This is an optimization exercise on Yosys and OpenROAD, whose aim is small area, a short achievable clock period and few clock cycles, not a production implementation.
RTL that was checked went through simulation tests only; none was proved equivalent to the original.
The series may have gaps, and a smaller design here may also do less where the tests do not look.
Function not checked in runs 1 to 3: the RTL went through the layout flow alone.

### flow/design.v
module mac(
    input [15:0] m,
    input [15:0] x,
    input [15:0] k,
    output [15:0] s,
    output o
);
    wire pp_0_0 = m[0] & x[0];
    wire pp_0_1 = m[0] & x[1];
    wire pp_0_2 = m[0] & x[2];
    wire pp_0_3 = m[0] & x[3];
    wire pp_0_4 = m[0] & x[4];
    wire pp_0_5 = m[0] & x[5];
    wire pp_0_6 = m[0] & x[6];
    wire pp_0_7 = m[0] & x[7];
    wire pp_0_8 = m[0] & x[8];
    wire pp_0_9 = m[0] & x[9];
    wire pp_0_10 = m[0] & x[10];
    wire pp_0_11 = m[0] & x[11];
    wire pp_0_12 = m[0] & x[12];
    wire pp_0_13 = m[0] & x[13];
    wire pp_0_14 = m[0] & x[14];
    wire pp_0_15 = m[0] & x[15];
    wire pp_1_0 = m[1] & x[0];
    wire pp_1_1 = m[1] & x[1];
    wire pp_1_2 = m[1] & x[2];
    wire pp_1_3 = m[1] & x[3];
    wire pp_1_4 = m[1] & x[4];
    wire pp_1_5 = m[1] & x[5];
    wire pp_1_6 = m[1] & x[6];
    wire pp_1_7 = m[1] & x[7];
    wire pp_1_8 = m[1] & x[8];
    wire pp_1_9 = m[1] & x[9];
    wire pp_1_10 = m[1] & x[10];
    wire pp_1_11 = m[1] & x[11];
    wire pp_1_12 = m[1] & x[12];
    wire pp_1_13 = m[1] & x[13];
    wire pp_1_14 = m[1] & x[14];
    wire pp_2_0 = m[2] & x[0];
    wire pp_2_1 = m[2] & x[1];
    wire pp_2_2 = m[2] & x[2];
    wire pp_2_3 = m[2] & x[3];
    wire pp_2_4 = m[2] & x[4];
    wire pp_2_5 = m[2] & x[5];
    wire pp_2_6 = m[2] & x[6];
    wire pp_2_7 = m[2] & x[7];
    wire pp_2_8 = m[2] & x[8];
    wire pp_2_9 = m[2] & x[9];
    wire pp_2_10 = m[2] & x[10];
    wire pp_2_11 = m[2] & x[11];
    wire pp_2_12 = m[2] & x[12];
    wire pp_2_13 = m[2] & x[13];
    wire pp_3_0 = m[3] & x[0];
    wire pp_3_1 = m[3] & x[1];
    wire pp_3_2 = m[3] & x[2];
    wire pp_3_3 = m[3] & x[3];
    wire pp_3_4 = m[3] & x[4];
    wire pp_3_5 = m[3] & x[5];
    wire pp_3_6 = m[3] & x[6];
    wire pp_3_7 = m[3] & x[7];
    wire pp_3_8 = m[3] & x[8];
    wire pp_3_9 = m[3] & x[9];
    wire pp_3_10 = m[3] & x[10];
    wire pp_3_11 = m[3] & x[11];
    wire pp_3_12 = m[3] & x[12];
    wire pp_4_0 = m[4] & x[0];
    wire pp_4_1 = m[4] & x[1];
    wire pp_4_2 = m[4] & x[2];
    wire pp_4_3 = m[4] & x[3];
    wire pp_4_4 = m[4] & x[4];
    wire pp_4_5 = m[4] & x[5];
    wire pp_4_6 = m[4] & x[6];
    wire pp_4_7 = m[4] & x[7];
    wire pp_4_8 = m[4] & x[8];
    wire pp_4_9 = m[4] & x[9];
    wire pp_4_10 = m[4] & x[10];
    wire pp_4_11 = m[4] & x[11];
    wire pp_5_0 = m[5] & x[0];
    wire pp_5_1 = m[5] & x[1];
    wire pp_5_2 = m[5] & x[2];
    wire pp_5_3 = m[5] & x[3];
    wire pp_5_4 = m[5] & x[4];
    wire pp_5_5 = m[5] & x[5];
    wire pp_5_6 = m[5] & x[6];
    wire pp_5_7 = m[5] & x[7];
    wire pp_5_8 = m[5] & x[8];
    wire pp_5_9 = m[5] & x[9];
    wire pp_5_10 = m[5] & x[10];
    wire pp_6_0 = m[6] & x[0];
    wire pp_6_1 = m[6] & x[1];
    wire pp_6_2 = m[6] & x[2];
    wire pp_6_3 = m[6] & x[3];
    wire pp_6_4 = m[6] & x[4];
    wire pp_6_5 = m[6] & x[5];
    wire pp_6_6 = m[6] & x[6];
    wire pp_6_7 = m[6] & x[7];
    wire pp_6_8 = m[6] & x[8];
    wire pp_6_9 = m[6] & x[9];
    wire pp_7_0 = m[7] & x[0];
    wire pp_7_1 = m[7] & x[1];
    wire pp_7_2 = m[7] & x[2];
    wire pp_7_3 = m[7] & x[3];
    wire pp_7_4 = m[7] & x[4];
    wire pp_7_5 = m[7] & x[5];
    wire pp_7_6 = m[7] & x[6];
    wire pp_7_7 = m[7] & x[7];
    wire pp_7_8 = m[7] & x[8];
    wire pp_8_0 = m[8] & x[0];
    wire pp_8_1 = m[8] & x[1];
    wire pp_8_2 = m[8] & x[2];
    wire pp_8_3 = m[8] & x[3];
    wire pp_8_4 = m[8] & x[4];
    wire pp_8_5 = m[8] & x[5];
    wire pp_8_6 = m[8] & x[6];
    wire pp_8_7 = m[8] & x[7];
    wire pp_9_0 = m[9] & x[0];
    wire pp_9_1 = m[9] & x[1];
    wire pp_9_2 = m[9] & x[2];
    wire pp_9_3 = m[9] & x[3];
    wire pp_9_4 = m[9] & x[4];
    wire pp_9_5 = m[9] & x[5];
    wire pp_9_6 = m[9] & x[6];
    wire pp_10_0 = m[10] & x[0];
    wire pp_10_1 = m[10] & x[1];
    wire pp_10_2 = m[10] & x[2];
    wire pp_10_3 = m[10] & x[3];
    wire pp_10_4 = m[10] & x[4];
    wire pp_10_5 = m[10] & x[5];
    wire pp_11_0 = m[11] & x[0];
    wire pp_11_1 = m[11] & x[1];
    wire pp_11_2 = m[11] & x[2];
    wire pp_11_3 = m[11] & x[3];
    wire pp_11_4 = m[11] & x[4];
    wire pp_12_0 = m[12] & x[0];
    wire pp_12_1 = m[12] & x[1];
    wire pp_12_2 = m[12] & x[2];
    wire pp_12_3 = m[12] & x[3];
    wire pp_13_0 = m[13] & x[0];
    wire pp_13_1 = m[13] & x[1];
    wire pp_13_2 = m[13] & x[2];
    wire pp_14_0 = m[14] & x[0];
    wire pp_14_1 = m[14] & x[1];
    wire pp_15_0 = m[15] & x[0];
    wire s1 = k[1] ^ pp_0_1 ^ pp_1_0;
    wire c2 = (k[1] & pp_0_1) | (k[1] & pp_1_0) | (pp_0_1 & pp_1_0);
    wire s3 = k[2] ^ pp_0_2 ^ pp_1_1;
    wire c4 = (k[2] & pp_0_2) | (k[2] & pp_1_1) | (pp_0_2 & pp_1_1);
    wire s5 = pp_2_0 ^ c2 ^ s3;
    wire c6 = (pp_2_0 & c2) | (pp_2_0 & s3) | (c2 & s3);
    wire s7 = k[3] ^ pp_0_3 ^ pp_1_2;
    wire c8 = (k[3] & pp_0_3) | (k[3] & pp_1_2) | (pp_0_3 & pp_1_2);
    wire s9 = pp_2_1 ^ pp_3_0 ^ c4;
    wire c10 = (pp_2_1 & pp_3_0) | (pp_2_1 & c4) | (pp_3_0 & c4);
    wire s11 = s7 ^ c6 ^ s9;
    wire c12 = (s7 & c6) | (s7 & s9) | (c6 & s9);
    wire s13 = k[4] ^ pp_0_4 ^ pp_1_3;
    wire c14 = (k[4] & pp_0_4) | (k[4] & pp_1_3) | (pp_0_4 & pp_1_3);
    wire s15 = pp_2_2 ^ pp_3_1 ^ pp_4_0;
    wire c16 = (pp_2_2 & pp_3_1) | (pp_2_2 & pp_4_0) | (pp_3_1 & pp_4_0);
    wire s17 = c8 ^ s13 ^ s15;
    wire c18 = (c8 & s13) | (c8 & s15) | (s13 & s15);
    wire s19 = c10 ^ s17 ^ c12;
    wire c20 = (c10 & s17) | (c10 & c12) | (s17 & c12);
    wire s21 = k[5] ^ pp_0_5 ^ pp_1_4;
    wire c22 = (k[5] & pp_0_5) | (k[5] & pp_1_4) | (pp_0_5 & pp_1_4);
    wire s23 = pp_2_3 ^ pp_3_2 ^ pp_4_1;
    wire c24 = (pp_2_3 & pp_3_2) | (pp_2_3 & pp_4_1) | (pp_3_2 & pp_4_1);
    wire s25 = pp_5_0 ^ c14 ^ c16;
    wire c26 = (pp_5_0 & c14) | (pp_5_0 & c16) | (c14 & c16);
    wire s27 = s21 ^ s23 ^ c18;
    wire c28 = (s21 & s23) | (s21 & c18) | (s23 & c18);
    wire s29 = s25 ^ s27 ^ c20;
    wire c30 = (s25 & s27) | (s25 & c20) | (s27 & c20);
    wire s31 = k[6] ^ pp_0_6 ^ pp_1_5;
    wire c32 = (k[6] & pp_0_6) | (k[6] & pp_1_5) | (pp_0_6 & pp_1_5);
    wire s33 = pp_2_4 ^ pp_3_3 ^ pp_4_2;
    wire c34 = (pp_2_4 & pp_3_3) | (pp_2_4 & pp_4_2) | (pp_3_3 & pp_4_2);
    wire s35 = pp_5_1 ^ pp_6_0 ^ c22;
    wire c36 = (pp_5_1 & pp_6_0) | (pp_5_1 & c22) | (pp_6_0 & c22);
    wire s37 = c24 ^ s31 ^ s33;
    wire c38 = (c24 & s31) | (c24 & s33) | (s31 & s33);
    wire s39 = c26 ^ s35 ^ s37;
    wire c40 = (c26 & s35) | (c26 & s37) | (s35 & s37);
    wire s41 = c28 ^ s39;
    wire c42 = c28 & s39;
    wire s43 = k[7] ^ pp_0_7 ^ pp_1_6;
    wire c44 = (k[7] & pp_0_7) | (k[7] & pp_1_6) | (pp_0_7 & pp_1_6);
    wire s45 = pp_2_5 ^ pp_3_4 ^ pp_4_3;
    wire c46 = (pp_2_5 & pp_3_4) | (pp_2_5 & pp_4_3) | (pp_3_4 & pp_4_3);
    wire s47 = pp_5_2 ^ pp_6_1 ^ pp_7_0;
    wire c48 = (pp_5_2 & pp_6_1) | (pp_5_2 & pp_7_0) | (pp_6_1 & pp_7_0);
    wire s49 = c32 ^ c34 ^ s43;
    wire c50 = (c32 & c34) | (c32 & s43) | (c34 & s43);
    wire s51 = s45 ^ s47 ^ c36;
    wire c52 = (s45 & s47) | (s45 & c36) | (s47 & c36);
    wire s53 = c38 ^ s49 ^ s51;
    wire c54 = (c38 & s49) | (c38 & s51) | (s49 & s51);
    wire s55 = c40 ^ c42 ^ s53;
    wire c56 = (c40 & c42) | (c40 & s53) | (c42 & s53);
    wire s57 = k[8] ^ pp_0_8 ^ pp_1_7;
    wire c58 = (k[8] & pp_0_8) | (k[8] & pp_1_7) | (pp_0_8 & pp_1_7);
    wire s59 = pp_2_6 ^ pp_3_5 ^ pp_4_4;
    wire c60 = (pp_2_6 & pp_3_5) | (pp_2_6 & pp_4_4) | (pp_3_5 & pp_4_4);
    wire s61 = pp_5_3 ^ pp_6_2 ^ pp_7_1;
    wire c62 = (pp_5_3 & pp_6_2) | (pp_5_3 & pp_7_1) | (pp_6_2 & pp_7_1);
    wire s63 = pp_8_0 ^ c44 ^ c46;
    wire c64 = (pp_8_0 & c44) | (pp_8_0 & c46) | (c44 & c46);
    wire s65 = c48 ^ s57 ^ s59;
    wire c66 = (c48 & s57) | (c48 & s59) | (s57 & s59);
    wire s67 = s61 ^ c50 ^ s63;
    wire c68 = (s61 & c50) | (s61 & s63) | (c50 & s63);
    wire s69 = s65 ^ c52 ^ s67;
    wire c70 = (s65 & c52) | (s65 & s67) | (c52 & s67);
    wire s71 = c54 ^ s69 ^ c56;
    wire c72 = (c54 & s69) | (c54 & c56) | (s69 & c56);
    wire s73 = k[9] ^ pp_0_9 ^ pp_1_8;
    wire c74 = (k[9] & pp_0_9) | (k[9] & pp_1_8) | (pp_0_9 & pp_1_8);
    wire s75 = pp_2_7 ^ pp_3_6 ^ pp_4_5;
    wire c76 = (pp_2_7 & pp_3_6) | (pp_2_7 & pp_4_5) | (pp_3_6 & pp_4_5);
    wire s77 = pp_5_4 ^ pp_6_3 ^ pp_7_2;
    wire c78 = (pp_5_4 & pp_6_3) | (pp_5_4 & pp_7_2) | (pp_6_3 & pp_7_2);
    wire s79 = pp_8_1 ^ pp_9_0 ^ c58;
    wire c80 = (pp_8_1 & pp_9_0) | (pp_8_1 & c58) | (pp_9_0 & c58);
    wire s81 = c60 ^ c62 ^ s73;
    wire c82 = (c60 & c62) | (c60 & s73) | (c62 & s73);
    wire s83 = s75 ^ s77 ^ c64;
    wire c84 = (s75 & s77) | (s75 & c64) | (s77 & c64);
    wire s85 = c66 ^ s79 ^ s81;
    wire c86 = (c66 & s79) | (c66 & s81) | (s79 & s81);
    wire s87 = c68 ^ s83 ^ s85;
    wire c88 = (c68 & s83) | (c68 & s85) | (s83 & s85);
    wire s89 = c70 ^ s87;
    wire c90 = c70 & s87;
    wire s91 = k[10] ^ pp_0_10 ^ pp_10_0;
    wire c92 = (k[10] & pp_0_10) | (k[10] & pp_10_0) | (pp_0_10 & pp_10_0);
    wire s93 = pp_1_9 ^ pp_2_8 ^ pp_3_7;
    wire c94 = (pp_1_9 & pp_2_8) | (pp_1_9 & pp_3_7) | (pp_2_8 & pp_3_7);
    wire s95 = pp_4_6 ^ pp_5_5 ^ pp_6_4;
    wire c96 = (pp_4_6 & pp_5_5) | (pp_4_6 & pp_6_4) | (pp_5_5 & pp_6_4);
    wire s97 = pp_7_3 ^ pp_8_2 ^ pp_9_1;
    wire c98 = (pp_7_3 & pp_8_2) | (pp_7_3 & pp_9_1) | (pp_8_2 & pp_9_1);
    wire s99 = c74 ^ c76 ^ c78;
    wire c100 = (c74 & c76) | (c74 & c78) | (c76 & c78);
    wire s101 = s91 ^ s93 ^ s95;
    wire c102 = (s91 & s93) | (s91 & s95) | (s93 & s95);
    wire s103 = s97 ^ c80 ^ c82;
    wire c104 = (s97 & c80) | (s97 & c82) | (c80 & c82);
    wire s105 = s99 ^ s101 ^ c84;
    wire c106 = (s99 & s101) | (s99 & c84) | (s101 & c84);
    wire s107 = c86 ^ s103 ^ s105;
    wire c108 = (c86 & s103) | (c86 & s105) | (s103 & s105);
    wire s109 = c88 ^ c90 ^ s107;
    wire c110 = (c88 & c90) | (c88 & s107) | (c90 & s107);
    wire s111 = k[11] ^ pp_0_11 ^ pp_10_1;
    wire c112 = (k[11] & pp_0_11) | (k[11] & pp_10_1) | (pp_0_11 & pp_10_1);
    wire s113 = pp_11_0 ^ pp_1_10 ^ pp_2_9;
    wire c114 = (pp_11_0 & pp_1_10) | (pp_11_0 & pp_2_9) | (pp_1_10 & pp_2_9);
    wire s115 = pp_3_8 ^ pp_4_7 ^ pp_5_6;
    wire c116 = (pp_3_8 & pp_4_7) | (pp_3_8 & pp_5_6) | (pp_4_7 & pp_5_6);
    wire s117 = pp_6_5 ^ pp_7_4 ^ pp_8_3;
    wire c118 = (pp_6_5 & pp_7_4) | (pp_6_5 & pp_8_3) | (pp_7_4 & pp_8_3);
    wire s119 = pp_9_2 ^ c92 ^ c94;
    wire c120 = (pp_9_2 & c92) | (pp_9_2 & c94) | (c92 & c94);
    wire s121 = c96 ^ c98 ^ s111;
    wire c122 = (c96 & c98) | (c96 & s111) | (c98 & s111);
    wire s123 = s113 ^ s115 ^ s117;
    wire c124 = (s113 & s115) | (s113 & s117) | (s115 & s117);
    wire s125 = c100 ^ c102 ^ s119;
    wire c126 = (c100 & c102) | (c100 & s119) | (c102 & s119);
    wire s127 = s121 ^ s123 ^ c104;
    wire c128 = (s121 & s123) | (s121 & c104) | (s123 & c104);
    wire s129 = s125 ^ c106 ^ s127;
    wire c130 = (s125 & c106) | (s125 & s127) | (c106 & s127);
    wire s131 = c108 ^ s129 ^ c110;
    wire c132 = (c108 & s129) | (c108 & c110) | (s129 & c110);
    wire s133 = k[12] ^ pp_0_12 ^ pp_10_2;
    wire c134 = (k[12] & pp_0_12) | (k[12] & pp_10_2) | (pp_0_12 & pp_10_2);
    wire s135 = pp_11_1 ^ pp_12_0 ^ pp_1_11;
    wire c136 = (pp_11_1 & pp_12_0) | (pp_11_1 & pp_1_11) | (pp_12_0 & pp_1_11);
    wire s137 = pp_2_10 ^ pp_3_9 ^ pp_4_8;
    wire c138 = (pp_2_10 & pp_3_9) | (pp_2_10 & pp_4_8) | (pp_3_9 & pp_4_8);
    wire s139 = pp_5_7 ^ pp_6_6 ^ pp_7_5;
    wire c140 = (pp_5_7 & pp_6_6) | (pp_5_7 & pp_7_5) | (pp_6_6 & pp_7_5);
    wire s141 = pp_8_4 ^ pp_9_3 ^ c112;
    wire c142 = (pp_8_4 & pp_9_3) | (pp_8_4 & c112) | (pp_9_3 & c112);
    wire s143 = c114 ^ c116 ^ c118;
    wire c144 = (c114 & c116) | (c114 & c118) | (c116 & c118);
    wire s145 = s133 ^ s135 ^ s137;
    wire c146 = (s133 & s135) | (s133 & s137) | (s135 & s137);
    wire s147 = s139 ^ c120 ^ c122;
    wire c148 = (s139 & c120) | (s139 & c122) | (c120 & c122);
    wire s149 = c124 ^ s141 ^ s143;
    wire c150 = (c124 & s141) | (c124 & s143) | (s141 & s143);
    wire s151 = s145 ^ c126 ^ s147;
    wire c152 = (s145 & c126) | (s145 & s147) | (c126 & s147);
    wire s153 = s149 ^ c128 ^ s151;
    wire c154 = (s149 & c128) | (s149 & s151) | (c128 & s151);
    wire s155 = c130 ^ s153;
    wire c156 = c130 & s153;
    wire s157 = k[13] ^ pp_0_13 ^ pp_10_3;
    wire c158 = (k[13] & pp_0_13) | (k[13] & pp_10_3) | (pp_0_13 & pp_10_3);
    wire s159 = pp_11_2 ^ pp_12_1 ^ pp_13_0;
    wire c160 = (pp_11_2 & pp_12_1) | (pp_11_2 & pp_13_0) | (pp_12_1 & pp_13_0);
    wire s161 = pp_1_12 ^ pp_2_11 ^ pp_3_10;
    wire c162 = (pp_1_12 & pp_2_11) | (pp_1_12 & pp_3_10) | (pp_2_11 & pp_3_10);
    wire s163 = pp_4_9 ^ pp_5_8 ^ pp_6_7;
    wire c164 = (pp_4_9 & pp_5_8) | (pp_4_9 & pp_6_7) | (pp_5_8 & pp_6_7);
    wire s165 = pp_7_6 ^ pp_8_5 ^ pp_9_4;
    wire c166 = (pp_7_6 & pp_8_5) | (pp_7_6 & pp_9_4) | (pp_8_5 & pp_9_4);
    wire s167 = c134 ^ c136 ^ c138;
    wire c168 = (c134 & c136) | (c134 & c138) | (c136 & c138);
    wire s169 = c140 ^ s157 ^ s159;
    wire c170 = (c140 & s157) | (c140 & s159) | (s157 & s159);
    wire s171 = s161 ^ s163 ^ s165;
    wire c172 = (s161 & s163) | (s161 & s165) | (s163 & s165);
    wire s173 = c142 ^ c144 ^ c146;
    wire c174 = (c142 & c144) | (c142 & c146) | (c144 & c146);
    wire s175 = s167 ^ s169 ^ s171;
    wire c176 = (s167 & s169) | (s167 & s171) | (s169 & s171);
    wire s177 = c148 ^ c150 ^ s173;
    wire c178 = (c148 & c150) | (c148 & s173) | (c150 & s173);
    wire s179 = s175 ^ c152 ^ s177;
    wire c180 = (s175 & c152) | (s175 & s177) | (c152 & s177);
    wire s181 = c154 ^ s179 ^ c156;
    wire c182 = (c154 & s179) | (c154 & c156) | (s179 & c156);
    wire s183 = k[14] ^ pp_0_14 ^ pp_10_4;
    wire c184 = (k[14] & pp_0_14) | (k[14] & pp_10_4) | (pp_0_14 & pp_10_4);
    wire s185 = pp_11_3 ^ pp_12_2 ^ pp_13_1;
    wire c186 = (pp_11_3 & pp_12_2) | (pp_11_3 & pp_13_1) | (pp_12_2 & pp_13_1);
    wire s187 = pp_14_0 ^ pp_1_13 ^ pp_2_12;
    wire c188 = (pp_14_0 & pp_1_13) | (pp_14_0 & pp_2_12) | (pp_1_13 & pp_2_12);
    wire s189 = pp_3_11 ^ pp_4_10 ^ pp_5_9;
    wire c190 = (pp_3_11 & pp_4_10) | (pp_3_11 & pp_5_9) | (pp_4_10 & pp_5_9);
    wire s191 = pp_6_8 ^ pp_7_7 ^ pp_8_6;
    wire c192 = (pp_6_8 & pp_7_7) | (pp_6_8 & pp_8_6) | (pp_7_7 & pp_8_6);
    wire s193 = pp_9_5 ^ c158 ^ c160;
    wire c194 = (pp_9_5 & c158) | (pp_9_5 & c160) | (c158 & c160);
    wire s195 = c162 ^ c164 ^ c166;
    wire c196 = (c162 & c164) | (c162 & c166) | (c164 & c166);
    wire s197 = s183 ^ s185 ^ s187;
    wire c198 = (s183 & s185) | (s183 & s187) | (s185 & s187);
    wire s199 = s189 ^ s191 ^ c168;
    wire c200 = (s189 & s191) | (s189 & c168) | (s191 & c168);
    wire s201 = c170 ^ c172 ^ s193;
    wire c202 = (c170 & c172) | (c170 & s193) | (c172 & s193);
    wire s203 = s195 ^ s197 ^ c174;
    wire c204 = (s195 & s197) | (s195 & c174) | (s197 & c174);
    wire s205 = s199 ^ c176 ^ s201;
    wire c206 = (s199 & c176) | (s199 & s201) | (c176 & s201);
    wire s207 = c178 ^ s203 ^ s205;
    wire c208 = (c178 & s203) | (c178 & s205) | (s203 & s205);
    wire s209 = c180 ^ s207;
    wire c210 = c180 & s207;
    wire s211 = k[15] ^ pp_0_15 ^ pp_10_5;
    wire c212 = (k[15] & pp_0_15) | (k[15] & pp_10_5) | (pp_0_15 & pp_10_5);
    wire s213 = pp_11_4 ^ pp_12_3 ^ pp_13_2;
    wire c214 = (pp_11_4 & pp_12_3) | (pp_11_4 & pp_13_2) | (pp_12_3 & pp_13_2);
    wire s215 = pp_14_1 ^ pp_15_0 ^ pp_1_14;
    wire c216 = (pp_14_1 & pp_15_0) | (pp_14_1 & pp_1_14) | (pp_15_0 & pp_1_14);
    wire s217 = pp_2_13 ^ pp_3_12 ^ pp_4_11;
    wire c218 = (pp_2_13 & pp_3_12) | (pp_2_13 & pp_4_11) | (pp_3_12 & pp_4_11);
    wire s219 = pp_5_10 ^ pp_6_9 ^ pp_7_8;
    wire c220 = (pp_5_10 & pp_6_9) | (pp_5_10 & pp_7_8) | (pp_6_9 & pp_7_8);
    wire s221 = pp_8_7 ^ pp_9_6 ^ c184;
    wire c222 = (pp_8_7 & pp_9_6) | (pp_8_7 & c184) | (pp_9_6 & c184);
    wire s223 = c186 ^ c188 ^ c190;
    wire c224 = (c186 & c188) | (c186 & c190) | (c188 & c190);
    wire s225 = c192 ^ s211 ^ s213;
    wire c226 = (c192 & s211) | (c192 & s213) | (s211 & s213);
    wire s227 = s215 ^ s217 ^ s219;
    wire c228 = (s215 & s217) | (s215 & s219) | (s217 & s219);
    wire s229 = c194 ^ c196 ^ c198;
    wire c230 = (c194 & c196) | (c194 & c198) | (c196 & c198);
    wire s231 = s221 ^ s223 ^ s225;
    wire c232 = (s221 & s223) | (s221 & s225) | (s223 & s225);
    wire s233 = s227 ^ c200 ^ c202;
    wire c234 = (s227 & c200) | (s227 & c202) | (c200 & c202);
    wire s235 = s229 ^ s231 ^ c204;
    wire c236 = (s229 & s231) | (s229 & c204) | (s231 & c204);
    wire s237 = c206 ^ s233 ^ s235;
    wire c238 = (c206 & s233) | (c206 & s235) | (s233 & s235);
    wire s239 = c208 ^ c210 ^ s237;
    wire c240 = (c208 & c210) | (c208 & s237) | (c210 & s237);
    wire [15:0] ra = {s239, s209, s181, s155, s131, s109, s89, s71, s55, s41, s29, s19, s11, s5, s1, k[0]};
    wire [15:0] rb = {1'b0, c182, 1'b0, c132, 1'b0, 1'b0, c72, 1'b0, 1'b0, c30, 1'b0, 1'b0, 1'b0, 1'b0, 1'b0, pp_0_0};
    wire [16:0] sum = ra + rb;
    assign s = sum[15:0];
    wire hi = (m[1] & (|x[15:15])) | (m[2] & (|x[15:14])) | (m[3] & (|x[15:13])) | (m[4] & (|x[15:12])) | (m[5] & (|x[15:11])) | (m[6] & (|x[15:10])) | (m[7] & (|x[15:9])) | (m[8] & (|x[15:8])) | (m[9] & (|x[15:7])) | (m[10] & (|x[15:6])) | (m[11] & (|x[15:5])) | (m[12] & (|x[15:4])) | (m[13] & (|x[15:3])) | (m[14] & (|x[15:2])) | (m[15] & (|x[15:1]));
    assign o = hi | sum[16] | c212 | c214 | c216 | c218 | c220 | c222 | c224 | c226 | c228 | c230 | c232 | c234 | c236 | c238 | c240;
endmodule
module projeto(
    input ck,
    input inicio,
    input rst,
    input [15:0] X,
    input [15:0] A,
    input [15:0] B,
    input [15:0] C,
    output pronto,
    output overflow,
    output [15:0] resultado
);
    reg busy, pr, ov;
    reg [15:0] r;
    wire [15:0] m = busy ? r : A;
    wire [15:0] k = busy ? C : B;
    wire [15:0] s;
    wire o;
    mac u(.m(m), .x(X), .k(k), .s(s), .o(o));
    always @(posedge ck) begin
        r  <= s;
        ov <= o | (busy & ov);
        if (rst) begin
            busy <= 1'b0;
            pr   <= 1'b0;
        end else begin
            busy <= ~busy & inicio;
            pr   <= busy;
        end
    end
    assign pronto = pr;
    assign resultado = r;
    assign overflow = ov;
endmodule
### flow/standard.sh
#!/bin/bash
# synth_recipe.tcl (not shown) runs the flow's synth.tcl, then flattens the netlist and writes it again
# the make line also repeats each setting of config.mk as NAME=value (left out here)
make -C /OpenROAD-flow-scripts/flow DESIGN_CONFIG=/design/flow/config.mk WORK_HOME=/design/flow/orfs CLKGATE_MAP_FILE= SYNTH_SCRIPT=/design/flow/synth_recipe.tcl "${@:-finish}"
### flow/flow/run.sh
#!/bin/bash
# Standard ORFS layout with two changes: Yosys's early "abc -fast" is skipped so the
# explicit adder tree in the RTL maps straight onto full-adder cells, and port buffers
# use the smallest buffer.
set -euo pipefail
export SYNTH_ARGS="-noabc"
export BUFFER_PORTS_ARGS="-buffer_cell sky130_fd_sc_hd__buf_1"
bash standard.sh > standard.log 2>&1
### flow/config.mk
export PLATFORM = sky130hd
export DESIGN_NAME = projeto
export DESIGN_NICKNAME = projeto
export VERILOG_FILES = /design/flow/design.v
export SDC_FILE = /design/flow/constraint.sdc
export NUM_CORES = 4
export LEC_CHECK = 0
export CAP_MARGIN = 20
export CORE_MARGIN = 2
export CORE_UTILIZATION = 40
export SETUP_SLACK_MARGIN = 3.7
export SLEW_MARGIN = 20
### flow/constraint.sdc
create_clock -name core_clock -period 9.5 [get_ports {ck}]
set_input_delay 1.9000 -clock core_clock [delete_from_list [all_inputs] [get_ports {ck}]]
set_output_delay 1.9000 -clock core_clock [all_outputs]
set_load 0.01 [all_outputs]
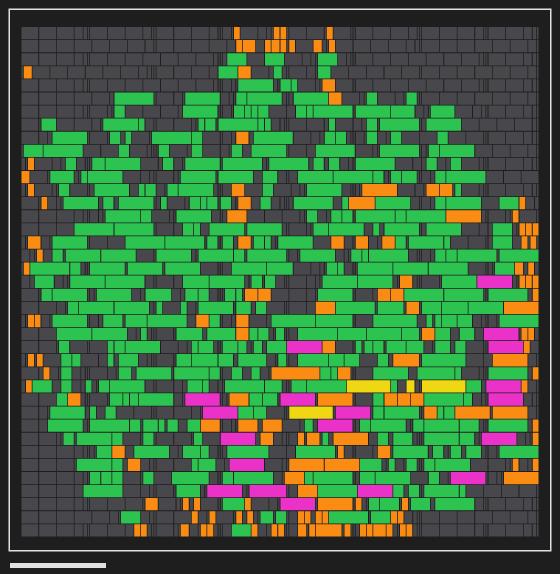
(run_1/cell_classes.png)
Bar = 20 um. Fill, decap, tap and diode cells in gray.
legend:
  orange:
    class: other buffers and delay cells
    cells: 141
    share_of_their_area: 16%
  magenta:
    class: flip-flops
    cells: 19
    share_of_their_area: 6.3%
  yellow:
    class: clock drivers and dummy loads
    cells: 4
    share_of_their_area: 1.3%
  green:
    class: all other logic
    cells: 384
    share_of_their_area: 76%
Core Footprint: 11,400 sq um
cell row count: 39
core occupancy in the finished layout: 55.0%
Design Area, Final: 6280 sq um
sequential fraction of total cell area: 6.07%

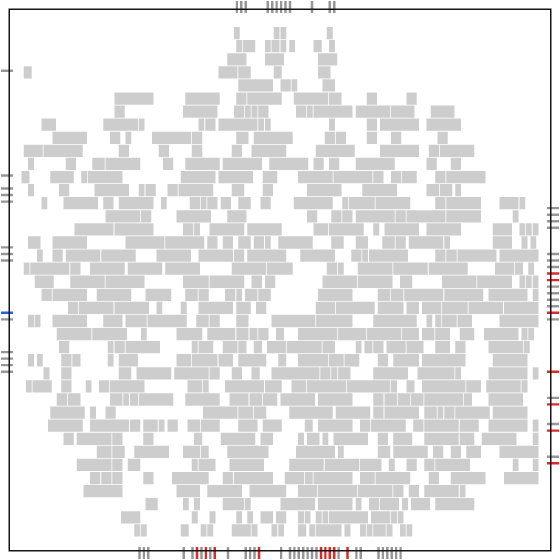
(run_1/pins.png)
Pins as bars across the die edge, other pins in gray.
legend:
  red:
    port: `resultado`
    pins: 16
    direction: output
    edge: 9 bottom, 7 right
  blue:
    port: `overflow`
    pins: 1
    direction: output
    edge: left
all pins by edge: 37 bottom, 22 right, 14 left, 12 top
input/output buffers: 84
height of the chip: 112 um
chip width: 112 um

==> impl_metrics.ini, run 1 <==
[synth]
synth-async-reset-ratio_pct = 0
synthesis.yosys.warnings = 1
synth_compound_gate_area_share_pct = 4.70
ys_top_cells_by_area = sky130_fd_sc_hd__fa_1 50%, sky130_fd_sc_hd__nor2b_1 13%, sky130_fd_sc_hd__dfxtp_1 8.1%, sky130_fd_sc_hd__mux2_2 3.8%, sky130_fd_sc_hd__nor2_1 3.7%
synth.most_common_cell = sky130_fd_sc_hd__fa_1
synth.largest_area_cell = sky130_fd_sc_hd__fa_1
synth-simple-area-share_pct = 21.8
count_of_different_cell_masters_after_synthesis = 47
dominantRegCellSynth = sky130_fd_sc_hd__dfxtp_1
syn_nets = 618
synth.avg_cell_area_sq_um = 11.0
yosys.area_share.xor_xnor_pct = 2.62
synth_cells = 425

[timing]
number_of_max_slew_violations_in_the_final_report = 0
grt_setup_unrepaired = true
setup_viol_count_final = 0
setup_tns_ps = 0
clock_skew_ps = 2.72
timing.final.crit_period_ps = 6160

[critical_path]
critical_path_class = in2reg
reg2regPathDepth = 15
rrSetupSlack_ps = 3490
worst_setup_path_end_kind = register
r2r_start = busy
crit_path_top_delay_cell = sky130_fd_sc_hd__fa_1
timing.critical_path.fanout_max = 3

[cts]
cts_buffer_depth = 2
holdBufCountCts = 0
postCtsSetupRepairBufs = 52
insertion_delay_ps = 250

[finish]
multiInputGateArea_sq_um = 4630
drive_gt1_share_pct = 34.1
clock_buffers = 3
non_clock_buffer_count = 141
n_fill_cell = 1004
layout.cells.most_common = sky130_fd_sc_hd__nor2b_1
flops_and_latches = 19

[worst_hold_path]
hp-class = reg2reg
hp-start = ov
min_delay_path_depth = 4

[die]
num_tap_cells = 143

[run_status]
outcome = timing/DRC/antenna clean

[global_route]
grt_max_degree = 27
grt_remaining_overflow = 0
globalRouteTotalUtil_pct = 24.5

[route]
detail_route.first_pass.iterations = 4
drt_drc = 0

[place]
dpl.hpwl_mm = 10.5

[power_and_ir_drop]
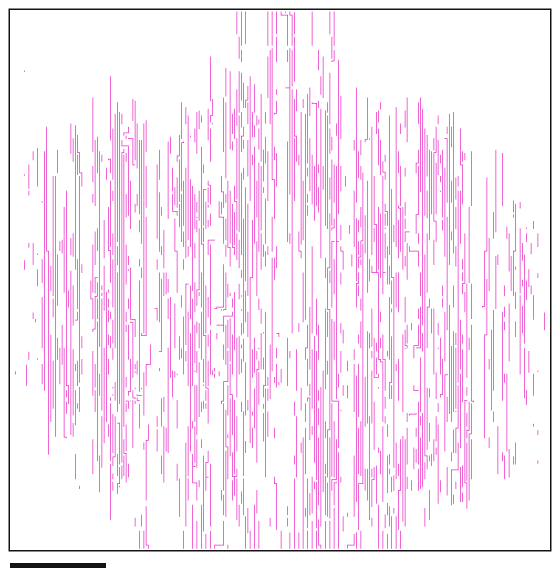
(run_1/met2.png)
Bar = 20 um.
main direction: vertical
share of all routed wire: 53%
wire length on this layer: 7,850 um
nets with wire on the layer: 681
longest straight run: 64.4 um
via count: 3,760
met2 layer usage reported by global route: 43.9%
sum of routed wire length over all layers: 14.9 mm

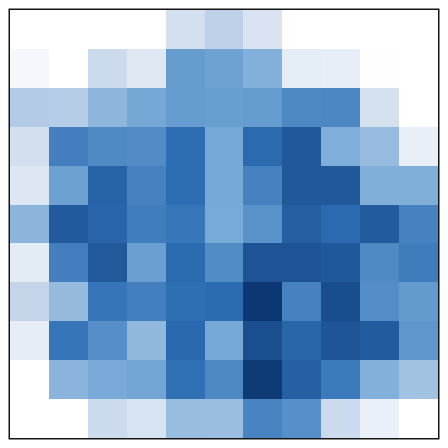
(run_1/density.png)
11 x 11 tiles, from white (low) to dark blue (high), 0 to 100% covered.
emptiest ninth of the die: top right
mean over tiles: 49%
tiles over 75% full: 22%
nearly empty tiles: 13%
effective utilization at floorplan: 41.0%

## run 1: state kept, by name, summed over array words and instances (netlist names)
name / cells
busy: 1
r: 16
pr: 1
ov: 1
## run 1: through the flow
stage	setup slack (ps)	cell area, sq um	hold slack, ps	instances
after detailed placement	2400	5270	663	631
after CTS	3280	6160	709	688
after global routing	3190	6280	707	691
final	3340	6280	707	691
after floorplan	3280	4960	641	425
after global placement	2380	5270	663	631
## run 1: routing by layer
metal,wire [um],global-route usage (%),vias up
met2,7850,43.9,134
met1,6000,31.7,1967
li1,-,-,1637
met4,434,7.24,0
met3,611,2.27,22
met5,0,0,-
## run 1: worst max path at each step
stage,from,cells past startpoint,to
after global routing,A[11],14,ov
final,A[12],14,ov
after CTS,A[12],14,ov
after detailed placement,A[6],15,ov
after global placement,A[9],14,ov
after floorplan,A[0],14,ov
==> run_1/final_all.png <==
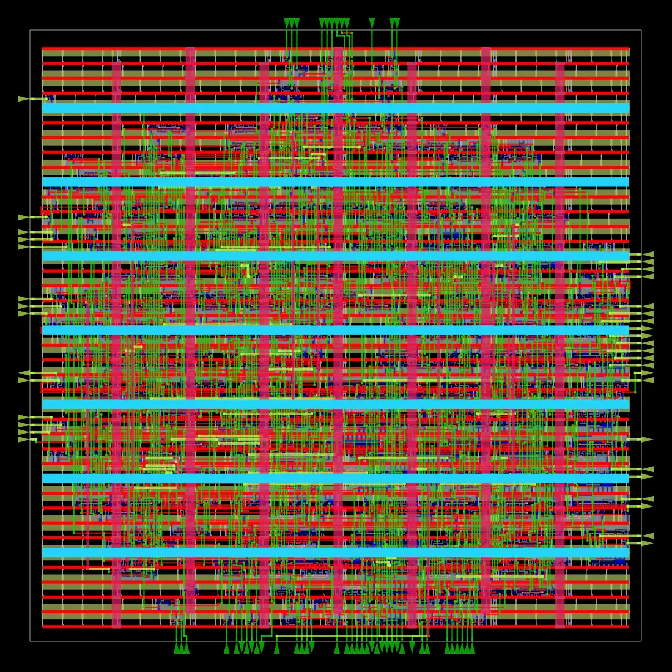

==> run 2, diff against run 1 <==
--- a/flow/design.v
+++ b/flow/design.v
@@ -4,4 +4,5 @@
     input [15:0] k,
-    output [15:0] s,
-    output o
+    output [15:0] ra,
+    output [15:0] rb,
+    output po
 );
@@ -383,8 +384,6 @@
     wire c240 = (c208 & c210) | (c208 & s237) | (c210 & s237);
-    wire [15:0] ra = {s239, s209, s181, s155, s131, s109, s89, s71, s55, s41, s29, s19, s11, s5, s1, k[0]};
-    wire [15:0] rb = {1'b0, c182, 1'b0, c132, 1'b0, 1'b0, c72, 1'b0, 1'b0, c30, 1'b0, 1'b0, 1'b0, 1'b0, 1'b0, pp_0_0};
-    wire [16:0] sum = ra + rb;
-    assign s = sum[15:0];
+    assign ra = {s239, s209, s181, s155, s131, s109, s89, s71, s55, s41, s29, s19, s11, s5, s1, k[0]};
+    assign rb = {1'b0, c182, 1'b0, c132, 1'b0, 1'b0, c72, 1'b0, 1'b0, c30, 1'b0, 1'b0, 1'b0, 1'b0, 1'b0, pp_0_0};
     wire hi = (m[1] & (|x[15:15])) | (m[2] & (|x[15:14])) | (m[3] & (|x[15:13])) | (m[4] & (|x[15:12])) | (m[5] & (|x[15:11])) | (m[6] & (|x[15:10])) | (m[7] & (|x[15:9])) | (m[8] & (|x[15:8])) | (m[9] & (|x[15:7])) | (m[10] & (|x[15:6])) | (m[11] & (|x[15:5])) | (m[12] & (|x[15:4])) | (m[13] & (|x[15:3])) | (m[14] & (|x[15:2])) | (m[15] & (|x[15:1]));
-    assign o = hi | sum[16] | c212 | c214 | c216 | c218 | c220 | c222 | c224 | c226 | c228 | c230 | c232 | c234 | c236 | c238 | c240;
+    assign po = hi | c212 | c214 | c216 | c218 | c220 | c222 | c224 | c226 | c228 | c230 | c232 | c234 | c236 | c238 | c240;
 endmodule
@@ -403,11 +402,13 @@
     reg busy, pr, ov;
-    reg [15:0] r;
-    wire [15:0] m = busy ? r : A;
+    reg [15:0] qa, qb;
+    wire [16:0] v = qa + qb;
+    wire [15:0] m = busy ? v[15:0] : A;
     wire [15:0] k = busy ? C : B;
-    wire [15:0] s;
-    wire o;
-    mac u(.m(m), .x(X), .k(k), .s(s), .o(o));
+    wire [15:0] ra, rb;
+    wire po;
+    mac u(.m(m), .x(X), .k(k), .ra(ra), .rb(rb), .po(po));
     always @(posedge ck) begin
-        r  <= s;
-        ov <= o | (busy & ov);
+        qa <= ra;
+        qb <= rb;
+        ov <= po | (busy & (ov | v[16]));
         if (rst) begin
@@ -421,4 +422,4 @@
     assign pronto = pr;
-    assign resultado = r;
-    assign overflow = ov;
+    assign resultado = v[15:0];
+    assign overflow = ov | v[16];
 endmodule
--- a/flow/config.mk
+++ b/flow/config.mk
@@ -10,3 +10,2 @@
 export CORE_UTILIZATION = 40
-export SETUP_SLACK_MARGIN = 3.7
 export SLEW_MARGIN = 20
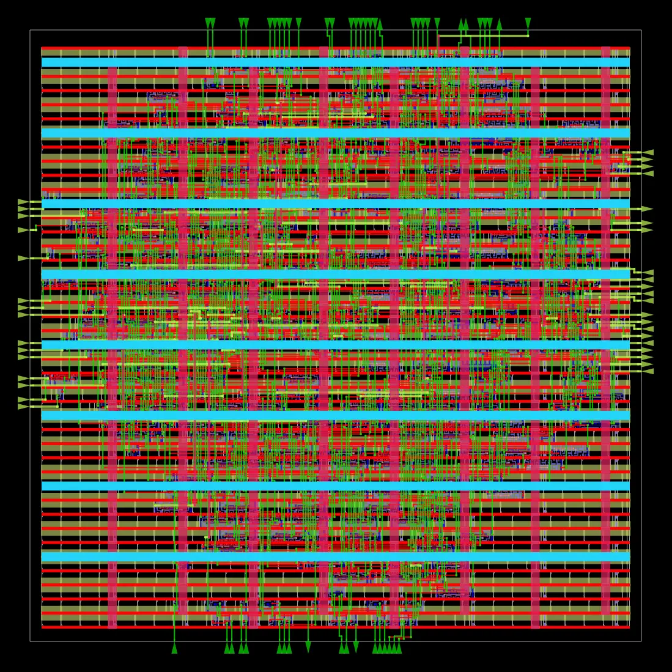
(run_2/final_all.png)
sum of routed wire length over all layers: 14.5 mm
number of standard cells in the final layout excluding fillers: 716
core occupancy in the finished layout: 44.8%
cell row count: 41
number of placed I/O pins: 85

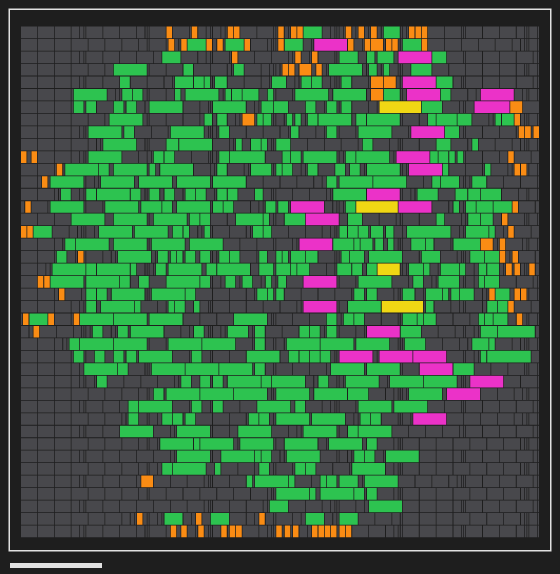
(run_2/cell_classes.png)
Bar = 20 um. Fill, decap, tap and diode cells in gray.
legend:
  orange:
    class: other buffers and delay cells
    cells: 93
    share_of_their_area: 7.0%
  green:
    class: all other logic
    cells: 423
    share_of_their_area: 82%
  magenta:
    class: flip-flops
    cells: 24
    share_of_their_area: 8.9%
  yellow:
    class: clock drivers and dummy loads
    cells: 4
    share_of_their_area: 1.6%
Design Area, Final: 5660 sq um
Core Footprint: 12,600 sq um

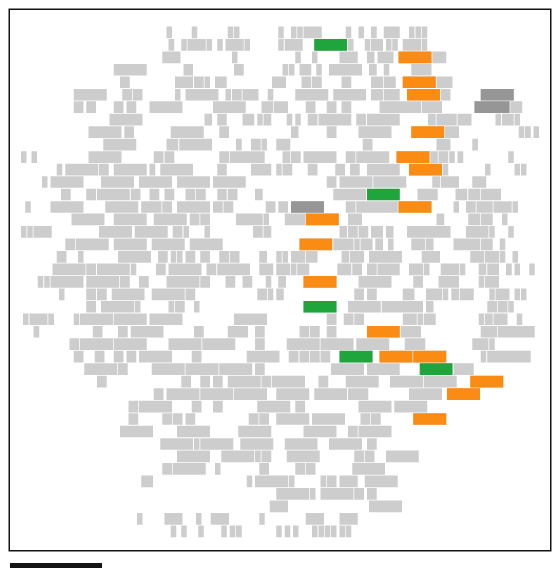
(run_2/registers.png)
Bar = 20 um.
legend:
  green:
    signal: `qb`
    placed_flops: 5
  orange:
    signal: `qa`
    placed_flops: 16
not colored: 3
flip-flop and latch area: 482 sq um

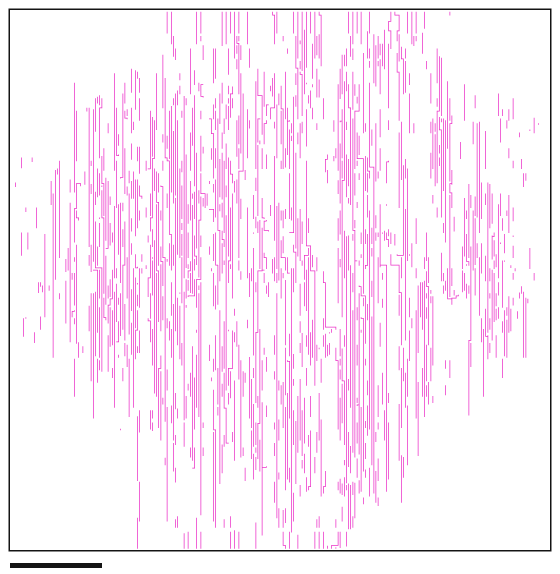
(run_2/met2.png)
Bar = 20 um.
longest straight run: 71.1 um
share of all routed wire: 50%
via count: 3,843
met2 layer usage reported by global route: 37.5%

==> impl_metrics.ini, run 2 <==
[finish]
largest_register_ff_count = 16
non_clock_buffer_count = 93
clock_buffers = 4
drive_gt1_share_pct = 9.56
sequential_fraction_of_total_cell_area_pct = 8.52
flops_and_latches = 24
n_fill_cell = 1254

[route]
m1WireLength_mm = 6.14
drt_drc = 0
maxUsedRoutingLayer = met4
dr_wl_met2_mm = 7.26

[cts]
postCtsSetupRepairBufs = 0
cts_buffer_depth = 2
insertion_delay_ps = 260

[run_status]
outcome = timing/DRC/antenna clean

[global_route]
grt_max_degree = 53
grt.met1_usage_pct = 29.6
globalRouteTotalUtil_pct = 21.9

[synth]
syn_nets = 677
synth-async-reset-ratio_pct = 0
synth-simple-area-share_pct = 24.2
synth.most_common_cell = sky130_fd_sc_hd__fa_1
synth_compound_gate_area_share_pct = 7.42
dominantRegCellSynth = sky130_fd_sc_hd__dfxtp_1

[worst_hold_path]
hp-start = ov
min_delay_path_depth = 5

[timing]
clock_skew_ps = 3.60
setup_viol_count_final = 0
number_of_max_slew_violations_in_the_final_report = 0
grt_setup_unrepaired = false
timing.hold.ws_ps = 821

[die]
die_width_um = 118
initial_core_util_pct = 41.0

[place]
place.port_buffers = 84
dp.cells = 712
dpl.hpwl_mm = 11.5
dpl_cell_area_sq_um = 5570

[critical_path]
timing.critical_path.fanout_max = 11
worst_setup_path_end_kind = register
timing.critical_path.to = ov
reg2regPathDepth = 17
==> run 2: critical path, cell delays in order <==
cell and delay, ps:
sky130_fd_sc_hd__buf_1 110, sky130_fd_sc_hd__nor2_1 50, sky130_fd_sc_hd__a31oi_1 790, sky130_fd_sc_hd__and2_1 280
sky130_fd_sc_hd__fa_1 430, sky130_fd_sc_hd__fa_1 430, sky130_fd_sc_hd__fa_1 500, sky130_fd_sc_hd__fa_1 520
sky130_fd_sc_hd__fa_1 490, sky130_fd_sc_hd__ha_1 220, sky130_fd_sc_hd__fa_1 390, sky130_fd_sc_hd__nor4_1 180
sky130_fd_sc_hd__nand2_1 130, sky130_fd_sc_hd__nor4_2 260, sky130_fd_sc_hd__nand4_1 140, sky130_fd_sc_hd__a211oi_2 210
sky130_fd_sc_hd__nand4_1 100
==> run_2/density.png <==
12 x 12 tiles, from white (low) to dark blue (high), 0 to 100% covered.
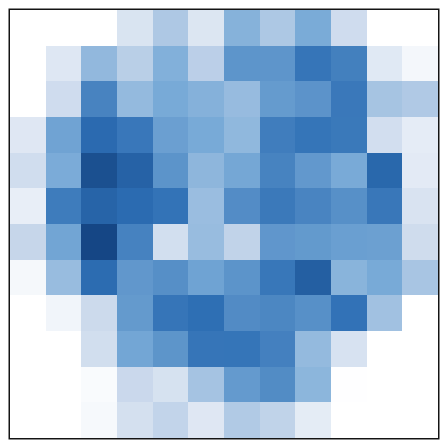

==> run 3, diff against run 2 <==
--- a/flow/design.v
+++ b/flow/design.v
@@ -6,3 +6,4 @@
     output [15:0] rb,
-    output po
+    output po,
+    output [2:0] pl
 );
@@ -387,3 +388,4 @@
     wire hi = (m[1] & (|x[15:15])) | (m[2] & (|x[15:14])) | (m[3] & (|x[15:13])) | (m[4] & (|x[15:12])) | (m[5] & (|x[15:11])) | (m[6] & (|x[15:10])) | (m[7] & (|x[15:9])) | (m[8] & (|x[15:8])) | (m[9] & (|x[15:7])) | (m[10] & (|x[15:6])) | (m[11] & (|x[15:5])) | (m[12] & (|x[15:4])) | (m[13] & (|x[15:3])) | (m[14] & (|x[15:2])) | (m[15] & (|x[15:1]));
-    assign po = hi | c212 | c214 | c216 | c218 | c220 | c222 | c224 | c226 | c228 | c230 | c232 | c234 | c236 | c238 | c240;
+    assign po = hi | c212 | c214 | c216 | c218 | c220 | c222 | c224 | c226 | c228 | c230 | c232 | c234;
+    assign pl = {c236, c238, c240};
 endmodule
@@ -403,2 +405,3 @@
     reg [15:0] qa, qb;
+    reg [2:0] ql;        
     wire [16:0] v = qa + qb;
@@ -408,3 +411,4 @@
     wire po;
-    mac u(.m(m), .x(X), .k(k), .ra(ra), .rb(rb), .po(po));
+    wire [2:0] pl;
+    mac u(.m(m), .x(X), .k(k), .ra(ra), .rb(rb), .po(po), .pl(pl));
     always @(posedge ck) begin
@@ -412,3 +416,4 @@
         qb <= rb;
-        ov <= po | (busy & (ov | v[16]));
+        ql <= pl;
+        ov <= po | (busy & (ov | v[16] | (|ql)));
         if (rst) begin
@@ -423,3 +428,3 @@
     assign resultado = v[15:0];
-    assign overflow = ov | v[16];
+    assign overflow = ov | v[16] | (|ql);
 endmodule
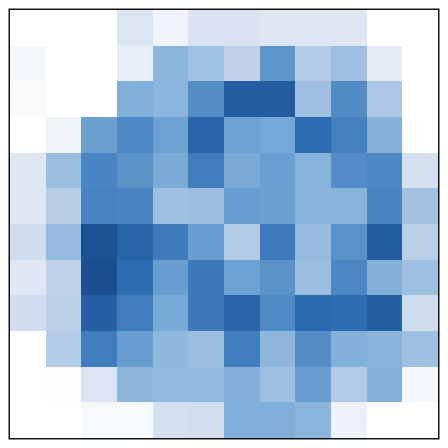
(run_3/density.png)
12 x 12 tiles, from white (low) to dark blue (high), 0 to 100% covered.
emptiest ninth of the die: top left
mean over tiles: 39%
fullest tile: 87%
core occupancy in the finished layout: 44.5%
effective utilization at floorplan: 40.8%
Core Footprint: 12,500 sq um

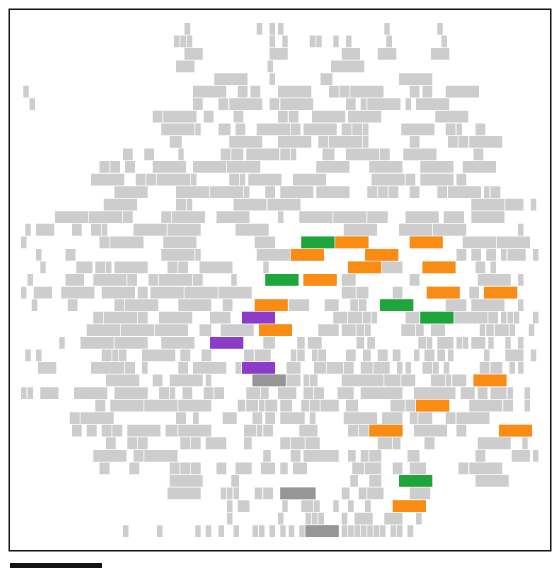
(run_3/registers.png)
Bar = 20 um.
legend:
  purple:
    signal: `ql`
    placed_flops: 3
  green:
    signal: `qb`
    placed_flops: 5
  orange:
    signal: `qa`
    placed_flops: 16
flip-flop and latch area: 542 sq um
sequential fraction of total cell area: 9.72%

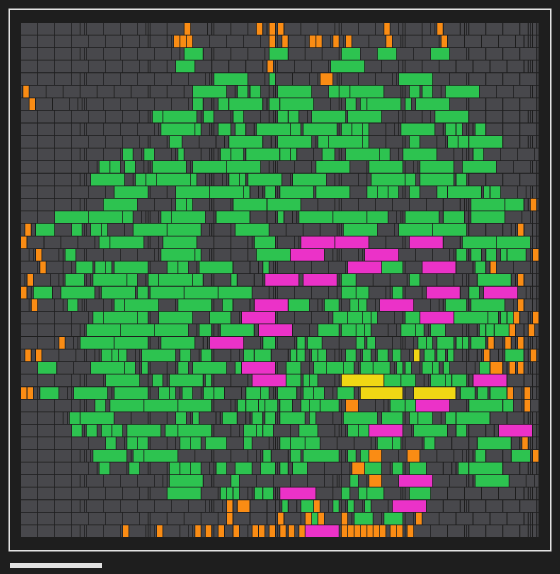
(run_3/cell_classes.png)
Bar = 20 um. Fill, decap, tap and diode cells in gray.
legend:
  magenta:
    class: flip-flops
    cells: 27
    share_of_their_area: 10%
  orange:
    class: other buffers and delay cells
    cells: 92
    share_of_their_area: 7.0%
  green:
    class: all other logic
    cells: 419
    share_of_their_area: 81%
  yellow:
    class: clock drivers and dummy loads
    cells: 4
    share_of_their_area: 1.5%
Design Area, Final: 5580 sq um

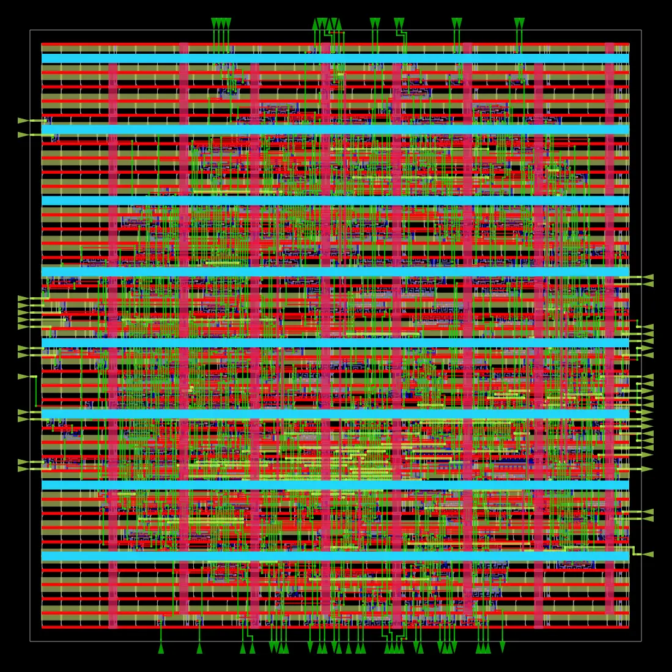
(run_3/final_all.png)
sum of routed wire length over all layers: 15.0 mm
total die area: 13,700 sq um

==> impl_metrics.ini, run 3 <==
[critical_path]
crit_path_top_delay_cell = sky130_fd_sc_hd__nor2_1
path_cells = buf_1, nor2b_1, a31o_2, nor2_1, nor2b_1, fa_1, fa_1, fa_1, fa_1, nor4_1, nand2_1, a311oi_1, o211ai_1, or4_4, a2111oi_2, nand4_1
critical_path.max_stage_delay_ps = 720
worst_setup_path_end_kind = register
cp_num_buf_inv = 1
timing.critical_path.fanout_max = 11
critical-path-top-delay-family = simple AND/OR/NAND/NOR gates

[cts]
postCtsSetupRepairBufs = 0
insertion_delay_ps = 260
cts_buffer_depth = 2

[global_route]
globalRouteTotalUtil_pct = 23.1
grt_max_degree = 32

[route]
via_count = 3818
drt_drc = 0

[synth]
synth-simple-area-share_pct = 22.3
dominantRegCellSynth = sky130_fd_sc_hd__dfxtp_1
synthTopCellsByCount = 116 x sky130_fd_sc_hd__fa_1, 85 x sky130_fd_sc_hd__nor2b_1, 35 x sky130_fd_sc_hd__nor2_1, 27 x sky130_fd_sc_hd__dfxtp_1, 26 x sky130_fd_sc_hd__and2_1
synth_compound_gate_area_share_pct = 7.06
synth.most_common_cell = sky130_fd_sc_hd__fa_1
synth-async-reset-ratio_pct = 0
yosys.area_share.xor_xnor_pct = 2.23

[die]
die_width_um = 117
floorplan.rows = 41
io-pin-count = 85

[timing]
setup_tns_ps = 0
number_of_max_slew_violations_in_the_final_report = 0
clock_skew_ps = 2.43
setup_viol_count_final = 0
grt_setup_unrepaired = false
timing.hold.ws_ps = 890

[place]
dpl_cell_area_sq_um = 5490
dpl.hpwl_mm = 11.5
place.port_buffers = 84

[finish]
finish.cell_count_without_fillers = 714
largest_register_ff_count = 16
drive_gt1_share_pct = 8.49
n_fill_cell = 1258

[run_status]
outcome = timing/DRC/antenna clean
[run 3: path summary, 6_finish.rpt]
| kind | from | endpoint | slack, ps | depth (start not counted) |
|---|---|---|---|---|
| setup / recovery | A[6] | ov | 3080 | 16 |
| hold / removal | qb[0] | qb[0] | 890 | 4 |
| setup reg to reg | qa[0] | ov | 3500 | 19 |
| hold reg to reg | qb[0] | qb[0] | 890 | 4 |
[run 3: per-layer routing]
layer	up-vias	part of all wire [%]	global-route usage, %
met5	-	0	0
met2	162	49	39.4
met3	27	6.0	2.68
met1	1937	42	31.6
met4	0	2.6	6.04
li1	1692	-	-
[run 3: layout make-up]
type / count / share of cell area, %
clock buffer: 4 / 1.41
inverter: 9 / 0.606
multi-input combinational: 410 / 77.7
sequential: 27 / 9.72
tap: 172 / 3.86
timing repair buffer: 92 / 6.73
==> run_3/met2.png <==
Bar = 20 um.
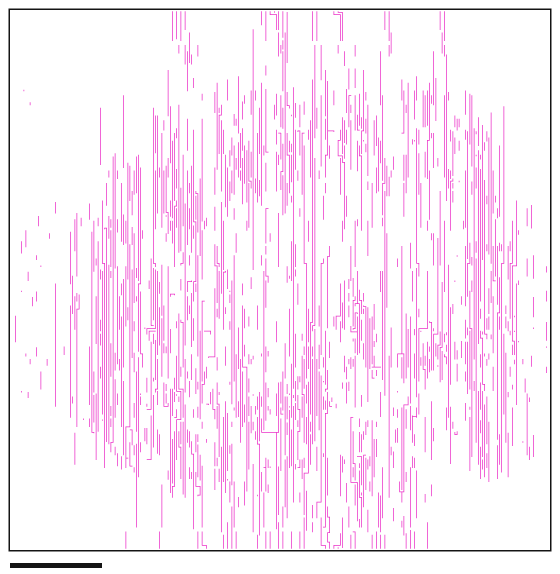

==> run 4, diff against run 3 <==
--- a/flow/design.v
+++ b/flow/design.v
@@ -6,4 +6,5 @@
     output [15:0] rb,
+    output hi,
     output po,
-    output [2:0] pl
+    output [3:0] pl
 );
@@ -387,5 +388,5 @@
     assign rb = {1'b0, c182, 1'b0, c132, 1'b0, 1'b0, c72, 1'b0, 1'b0, c30, 1'b0, 1'b0, 1'b0, 1'b0, 1'b0, pp_0_0};
-    wire hi = (m[1] & (|x[15:15])) | (m[2] & (|x[15:14])) | (m[3] & (|x[15:13])) | (m[4] & (|x[15:12])) | (m[5] & (|x[15:11])) | (m[6] & (|x[15:10])) | (m[7] & (|x[15:9])) | (m[8] & (|x[15:8])) | (m[9] & (|x[15:7])) | (m[10] & (|x[15:6])) | (m[11] & (|x[15:5])) | (m[12] & (|x[15:4])) | (m[13] & (|x[15:3])) | (m[14] & (|x[15:2])) | (m[15] & (|x[15:1]));
-    assign po = hi | c212 | c214 | c216 | c218 | c220 | c222 | c224 | c226 | c228 | c230 | c232 | c234;
-    assign pl = {c236, c238, c240};
+    assign hi = (m[1] & (|x[15:15])) | (m[2] & (|x[15:14])) | (m[3] & (|x[15:13])) | (m[4] & (|x[15:12])) | (m[5] & (|x[15:11])) | (m[6] & (|x[15:10])) | (m[7] & (|x[15:9])) | (m[8] & (|x[15:8])) | (m[9] & (|x[15:7])) | (m[10] & (|x[15:6])) | (m[11] & (|x[15:5])) | (m[12] & (|x[15:4])) | (m[13] & (|x[15:3])) | (m[14] & (|x[15:2])) | (m[15] & (|x[15:1]));
+    assign po = c212 | c214 | c216 | c218 | c220 | c222 | c224 | c226 | c228;
+    assign pl = {c230 | c232, c234 | c236, c238, c240};
 endmodule
@@ -403,6 +404,7 @@
 );
-    reg busy, pr, ov;
+    reg busy, pr, ov, qh;
     reg [15:0] qa, qb;
-    reg [2:0] ql;        
+    reg [3:0] ql;
     wire [16:0] v = qa + qb;
+    wire vo = ov | qh | (|ql) | v[16];
     wire [15:0] m = busy ? v[15:0] : A;
@@ -410,5 +412,5 @@
     wire [15:0] ra, rb;
-    wire po;
-    wire [2:0] pl;
-    mac u(.m(m), .x(X), .k(k), .ra(ra), .rb(rb), .po(po), .pl(pl));
+    wire [3:0] pl;
+    wire hi, po;
+    mac u(.m(m), .x(X), .k(k), .ra(ra), .rb(rb), .hi(hi), .po(po), .pl(pl));
     always @(posedge ck) begin
@@ -416,4 +418,5 @@
         qb <= rb;
+        qh <= hi;
         ql <= pl;
-        ov <= po | (busy & (ov | v[16] | (|ql)));
+        ov <= po | (busy & vo);
         if (rst) begin
@@ -428,3 +431,3 @@
     assign resultado = v[15:0];
-    assign overflow = ov | v[16] | (|ql);
+    assign overflow = vo;
 endmodule
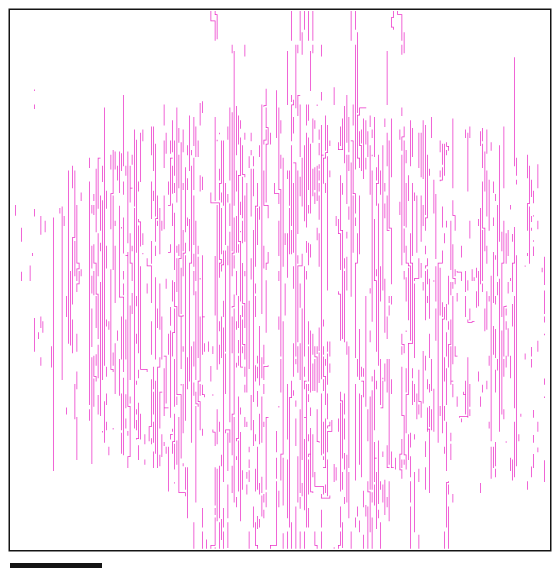
(run_4/met2.png)
Bar = 20 um.
share of all routed wire: 51%
nets with wire on the layer: 666
wire length on this layer: 7,260 um
main direction: vertical
sum of routed wire length over all layers: 14.1 mm
met2 layer usage reported by global route: 39.2%
via count: 3,763

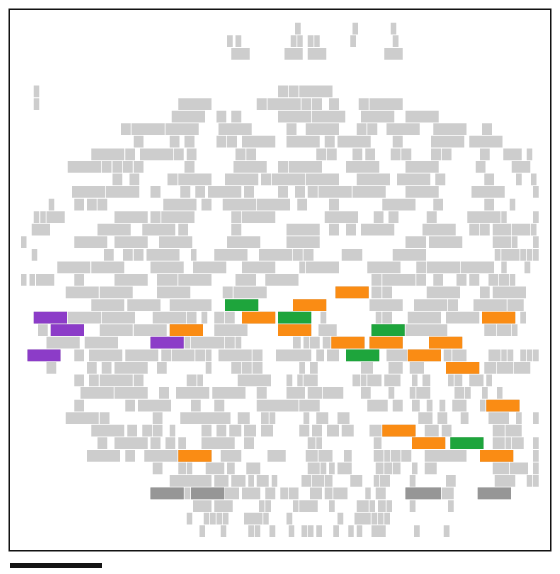
(run_4/registers.png)
Bar = 20 um.
legend:
  purple:
    signal: `ql`
    placed_flops: 4
    where: left middle
  green:
    signal: `qb`
    placed_flops: 5
  orange:
    signal: `qa`
    placed_flops: 16
not colored: 4
flip-flop and latch area: 582 sq um
core occupancy in the finished layout: 45.4%
sequential fraction of total cell area: 10.2%

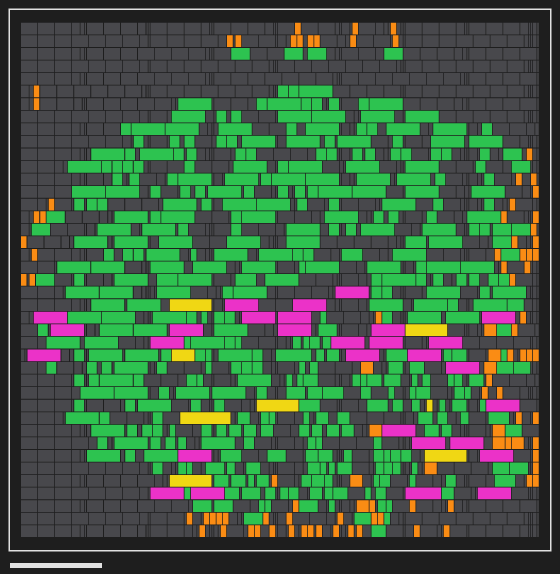
(run_4/cell_classes.png)
Bar = 20 um. Fill, decap, tap and diode cells in gray.
legend:
  orange:
    class: other buffers and delay cells
    cells: 95
    share_of_their_area: 7.3%
  magenta:
    class: flip-flops
    cells: 29
    share_of_their_area: 11%
  yellow:
    class: clock drivers and dummy loads
    cells: 8
    share_of_their_area: 3.2%
  green:
    class: all other logic
    cells: 408
    share_of_their_area: 79%
Design Area, Final: 5680 sq um

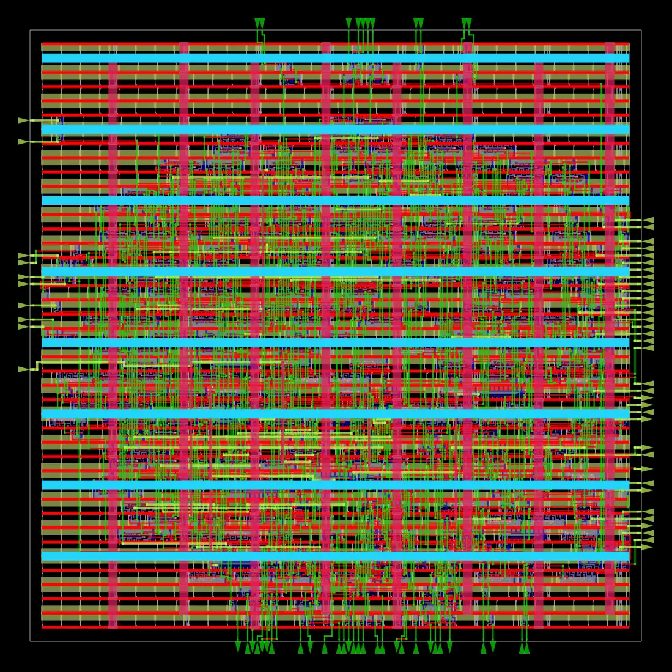
(run_4/final_all.png)
chip width: 117 um
number of standard cells in the final layout excluding fillers: 712
height of the chip: 117 um

==> impl_metrics.ini, run 4 <==
[place]
dpl.hpwl_mm = 11.0
place.port_buffers = 84

[critical_path]
timing.critical_path.fanout_max = 7
r2r_start = qb[0]
rrSetupSlack_ps = 3670
path_cells = buf_1, inv_1, o221ai_1, a211oi_2, nor2b_1, fa_1, fa_1, fa_1, fa_1, fa_1, fa_1, fa_1
worst_setup_path_end_kind = register
reg2regPathDepth = 14
cp_num_buf_inv = 2
timing.rr.end = qa[15]
critical_path_class = in2reg
critical-path-top-delay-family = adder cells

[worst_hold_path]
min_delay_path_depth = 4
hp-start = ov
whs_endpoint = ov

[die]
die-area_sq_um = 13700
initial_core_util_pct = 40.7
floorplan.rows = 41
io-pin-count = 85
core-area_sq_um = 12500

[global_route]
grt.met1_usage_pct = 30.0
globalRoute.busiestLayer = met2
grt_util_met3_pct = 3.71
grt_max_degree = 28

[timing]
setup_tns_ps = 0
clock_skew_ps = 4.38
timing.hold.ws_ps = 577
setup_viol_count_final = 0
grt_setup_unrepaired = false

[cts]
cts_buffer_depth = 2
insertion_delay_ps = 280

[route]
dr_wl_met2_mm = 7.26
m1WireLength_mm = 5.84
met3_wire_length_um = 878
drt_drc = 0

[synth]
synthTopCellsByCount = 116 x sky130_fd_sc_hd__fa_1, 98 x sky130_fd_sc_hd__nor2b_1, 31 x sky130_fd_sc_hd__and2_1, 29 x sky130_fd_sc_hd__dfxtp_1, 22 x sky130_fd_sc_hd__nor2_1
synth-simple-area-share_pct = 22.8
yosys.area_share.xor_xnor_pct = 1.89
dominantRegCellSynth = sky130_fd_sc_hd__dfxtp_1
synth-async-reset-ratio_pct = 0

[finish]
largest_register_ff_count = 16
drive_gt1_share_pct = 8.52

[run_status]
outcome = timing/DRC/antenna clean
Testbench counts for the RTL of run 4, summed over its fixed seeds: cycles 4,800.
-- run 4: logic make-up after synthesis --
group	Yosys count
DFF	29
buffers and inverters	47
and+or+nand+nor	195
AOI/OAI and AO/OA	42
adders and majority gates	126
muxes	27
xor gates and xnor gates	11
-- run 4: layout make-up --
class / instances / area, sq um
fill: 1230 / 6840
multi-input combinational: 401 / 4280
sequential: 29 / 582
timing repair buffer: 95 / 398
tap: 172 / 215
clock buffer: 7 / 143
clock inverter: 1 / 30.0
inverter: 7 / 26.3
-- run 4: worst max path at each step --
stage | start | cells past startpoint | to | slack [ps]
floorplan | A[10] | 11 | qa[15] | 3580
global placement | A[10] | 12 | qa[15] | 2850
detailed placement | A[10] | 12 | qa[15] | 3190
CTS | A[10] | 12 | qa[15] | 3480
global route | A[10] | 12 | qa[15] | 3240
finish | A[10] | 12 | qa[15] | 3480
-- run 4: metrics by stage --
step	utilization [%]	cells	instance area (sq um)
after global placement	43.9	704	5500
final	45.4	712	5680
after floorplan	-	477	5100
after detailed placement	44.0	704	5510
after global routing	45.4	712	5680
after CTS	45.4	712	5680
==> run_4/density.png <==
12 x 12 tiles, from white (low) to dark blue (high), 0 to 100% covered.
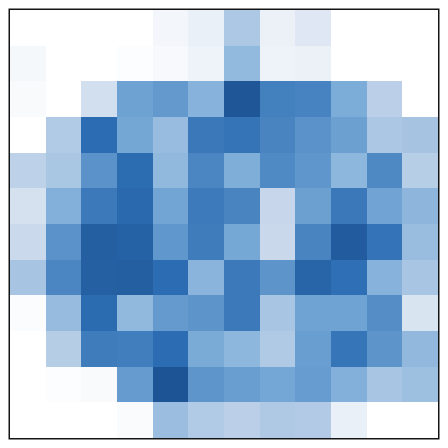

==> run 5, diff against run 4 <==
--- a/flow/config.mk
+++ b/flow/config.mk
@@ -10,2 +10,3 @@
 export CORE_UTILIZATION = 40
+export SETUP_SLACK_MARGIN = 4.2
 export SLEW_MARGIN = 20
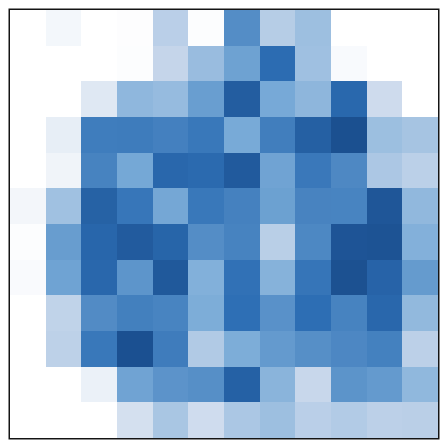
(run_5/density.png)
12 x 12 tiles, from white (low) to dark blue (high), 0 to 100% covered.
emptiest ninth of the die: top left
fullest tile: 87%
nearly empty tiles: 18%
mean over tiles: 44%
tiles over 75% full: 16%
core occupancy in the finished layout: 49.5%
effective utilization at floorplan: 40.7%

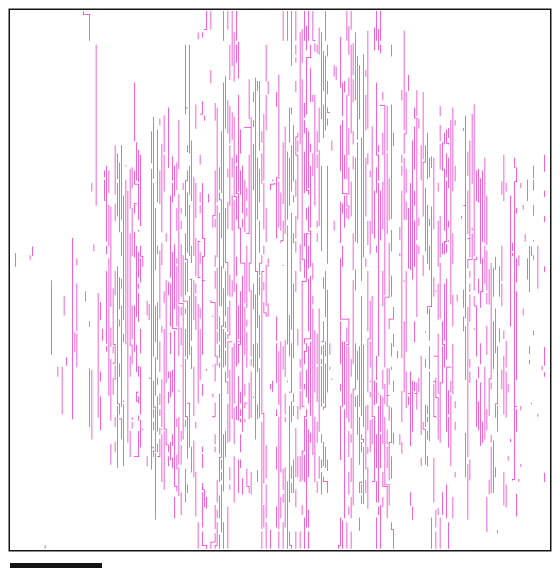
(run_5/met2.png)
Bar = 20 um.
longest straight run: 64.9 um
main direction: vertical
share of all routed wire: 53%
nets with wire on the layer: 690
sum of routed wire length over all layers: 15.0 mm
via count: 3,848
met2 layer usage reported by global route: 41.8%

==> impl_metrics.ini, run 5 <==
[finish]
final_layout_non_clock_buffer_area_share_pct = 10.8
clock_buffers = 5
flip_flop_and_latch_area_sq_um = 582
drive_gt1_share_pct = 23.5
multiInputGateArea_sq_um = 4560
non_clock_buffer_count = 116

[die]
num_tap_cells = 172
io-pin-count = 85
die_width_um = 117
height_of_the_chip_um = 117

[global_route]
globalRoute.busiestLayer = met2

[place]
dpl.hpwl_mm = 11.2
place.port_buffers = 84

[synth]
synth-async-reset-ratio_pct = 0
yosys.area_share.xor_xnor_pct = 1.89

[timing]
setup_viol_count_final = 0
clock_skew_ps = 5.49

[critical_path]
critical_path_class = in2reg
cp-startpoint = A[10]
r2r_start = qa[0]

[run_status]
outcome = timing/DRC/antenna clean
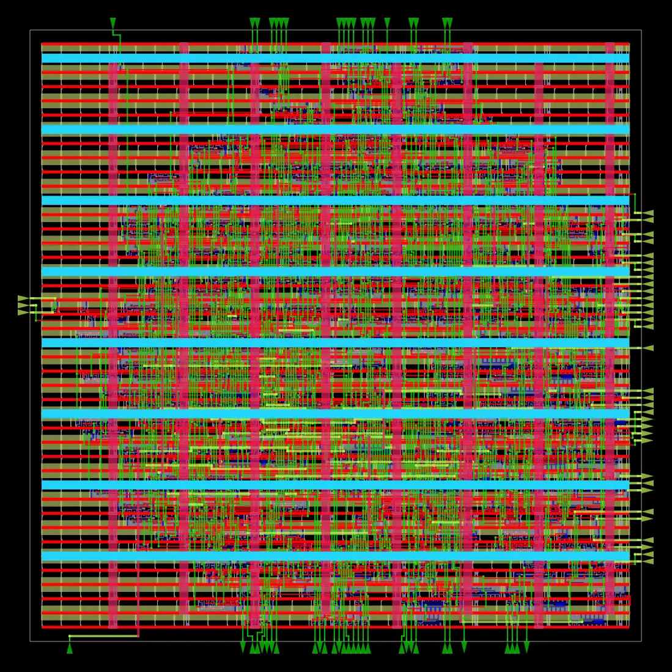
(run_5/final_all.png)
number of standard cells in the final layout excluding fillers: 733
total die area: 13,700 sq um
Design Area, Final: 6200 sq um

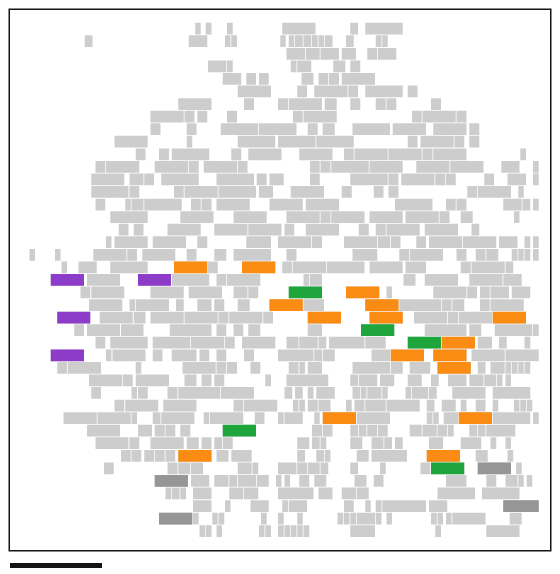
(run_5/registers.png)
Bar = 20 um.
legend:
  orange:
    signal: `qa`
    placed_flops: 16
  green:
    signal: `qb`
    placed_flops: 5
  purple:
    signal: `ql`
    placed_flops: 4
    where: left middle
sequential fraction of total cell area: 9.39%

[run 5: cell types whose count changed in the layout (fill, tap and decap cells not counted), sizes merged]
cell / before / now
clkbuf: 7 / 5
clkinv: 0 / 2
bufinv: 1 / 0
buf: 95 / 116
clkinvlp: 0 / 1
[run 5: worst paths after layout]
path / to / slack [ps] / depth (start not counted)
max: qa[15] / 4010 / 13
min: ov / 580 / 4
max reg2reg: qa[15] / 4170 / 14
min reg2reg: ov / 580 / 4
[run 5: per-layer routing]
layer  vias up  share of wire (%)  routed length, um
li1       1699                  -                  -
met1      2005                 40               5970
met2       115                 53               7960
met3        29                4.6                696
met4         0                2.4                355
met5         -                  0                  0
[run 5: through the flow]
step | util (%)
global placement | 44.6
detailed placement | 44.6
global route | 49.5
floorplan | -
finish | 49.5
CTS | 49.4
[run 5: timing repair]
item / in CTS / in global routing
buffers inserted: 30 / 0
pin swaps: 24 / 4
gates resized for setup: 40 / 9
setup endpoints to repair: 12 / 7
gates cloned: 0 / 0
hold endpoints to repair: 0 / 0
==> run_5/cell_classes.png <==
Bar = 20 um. Fill, decap, tap and diode cells in gray.
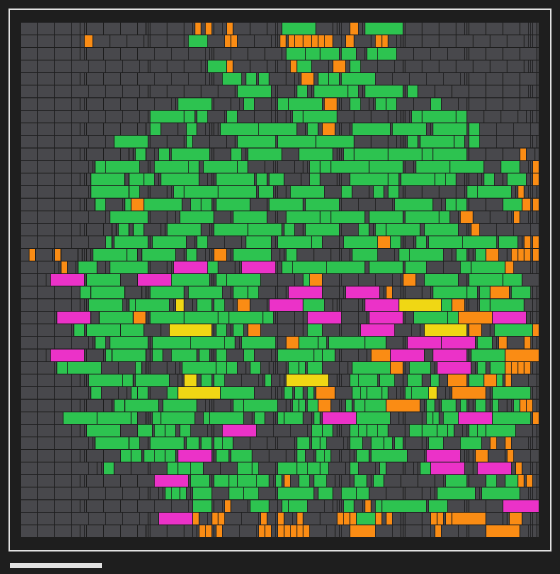

==> run 6, diff against run 5 <==
--- a/flow/config.mk
+++ b/flow/config.mk
@@ -9,4 +9,4 @@
 export CORE_MARGIN = 2
-export CORE_UTILIZATION = 40
-export SETUP_SLACK_MARGIN = 4.2
+export CORE_UTILIZATION = 60
+export SETUP_SLACK_MARGIN = 3.8
 export SLEW_MARGIN = 20
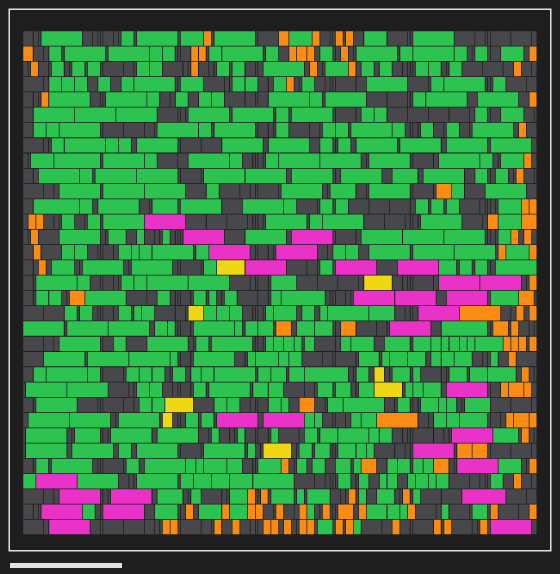
(run_6/cell_classes.png)
Bar = 20 um. Fill, decap, tap and diode cells in gray.
legend:
  orange:
    class: other buffers and delay cells
    cells: 101
    share_of_their_area: 8.6%
  yellow:
    class: clock drivers and dummy loads
    cells: 8
    share_of_their_area: 1.6%
  magenta:
    class: flip-flops
    cells: 29
    share_of_their_area: 11%
  green:
    class: all other logic
    cells: 408
    share_of_their_area: 79%
sequential fraction of total cell area: 10.3%
cell row count: 33

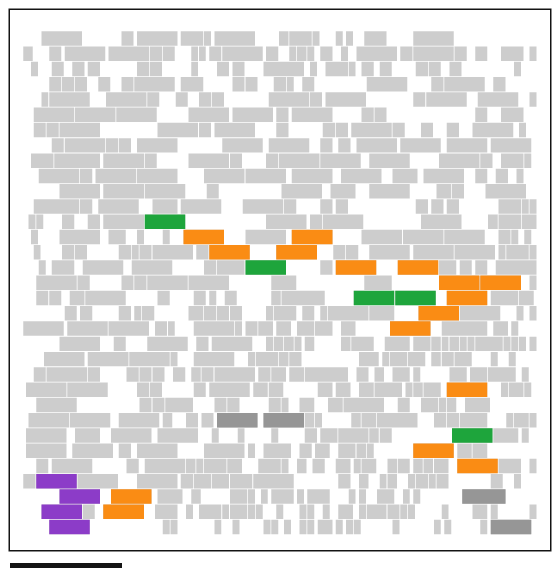
(run_6/registers.png)
Bar = 20 um.
legend:
  orange:
    signal: `qa`
    placed_flops: 16
  green:
    signal: `qb`
    placed_flops: 5
  purple:
    signal: `ql`
    placed_flops: 4
    where: bottom left
core occupancy in the finished layout: 68.8%

==> impl_metrics.ini, run 6 <==
[run_status]
outcome = timing/DRC/antenna clean

[finish]
layout.cell_area.non_filler_sq_um = 5650
final_layout_non_clock_buffer_area_share_pct = 8.36
finish.net_count = 738
flip_flop_and_latch_area_sq_um = 582
drive_gt1_share_pct = 12.5
dominant-cell-class = multi-input combinational cells
finish.cell_count_without_fillers = 651
n_fill_cell = 668
multiInputGateArea_sq_um = 4360
flops_and_latches = 29
clock_buffers = 5
non_clock_buffer_count = 101
layout_common_cells = 114 x sky130_fd_sc_hd__fa_1, 97 x sky130_fd_sc_hd__nor2b_1, 80 x sky130_fd_sc_hd__buf_1
largest_register_ff_count = 16

[timing]
setup_viol_count_final = 0
number_of_max_slew_violations_in_the_final_report = 0
maxClockFrequency_ghz = 0.179

[place]
place_congestion = 0.880
place.port_buffers = 84
dpl.hpwl_mm = 10.3

[synth]
synth.avg_cell_area_sq_um = 10.7
ys_top_cells_by_area = sky130_fd_sc_hd__fa_1 46%, sky130_fd_sc_hd__nor2b_1 12%, sky130_fd_sc_hd__dfxtp_1 11%, sky130_fd_sc_hd__mux2_2 4.4%, sky130_fd_sc_hd__and2_1 3.8%
synth-async-reset-ratio_pct = 0
yosys.area_share.xor_xnor_pct = 1.89

[die]
die-area_sq_um = 9250
num_tap_cells = 105
io-pin-count = 85
die_width_um = 96.2
height_of_the_chip_um = 96.2

[cts]
tritoncts_num_sinks = 29
numCtsBuffers = 5
htreeDepth = 2

[route]
drt_drc = 0
detail_route.first_pass.iterations = 4
detail_route.iter0.violations = 251
route.detailed.wl_per_inst_um = 21.2

[global_route]
grt_max_degree = 26
via_count_of_the_first_global_routing_pass = 3970

[critical_path]
critical_path_class = in2reg
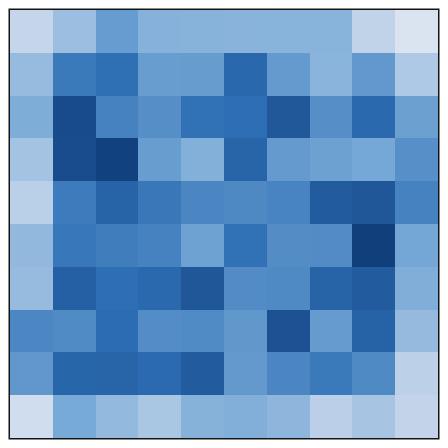
(run_6/density.png)
10 x 10 tiles, from white (low) to dark blue (high), 0 to 100% covered.
fullest tile: 94%
mean over tiles: 60%
tiles over 75% full: 24%
effective utilization at floorplan: 62.1%
Core Footprint: 8220 sq um

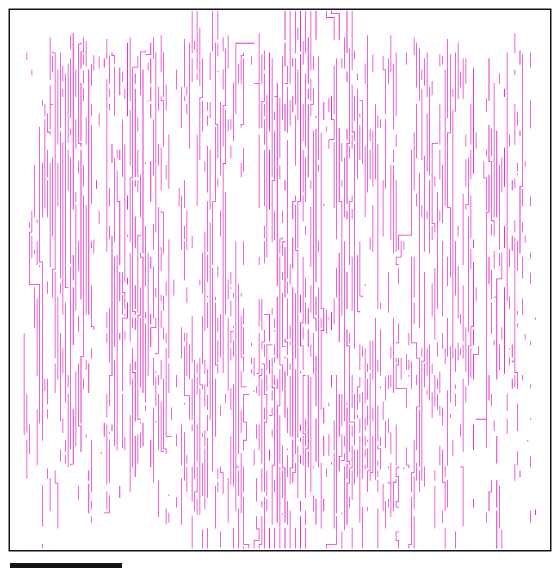
(run_6/met2.png)
Bar = 20 um.
share of all routed wire: 51%
main direction: vertical
nets with wire on the layer: 658
longest straight run: 47.9 um
via count: 3,831
met2 layer usage reported by global route: 55.3%
sum of routed wire length over all layers: 13.8 mm

## run 6: cell counts after synthesis
Identical to the previous run, type by type.
## run 6: timing repair
| item | in CTS | in global routing |
|---|---|---|
| gates resized for setup | 5 | 9 |
| buffers inserted | 5 | 2 |
| endpoints found under the setup margin | 6 | 4 |
| pin swaps | 1 | 2 |
## run 6: worst paths after layout
check | startpoint | end | cells past startpoint | slack [ps]
setup / recovery | X[6] | qa[15] | 9 | 3900
hold / removal | ov | ov | 4 | 600
setup reg to reg | qa[0] | qa[15] | 14 | 4070
hold reg to reg | ov | ov | 4 | 600
## run 6: metal layers
metal	routed length, um	vias to the layer above	global-route usage, %
li1	-	1673	-
met1	5340	1962	42.7
met2	7090	167	55.3
met3	998	29	5.95
met4	347	0	8.21
met5	0	-	0
==> run_6/final_all.png <==
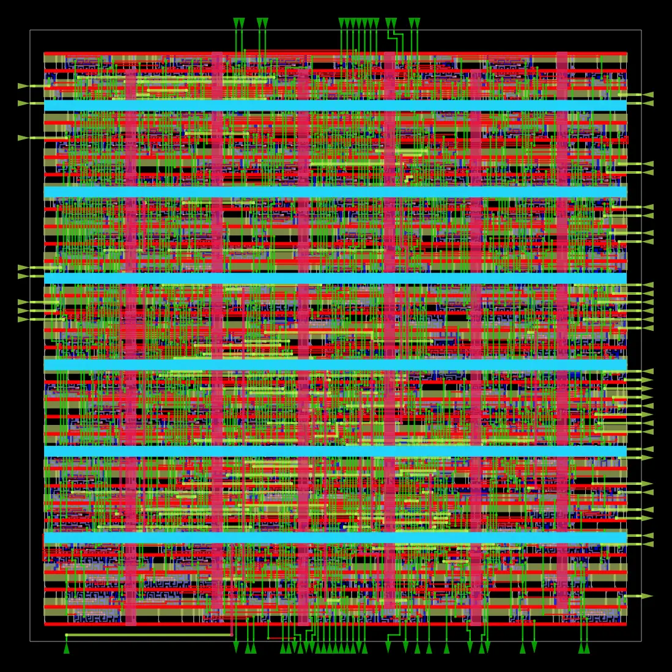

==> run 7, diff against run 6 <==
--- a/flow/config.mk
+++ b/flow/config.mk
@@ -10,2 +10,3 @@
 export CORE_UTILIZATION = 60
+export CTS_BUF_LIST = sky130_fd_sc_hd__clkbuf_4
 export SETUP_SLACK_MARGIN = 3.8
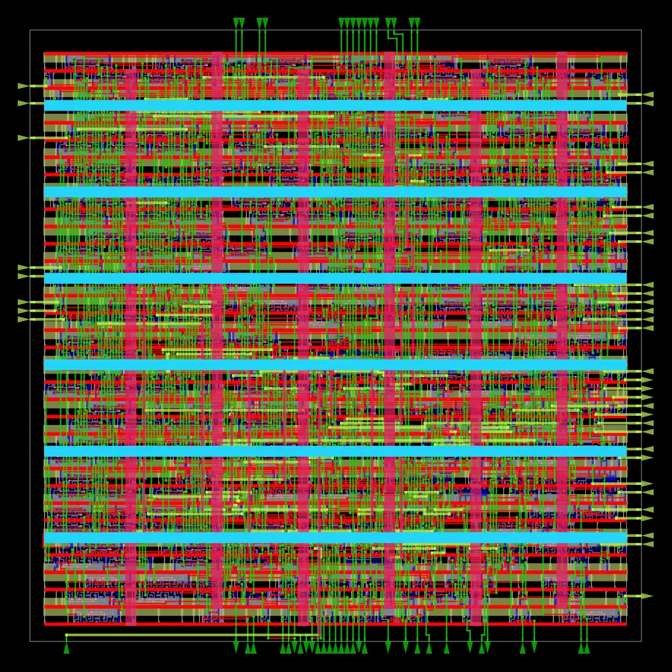
(run_7/final_all.png)
chip width: 96.2 um
Design Area, Final: 5600 sq um

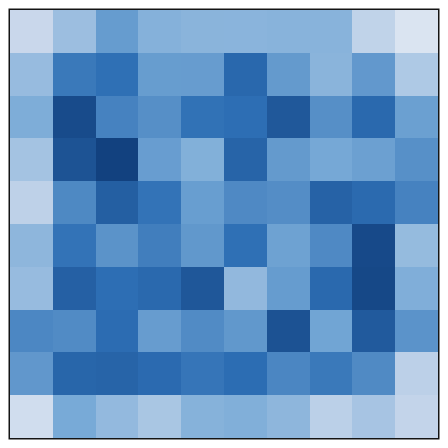
(run_7/density.png)
10 x 10 tiles, from white (low) to dark blue (high), 0 to 100% covered.
mean over tiles: 59%
tiles over 75% full: 24%
fullest tile: 93%
core occupancy in the finished layout: 68.2%

==> impl_metrics.ini, run 7 <==
[die]
initial_core_util_pct = 62.1
die-area_sq_um = 9250
floorplan.rows = 33

[critical_path]
reg2regPathDepth = 14
timing.critical_path.to = qa[15]
timing.rr.end = qa[15]
rrSetupSlack_ps = 4010

[global_route]
via_count_of_the_first_global_routing_pass = 3919
grt_util_met3_pct = 3.68
grt_max_degree = 26

[run_status]
outcome = timing/DRC/antenna clean

[timing]
maxClockFrequency_ghz = 0.179
number_of_max_slew_violations_in_the_final_report = 0

[finish]
finish.cell_count_without_fillers = 649
finish.net_count = 736
largest_register_ff_count = 16

[place]
dpl.hpwl_mm = 10.3
place_congestion = 0.880

[synth]
synth-async-reset-ratio_pct = 0
synth.avg_cell_area_sq_um = 10.7

[cts]
tritoncts_num_sinks = 29
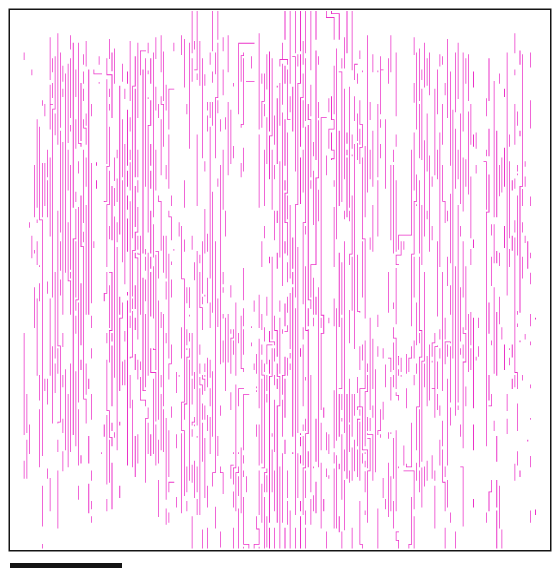
(run_7/met2.png)
Bar = 20 um.
wire length on this layer: 7,170 um
nets with wire on the layer: 658
share of all routed wire: 52%
via count: 3,820
sum of routed wire length over all layers: 13.7 mm
met2 layer usage reported by global route: 55.7%

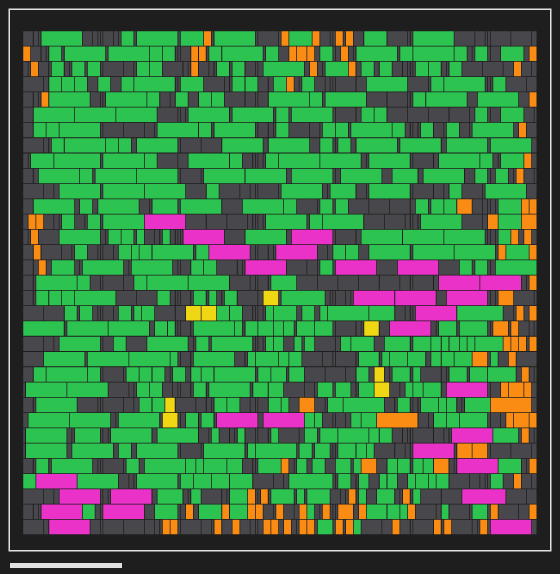
(run_7/cell_classes.png)
Bar = 20 um. Fill, decap, tap and diode cells in gray.
legend:
  magenta:
    class: flip-flops
    cells: 29
    share_of_their_area: 11%
  green:
    class: all other logic
    cells: 408
    share_of_their_area: 80%
  yellow:
    class: clock drivers and dummy loads
    cells: 8
    share_of_their_area: 1.0%
  orange:
    class: other buffers and delay cells
    cells: 99
    share_of_their_area: 8.3%
sequential fraction of total cell area: 10.4%

## run 7: worst min-delay path: stages, from the launching register on
cell	delay, ps
sky130_fd_sc_hd__dfxtp_1	320
sky130_fd_sc_hd__nor2_1	50
sky130_fd_sc_hd__nand3_1	80
sky130_fd_sc_hd__nand2_1	60
sky130_fd_sc_hd__nand4_1	60
## run 7: cell type report
| class | instances | area (sq um) |
|---|---|---|
| well taps | 105 | 131 |
| multi-input cells | 401 | 4350 |
| fillers | 671 | 2620 |
| inverters | 7 | 26.3 |
| clock buffers | 5 | 37.5 |
| flip-flops and latches | 29 | 582 |
| clock inverters | 3 | 17.5 |
| repair buffers | 99 | 455 |
## run 7: worst min-delay path by stage
| stage | endpoint | start | slack [ps] | cells after the start |
|---|---|---|---|---|
| 3_5_place_dp | ov | qh | 580 | 4 |
| 6_report | ov | ov | 600 | 4 |
| 5_1_grt | ov | ov | 650 | 4 |
| 3_3_place_gp | ov | ov | 570 | 4 |
| 4_1_cts | ov | ov | 600 | 4 |
| 2_1_floorplan | ov | qh | 580 | 4 |
## run 7: metal layers
layer | up-vias | wire length [um]
li1 | 1668 | -
met1 | 1959 | 5460
met2 | 169 | 7170
met3 | 24 | 837
met4 | 0 | 279
met5 | - | 0
==> run_7/registers.png <==
Bar = 20 um.
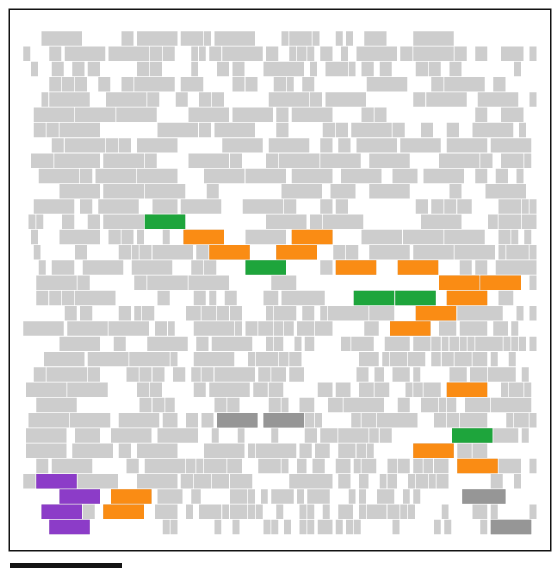

==> run 8, diff against run 7 <==
--- a/flow/config.mk
+++ b/flow/config.mk
@@ -9,3 +9,3 @@
 export CORE_MARGIN = 2
-export CORE_UTILIZATION = 60
+export CORE_UTILIZATION = 70
 export CTS_BUF_LIST = sky130_fd_sc_hd__clkbuf_4
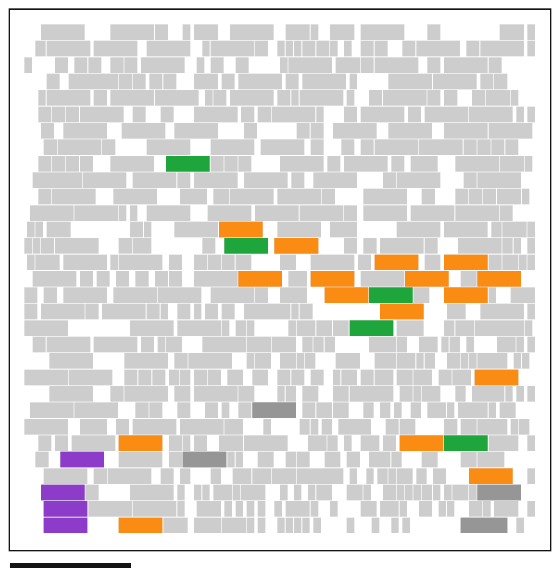
(run_8/registers.png)
Bar = 20 um.
legend:
  orange:
    signal: `qa`
    placed_flops: 16
  purple:
    signal: `ql`
    placed_flops: 4
    where: bottom left
  green:
    signal: `qb`
    placed_flops: 5
not colored: 4
sequential fraction of total cell area: 10.4%

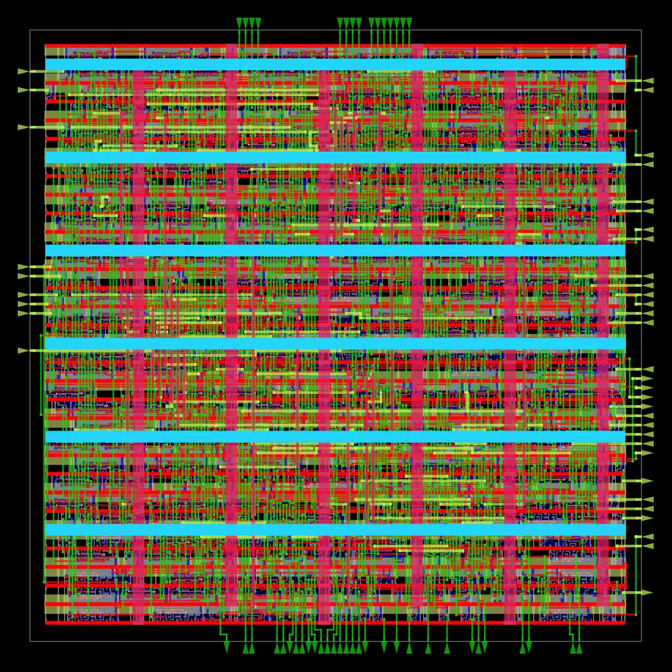
(run_8/final_all.png)
height of the chip: 89.4 um
sum of routed wire length over all layers: 13.6 mm
cell row count: 31
number of standard cells in the final layout excluding fillers: 642
total die area: 7980 sq um

==> impl_metrics.ini, run 8 <==
[route]
dr_wl_met2_mm = 7.10
m1WireLength_mm = 5.02
met3_wire_length_mm = 1.02
maxUsedRoutingLayer = met4

[die]
die_width_um = 89.4
initial_core_util_pct = 71.5

[global_route]
grt_util_met3_pct = 7.29
grt_max_degree = 25

[worst_hold_path]
hp-start = ov
min_delay_path_depth = 4
whs_endpoint = ov

[cts]
tritoncts_num_sinks = 29

[synth]
synth-async-reset-ratio_pct = 0
synth.avg_cell_area_sq_um = 10.7

[run_status]
outcome = timing/DRC/antenna clean

[critical_path]
rrSetupSlack_ps = 4030
reg2regPathDepth = 14

[finish]
largest_register_ff_count = 16
flip_flop_and_latch_area_sq_um = 582
multiInputGateArea_sq_um = 4360

[timing]
maxClockFrequency_ghz = 0.179
number_of_max_slew_violations_in_the_final_report = 0

[place]
place_congestion = 0.864
dpl.hpwl_mm = 10.3
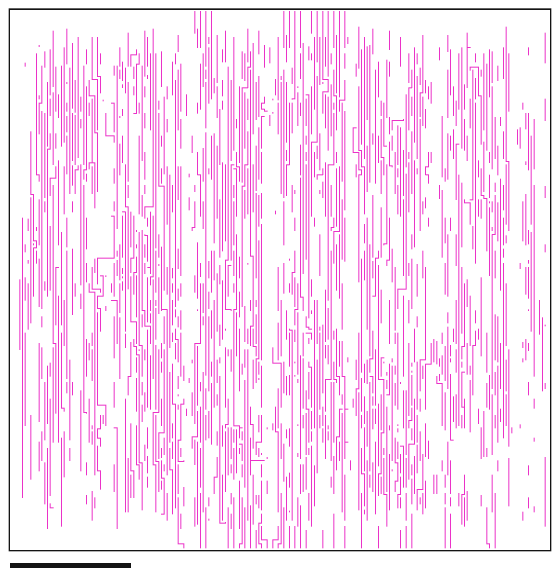
(run_8/met2.png)
Bar = 20 um.
main direction: vertical
longest straight run: 46.2 um
share of all routed wire: 52%
wire length on this layer: 7,100 um
via count: 3,900
met2 layer usage reported by global route: 62.6%

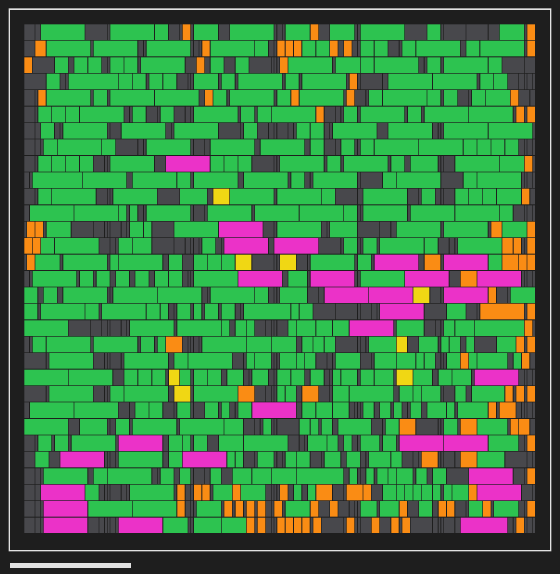
(run_8/cell_classes.png)
Bar = 20 um. Fill, decap, tap and diode cells in gray.
legend:
  orange:
    class: other buffers and delay cells
    cells: 98
    share_of_their_area: 8.0%
  green:
    class: all other logic
    cells: 408
    share_of_their_area: 80%
  magenta:
    class: flip-flops
    cells: 29
    share_of_their_area: 11%
  yellow:
    class: clock drivers and dummy loads
    cells: 8
    share_of_their_area: 1.0%
Core Footprint: 7140 sq um
core occupancy in the finished layout: 78.2%
Design Area, Final: 5580 sq um

==> run 8: layout make-up <==
cell class	count	share of cell area, %
Clock buffer	5	0.672
Clock inverter	3	0.314
Inverter	7	0.471
Multi-Input combinational cell	401	78.1
Sequential cell	29	10.4
Tap cell	99	2.22
Timing Repair Buffer	98	7.84
==> run 8: kinds of logic (layout without fill, tap and decap cells) <==
| logic type | Yosys count | in the layout | share of synthesized area (%) |
|---|---|---|---|
| simple gates | 195 | 195 | 22.8 |
| fa+ha+maj | 126 | 126 | 48.0 |
| buf+inv | 47 | 113 | 4.71 |
| compound gates | 42 | 42 | 5.42 |
| flops | 29 | 29 | 11.4 |
| mux | 27 | 27 | 5.79 |
| xor+xnor | 11 | 11 | 1.89 |
==> run 8: worst max path at each step <==
stage | endpoint | slack, ps | depth (start not counted)
6_report | qa[15] | 3900 | 14
5_1_grt | qa[15] | 3790 | 14
2_1_floorplan | qa[15] | 3790 | 11
3_3_place_gp | qa[15] | 3230 | 12
3_5_place_dp | qa[15] | 3120 | 12
4_1_cts | qa[15] | 3810 | 9
==> run_8/density.png <==
9 x 9 tiles, from white (low) to dark blue (high), 0 to 100% covered.
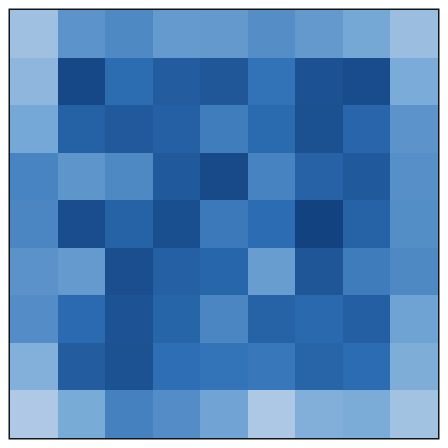

==> run 9, diff against run 8 <==
--- a/flow/config.mk
+++ b/flow/config.mk
@@ -9,4 +9,3 @@
 export CORE_MARGIN = 2
-export CORE_UTILIZATION = 70
-export CTS_BUF_LIST = sky130_fd_sc_hd__clkbuf_4
+export CORE_UTILIZATION = 40
 export SETUP_SLACK_MARGIN = 3.8
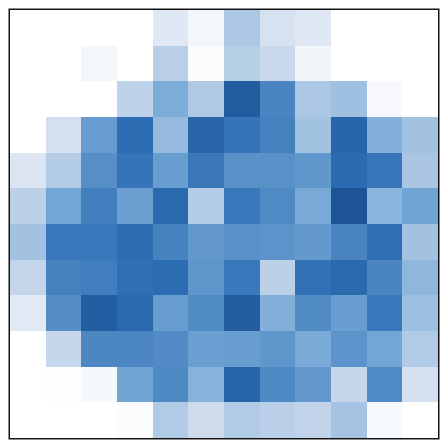
(run_9/density.png)
12 x 12 tiles, from white (low) to dark blue (high), 0 to 100% covered.
mean over tiles: 41%
fullest tile: 86%
emptiest ninth of the die: top left
nearly empty tiles: 18%
tiles over 75% full: 10%
Core Footprint: 12,500 sq um
effective utilization at floorplan: 40.7%
core occupancy in the finished layout: 46.3%

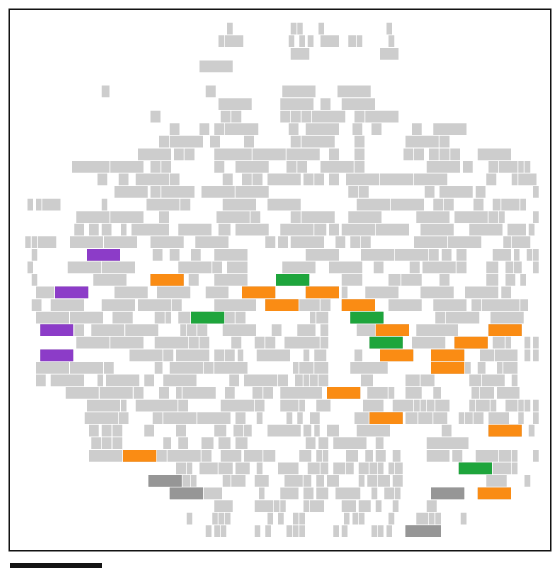
(run_9/registers.png)
Bar = 20 um.
legend:
  purple:
    signal: `ql`
    placed_flops: 4
    where: left middle
  green:
    signal: `qb`
    placed_flops: 5
  orange:
    signal: `qa`
    placed_flops: 16
sequential fraction of total cell area: 10.0%

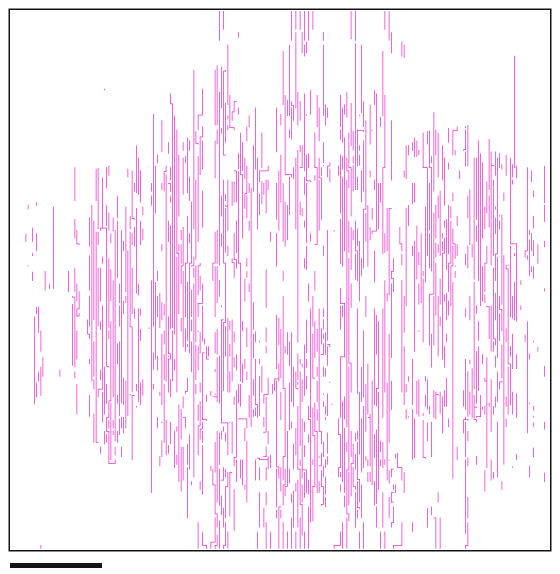
(run_9/met2.png)
Bar = 20 um.
main direction: vertical
share of all routed wire: 51%
wire length on this layer: 7,120 um
longest straight run: 53.4 um
via count: 3,753
sum of routed wire length over all layers: 13.9 mm
met2 layer usage reported by global route: 37.6%

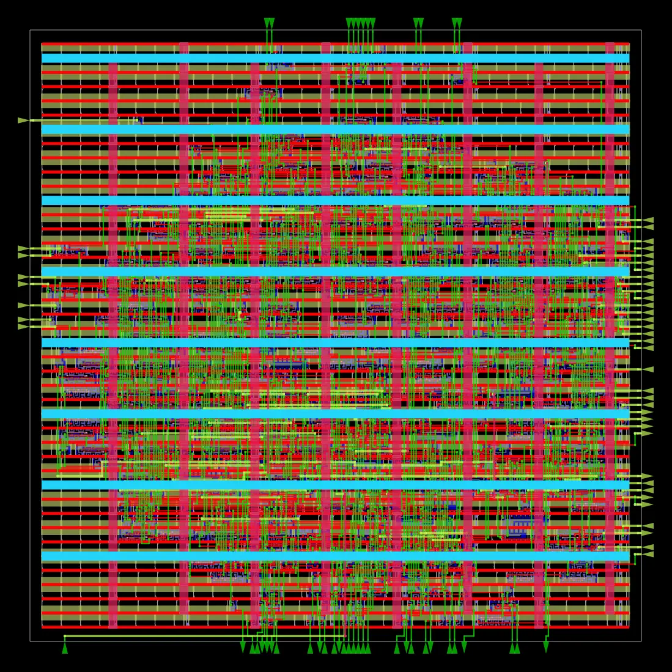
(run_9/final_all.png)
Design Area, Final: 5800 sq um
height of the chip: 117 um
total die area: 13,700 sq um
number of standard cells in the final layout excluding fillers: 716
chip width: 117 um

==> impl_metrics.ini, run 9 <==
[critical_path]
worst_setup_path_end_kind = register
rrSetupSlack_ps = 4040
worst-endpoint-required_ps = 9660
critical_path.max_stage_delay_ps = 520
path_cells = buf_1, inv_1, o221ai_2, a211oi_4, buf_12, nor2b_1, fa_1, fa_2, fa_1, fa_1, fa_1, fa_1, fa_1

[synth]
synth_area_sq_um = 5100
ys_ff_latch = 29
synth.avg_cell_area_sq_um = 10.7
dominantRegCellSynth = sky130_fd_sc_hd__dfxtp_1
synth.most_common_cell = sky130_fd_sc_hd__fa_1
syn_nets = 670
synth-async-reset-ratio_pct = 0
synth_cells = 477

[global_route]
globalRouteTotalUtil_pct = 22.0
grt_max_degree = 27
grt_util_met3_pct = 5.30
via_count_of_the_first_global_routing_pass = 4063

[route]
m1WireLength_mm = 5.77
maxUsedRoutingLayer = met4
met3_wire_length_um = 868
dr_wl_met2_mm = 7.12
detail-route-antenna-nets = 0
detail_route.first_pass.iterations = 5

[timing]
grt_setup_unrepaired = true
clock_skew_ps = 7.55
setup_tns_ps = 0
maxClockFrequency_ghz = 0.178
setup_viol_count_final = 0
number_of_max_slew_violations_in_the_final_report = 0
timing.final.crit_period_ps = 5610

[finish]
largest_register_ff_count = 16
syn_to_final_growth_pct = 13.6
drive_gt1_share_pct = 13.2
layout_common_cells = 113 x sky130_fd_sc_hd__fa_1, 98 x sky130_fd_sc_hd__nor2b_1, 77 x sky130_fd_sc_hd__buf_1
multiInputGateArea_sq_um = 4370
flip_flop_and_latch_area_sq_um = 582

[cts]
insertion_delay_ps = 280
numCtsBuffers = 5
holdBufCountCts = 0
tritoncts_clock_tree = done
tritoncts_num_sinks = 29
cts_buffer_depth = 2

[place]
place.port_buffers = 84
place_congestion = 0.815
dp.cells = 700
dpl.hpwl_mm = 10.8

[run_status]
outcome = timing/DRC/antenna clean

[die]
floorplan.rows = 41
[run 9: area by class of cell]
class,count,share of cell area (%)
well taps,172,3.71
flip-flops and latches,29,10.0
clock buffers,7,2.63
clock inverters,1,0.0864
inverters,7,0.453
multi-input cells,402,75.5
repair buffers,98,7.62
[run 9: final timing paths]
path	start	to	cells past startpoint
max reg2reg	qa[0]	qa[15]	14
min	qh	ov	4
min reg2reg	qh	ov	4
max	A[10]	qa[15]	13
[run 9: logic make-up after synthesis]
group | Yosys count | synth area share (%)
AO/OA/AOI/OAI | 42 | 5.42
buffers and inverters | 47 | 4.71
XOR/XNOR | 11 | 1.89
multiplexers | 27 | 5.79
flip-flops | 29 | 11.4
adder cells (fa/ha/maj) | 126 | 48.0
AND/OR/NAND/NOR | 195 | 22.8
[run 9: timing repair]
action | in CTS | in global routing
gates resized for setup | 9 | 11
setup endpoints to repair | 7 | 4
hold endpoints to repair | 0 | 0
setup buffers | 4 | 3
pin swaps | 1 | 2
cloned | 0 | 1
==> run 10, diff against run 9 <==
--- a/flow/config.mk
+++ b/flow/config.mk
@@ -7,3 +7,3 @@
 export LEC_CHECK = 0
-export CAP_MARGIN = 20
+export CAP_MARGIN = 0
 export CORE_MARGIN = 2
@@ -11,2 +11,2 @@
 export SETUP_SLACK_MARGIN = 3.8
-export SLEW_MARGIN = 20
+export SLEW_MARGIN = 0
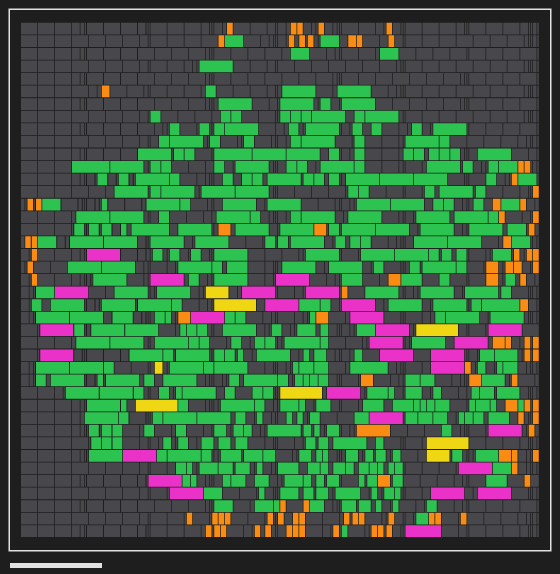
(run_10/cell_classes.png)
Bar = 20 um. Fill, decap, tap and diode cells in gray.
legend:
  green:
    class: all other logic
    cells: 409
    share_of_their_area: 79%
  orange:
    class: other buffers and delay cells
    cells: 98
    share_of_their_area: 7.9%
  magenta:
    class: flip-flops
    cells: 29
    share_of_their_area: 10%
  yellow:
    class: clock drivers and dummy loads
    cells: 8
    share_of_their_area: 2.8%
cell row count: 41

==> impl_metrics.ini, run 10 <==
[cts]
holdBufCountCts = 0
tritoncts_num_sinks = 29
numCtsBuffers = 5
tritoncts_clock_tree = done
cts_resized = 9
insertion_delay_ps = 280

[finish]
drive_gt1_share_pct = 13.2
syn_to_final_growth_pct = 13.6
largest_register_ff_count = 16
layout_common_cells = 113 x sky130_fd_sc_hd__fa_1, 98 x sky130_fd_sc_hd__nor2b_1, 77 x sky130_fd_sc_hd__buf_1
utilization_pct = 46.3

[global_route]
globalRouteTotalUtil_pct = 22.0
grt_max_degree = 27
via_count_of_the_first_global_routing_pass = 4063

[synth]
post_synth_mux_area_share_pct = 5.79
ys_ff_latch = 29
synth_area_sq_um = 5100
synth_top_family_by_area = adder cells
yosys.area_share.xor_xnor_pct = 1.89
synth_compound_gate_area_share_pct = 5.42
synth-simple-area-share_pct = 22.8
synth.avg_cell_area_sq_um = 10.7

[timing]
setup_tns_ps = 0
setup_viol_count_final = 0
number_of_max_slew_violations_in_the_final_report = 0
grt_setup_unrepaired = true
timing.final.crit_period_ps = 5610
clock_skew_ps = 7.55

[run_status]
outcome = timing/DRC/antenna clean

[die]
initial_core_util_pct = 40.7
die_width_um = 117
core-area_sq_um = 12500
height_of_the_chip_um = 117

[critical_path]
worst_setup_path_end_kind = register
path_cells = buf_1, inv_1, o221ai_2, a211oi_4, buf_12, nor2b_1, fa_1, fa_2, fa_1, fa_1, fa_1, fa_1, fa_1

[place]
place.port_buffers = 84
dp.cells = 700

[route]
wirelength_mm = 13.9
detail_route.first_pass.iterations = 5
## run 10: cell counts after synthesis
No cell type changed its count.
## run 10: critical path: cells and delay by family
family                     cells  cell delay [ps]
adders and majority gates      7             3130
AOI/OAI and AO/OA              2              390
and+or+nand+nor                1               60
buffers and inverters          3              290
## run 10: path summary, 6_finish.rpt
path	to	cells past startpoint	from	slack, ps
setup / recovery	qa[15]	13	A[10]	3890
hold reg to reg	ov	4	qh	570
hold / removal	ov	4	qh	570
setup reg to reg	qa[15]	14	qa[0]	4040
## run 10: routing by layer
layer  vias up  track usage, %  routed length [um]
li1       1667               -                   -
met1      1941            28.8                5770
met2       129            37.6                7120
met3        16            5.30                 868
met4         0            4.16                 167
met5         -               0                   0
## run 10: layout make-up
cell class | count | area, sq um
fillers | 1229 | 6720
multi-input cells | 402 | 4370
flip-flops and latches | 29 | 582
repair buffers | 98 | 442
well taps | 172 | 215
clock buffers | 7 | 153
inverters | 7 | 26.3
clock inverters | 1 | 5.00
==> run 11, diff against run 10 <==
--- a/flow/config.mk
+++ b/flow/config.mk
@@ -7,6 +7,7 @@
 export LEC_CHECK = 0
-export CAP_MARGIN = 0
+export CAP_MARGIN = 20
 export CORE_MARGIN = 2
-export CORE_UTILIZATION = 40
+export CORE_UTILIZATION = 60
+export CTS_BUF_LIST = sky130_fd_sc_hd__clkbuf_8
 export SETUP_SLACK_MARGIN = 3.8
-export SLEW_MARGIN = 0
+export SLEW_MARGIN = 20
==> impl_metrics.ini, run 11 <==
[global_route]
globalRoute.busiestLayer = met2

[finish]
n_fill_cell = 668
drive_gt1_share_pct = 12.5
multiInputGateArea_sq_um = 4360
syn_to_final_growth_pct = 10.9

[worst_hold_path]
hp-start = ov

[route]
m1WireLength_mm = 5.34
wirelength_mm = 13.8
met3_wire_length_um = 998
maxUsedRoutingLayer = met4
dr_wl_met2_mm = 7.09

[critical_path]
worst_setup_path_end_kind = register
cp-startpoint = X[6]
path_cells = buf_1, nor2b_1, fa_1, fa_1, fa_1, fa_1, fa_1, ha_1, fa_1
rrSetupSlack_ps = 4070

[cts]
numCtsBuffers = 5
cts_resized = 5

[synth]
synth_area_sq_um = 5100
synth.avg_cell_area_sq_um = 10.7

[timing]
timing.final.crit_period_ps = 5600
setup_tns_ps = 0
setup_viol_count_final = 0

[run_status]
outcome = timing/DRC/antenna clean

[die]
core-area_sq_um = 8220
die_width_um = 96.2
[run 11: area by class of cell]
cell class	count	area share, %
Sequential cell	29	10.3
Multi-Input combinational cell	401	77.0
Clock buffer	5	1.22
Timing Repair Buffer	101	8.36
Inverter	7	0.465
Clock inverter	3	0.310
Tap cell	105	2.32
[run 11: worst max-delay path, delay by kind of cell]
family / cells / cell delay (ps)
adder cells (fa/ha/maj): 7 / 3090
buffers and inverters: 1 / 530
AND/OR/NAND/NOR: 1 / 240
[run 11: final timing paths]
path         endpoint  depth (start not counted)
min                ov                          4
max reg2reg    qa[15]                         14
min reg2reg        ov                          4
max            qa[15]                          9
[run 11: cell families (layout without fill, tap and decap cells)]
group / after synthesis / after routing / share of synthesized area, %
AND/OR/NAND/NOR: 195 / 195 / 22.8
adder cells (fa/ha/maj): 126 / 126 / 48.0
buffers and inverters: 47 / 116 / 4.71
AO/OA/AOI/OAI: 42 / 42 / 5.42
flip-flops: 29 / 29 / 11.4
multiplexers: 27 / 27 / 5.79
XOR/XNOR: 11 / 11 / 1.89
==> run 12, diff against run 11 <==
--- a/flow/config.mk
+++ b/flow/config.mk
@@ -10,4 +10,4 @@
 export CORE_UTILIZATION = 60
-export CTS_BUF_LIST = sky130_fd_sc_hd__clkbuf_8
-export SETUP_SLACK_MARGIN = 3.8
+export CTS_BUF_LIST = sky130_fd_sc_hd__clkbuf_4
+export SETUP_SLACK_MARGIN = 4.0
 export SLEW_MARGIN = 20
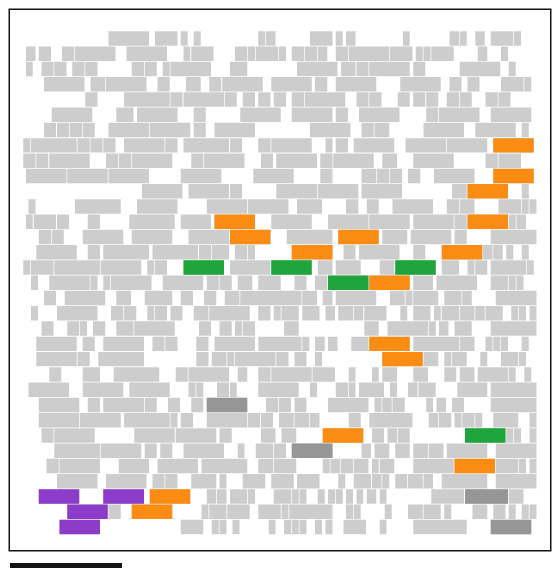
(run_12/registers.png)
Bar = 20 um.
legend:
  purple:
    signal: `ql`
    placed_flops: 4
    where: bottom left
  orange:
    signal: `qa`
    placed_flops: 16
  green:
    signal: `qb`
    placed_flops: 5
not colored: 4
sequential fraction of total cell area: 9.84%

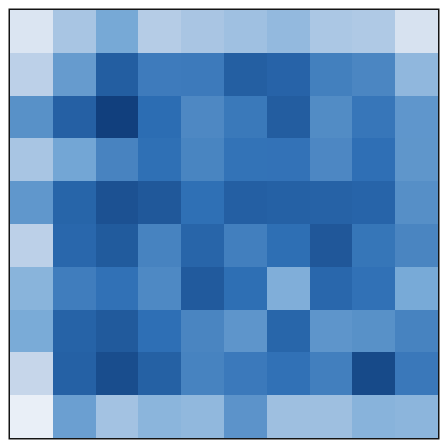
(run_12/density.png)
10 x 10 tiles, from white (low) to dark blue (high), 0 to 100% covered.
mean over tiles: 63%
tiles over 75% full: 27%
fullest tile: 94%
effective utilization at floorplan: 62.1%
core occupancy in the finished layout: 72.0%
Core Footprint: 8220 sq um

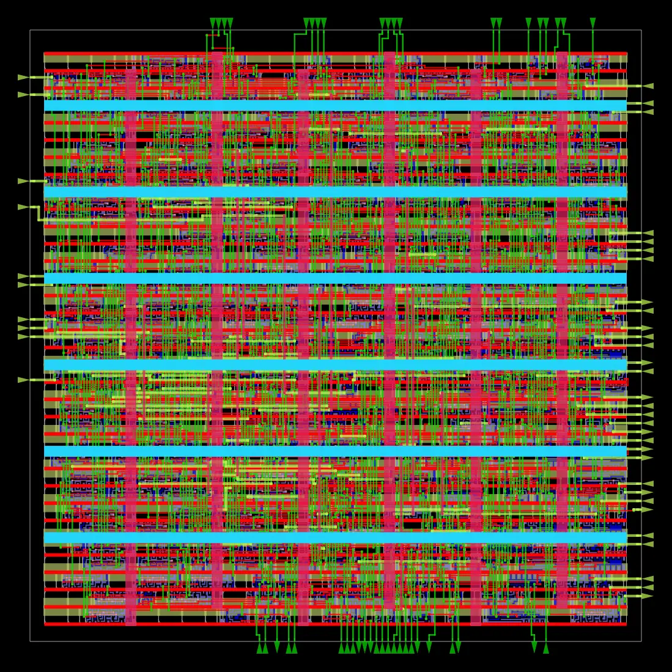
(run_12/final_all.png)
cell row count: 33
Design Area, Final: 5910 sq um
height of the chip: 96.2 um
chip width: 96.2 um

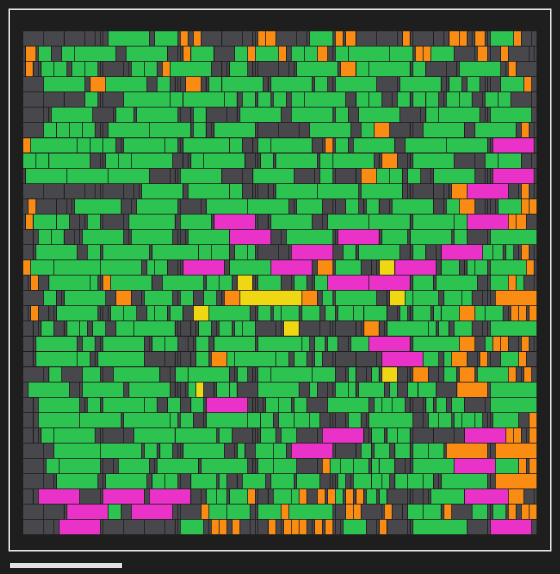
(run_12/cell_classes.png)
Bar = 20 um. Fill, decap, tap and diode cells in gray.
legend:
  magenta:
    class: flip-flops
    cells: 29
    share_of_their_area: 10%
  orange:
    class: other buffers and delay cells
    cells: 108
    share_of_their_area: 9.8%
  yellow:
    class: clock drivers and dummy loads
    cells: 8
    share_of_their_area: 1.4%
  green:
    class: all other logic
    cells: 409
    share_of_their_area: 79%

==> impl_metrics.ini, run 12 <==
[run_status]
outcome = timing/DRC/antenna clean

[timing]
setup_tns_ps = 0
setup_viol_count_final = 0
timing.final.crit_period_ps = 5470

[route]
m1WireLength_mm = 5.51
maxUsedRoutingLayer = met4
met3_wire_length_um = 893
wirelength_mm = 13.6

[finish]
n_fill_cell = 643
non_clock_buffer_count = 108
multiInputGateArea_sq_um = 4510
syn_to_final_growth_pct = 15.9
clock_buffers = 6
final_layout_non_clock_buffer_area_share_pct = 9.59
nMultiInputCombCells = 402
nonClockInverterCount = 7
dominant-cell-class = multi-input combinational cells
flops_and_latches = 29
multi_input_gate_share_of_the_layout_cell_area_pct = 76.4

[die]
num_tap_cells = 105

[worst_hold_path]
hp-start = ov

[global_route]
globalRoute.busiestLayer = met2

[critical_path]
critical-path-top-delay-family = adder cells
cp_num_buf_inv = 3
path_cells = buf_8, clkinv_8, o221ai_4, a211oi_4, buf_12, nor2b_4, fa_1, fa_2, fa_2, fa_2, fa_1, fa_1, fa_1

[cts]
numCtsBuffers = 5
-- run 12: cell count changes in the layout (fill, tap and decap cells not counted), moves of 5 or more --
| cell | before | now |
|---|---|---|
| sky130_fd_sc_hd__buf_1 | 80 | 75 |
| sky130_fd_sc_hd__buf_4 | 15 | 20 |
| sky130_fd_sc_hd__clkbuf_4 | 0 | 6 |
| sky130_fd_sc_hd__clkbuf_8 | 5 | 0 |
| sky130_fd_sc_hd__fa_1 | 114 | 102 |
| sky130_fd_sc_hd__fa_2 | 2 | 14 |
| sky130_fd_sc_hd__mux2i_4 | 1 | 6 |
-- run 12: cell families (layout without fill, tap and decap cells) --
kind of cell | count (synthesis) | after routing | share of synthesized area [%]
mux | 27 | 27 | 5.79
compound gates | 42 | 42 | 5.42
simple gates | 195 | 196 | 22.8
fa+ha+maj | 126 | 126 | 48.0
xor+xnor | 11 | 11 | 1.89
buf+inv | 47 | 123 | 4.71
flops | 29 | 29 | 11.4
-- run 12: worst paths after layout --
path	to	slack, ps	cells past startpoint
min reg2reg	ov	600	4
min	ov	600	4
max	qa[15]	4030	13
max reg2reg	qa[15]	4170	14

## re-timing with driven ports
How much do the figures lean on ideal ports? The routed layouts below were timed once more, with nothing changed but the port constraints. Step 1 (the two cells are an assumption about what drives the block):
set clk [get_ports {ck}]
set_driving_cell -lib_cell sky130_fd_sc_hd__clkbuf_16 $clk
set_driving_cell -lib_cell sky130_fd_sc_hd__buf_2 [delete_from_list [all_inputs] $clk]
Step 2 moves the port delays by t, midway between the first and last clock arrival at a register: inputs arrive t later, outputs are due t later. That takes back most of the time a late clock gives input paths. a / b / c = ideal ports / drivers / drivers and shift; a / b = the first two.
run | t (ns) | setup slack, ns | hold WS [ns] | worst setup path at the end | pins driven straight from the clock port
run 1 | 0.282 | 3.338 / 3.335 / 3.053 | 0.707 / 0.707 / 0.707 | input to register | 1
run 2 | 0.289 | 2.518 / 2.522 / 2.233 | 0.821 / 0.821 / 0.821 | input to register | 1
run 3 | 0.289 | 3.081 / 3.090 / 2.801 | 0.890 / 0.890 / 0.890 | input to register | 1
run 4 | 0.315 | 3.479 / 3.493 / 3.178 | 0.577 / 0.577 / 0.577 | input to register | 1
run 5 | 0.312 | 4.013 / 4.012 / 3.699 | 0.580 / 0.580 / 0.580 | input to register | 1
run 6 | 0.315 | 3.904 / 3.902 / 3.587 | 0.595 / 0.595 / 0.595 | input to register | 1
run 7 | 0.366 | 3.919 / 3.926 / 3.560 | 0.595 / 0.595 / 0.595 | input to register | 1
run 8 | 0.357 | 3.904 / 3.906 / 3.549 | 0.584 / 0.584 / 0.584 | input to register | 1
run 9 | 0.314 | 3.887 / 3.901 / 3.587 | 0.566 / 0.566 / 0.566 | input to register | 1
run 10 | 0.314 | 3.887 / 3.901 / 3.587 | 0.566 / 0.566 / 0.566 | input to register | 1
run 11 | 0.315 | 3.904 / 3.902 / 3.587 | 0.595 / 0.595 / 0.595 | input to register | 1
run 12 | 0.346 | 4.029 / 4.007 / 3.661 | 0.601 / 0.601 / 0.601 | input to register | 1
After both steps setup and hold are still met in every run listed. The setup slack of run 12, which loses most, moves by -0.022 ns with the drivers and by -0.368 ns with both steps.
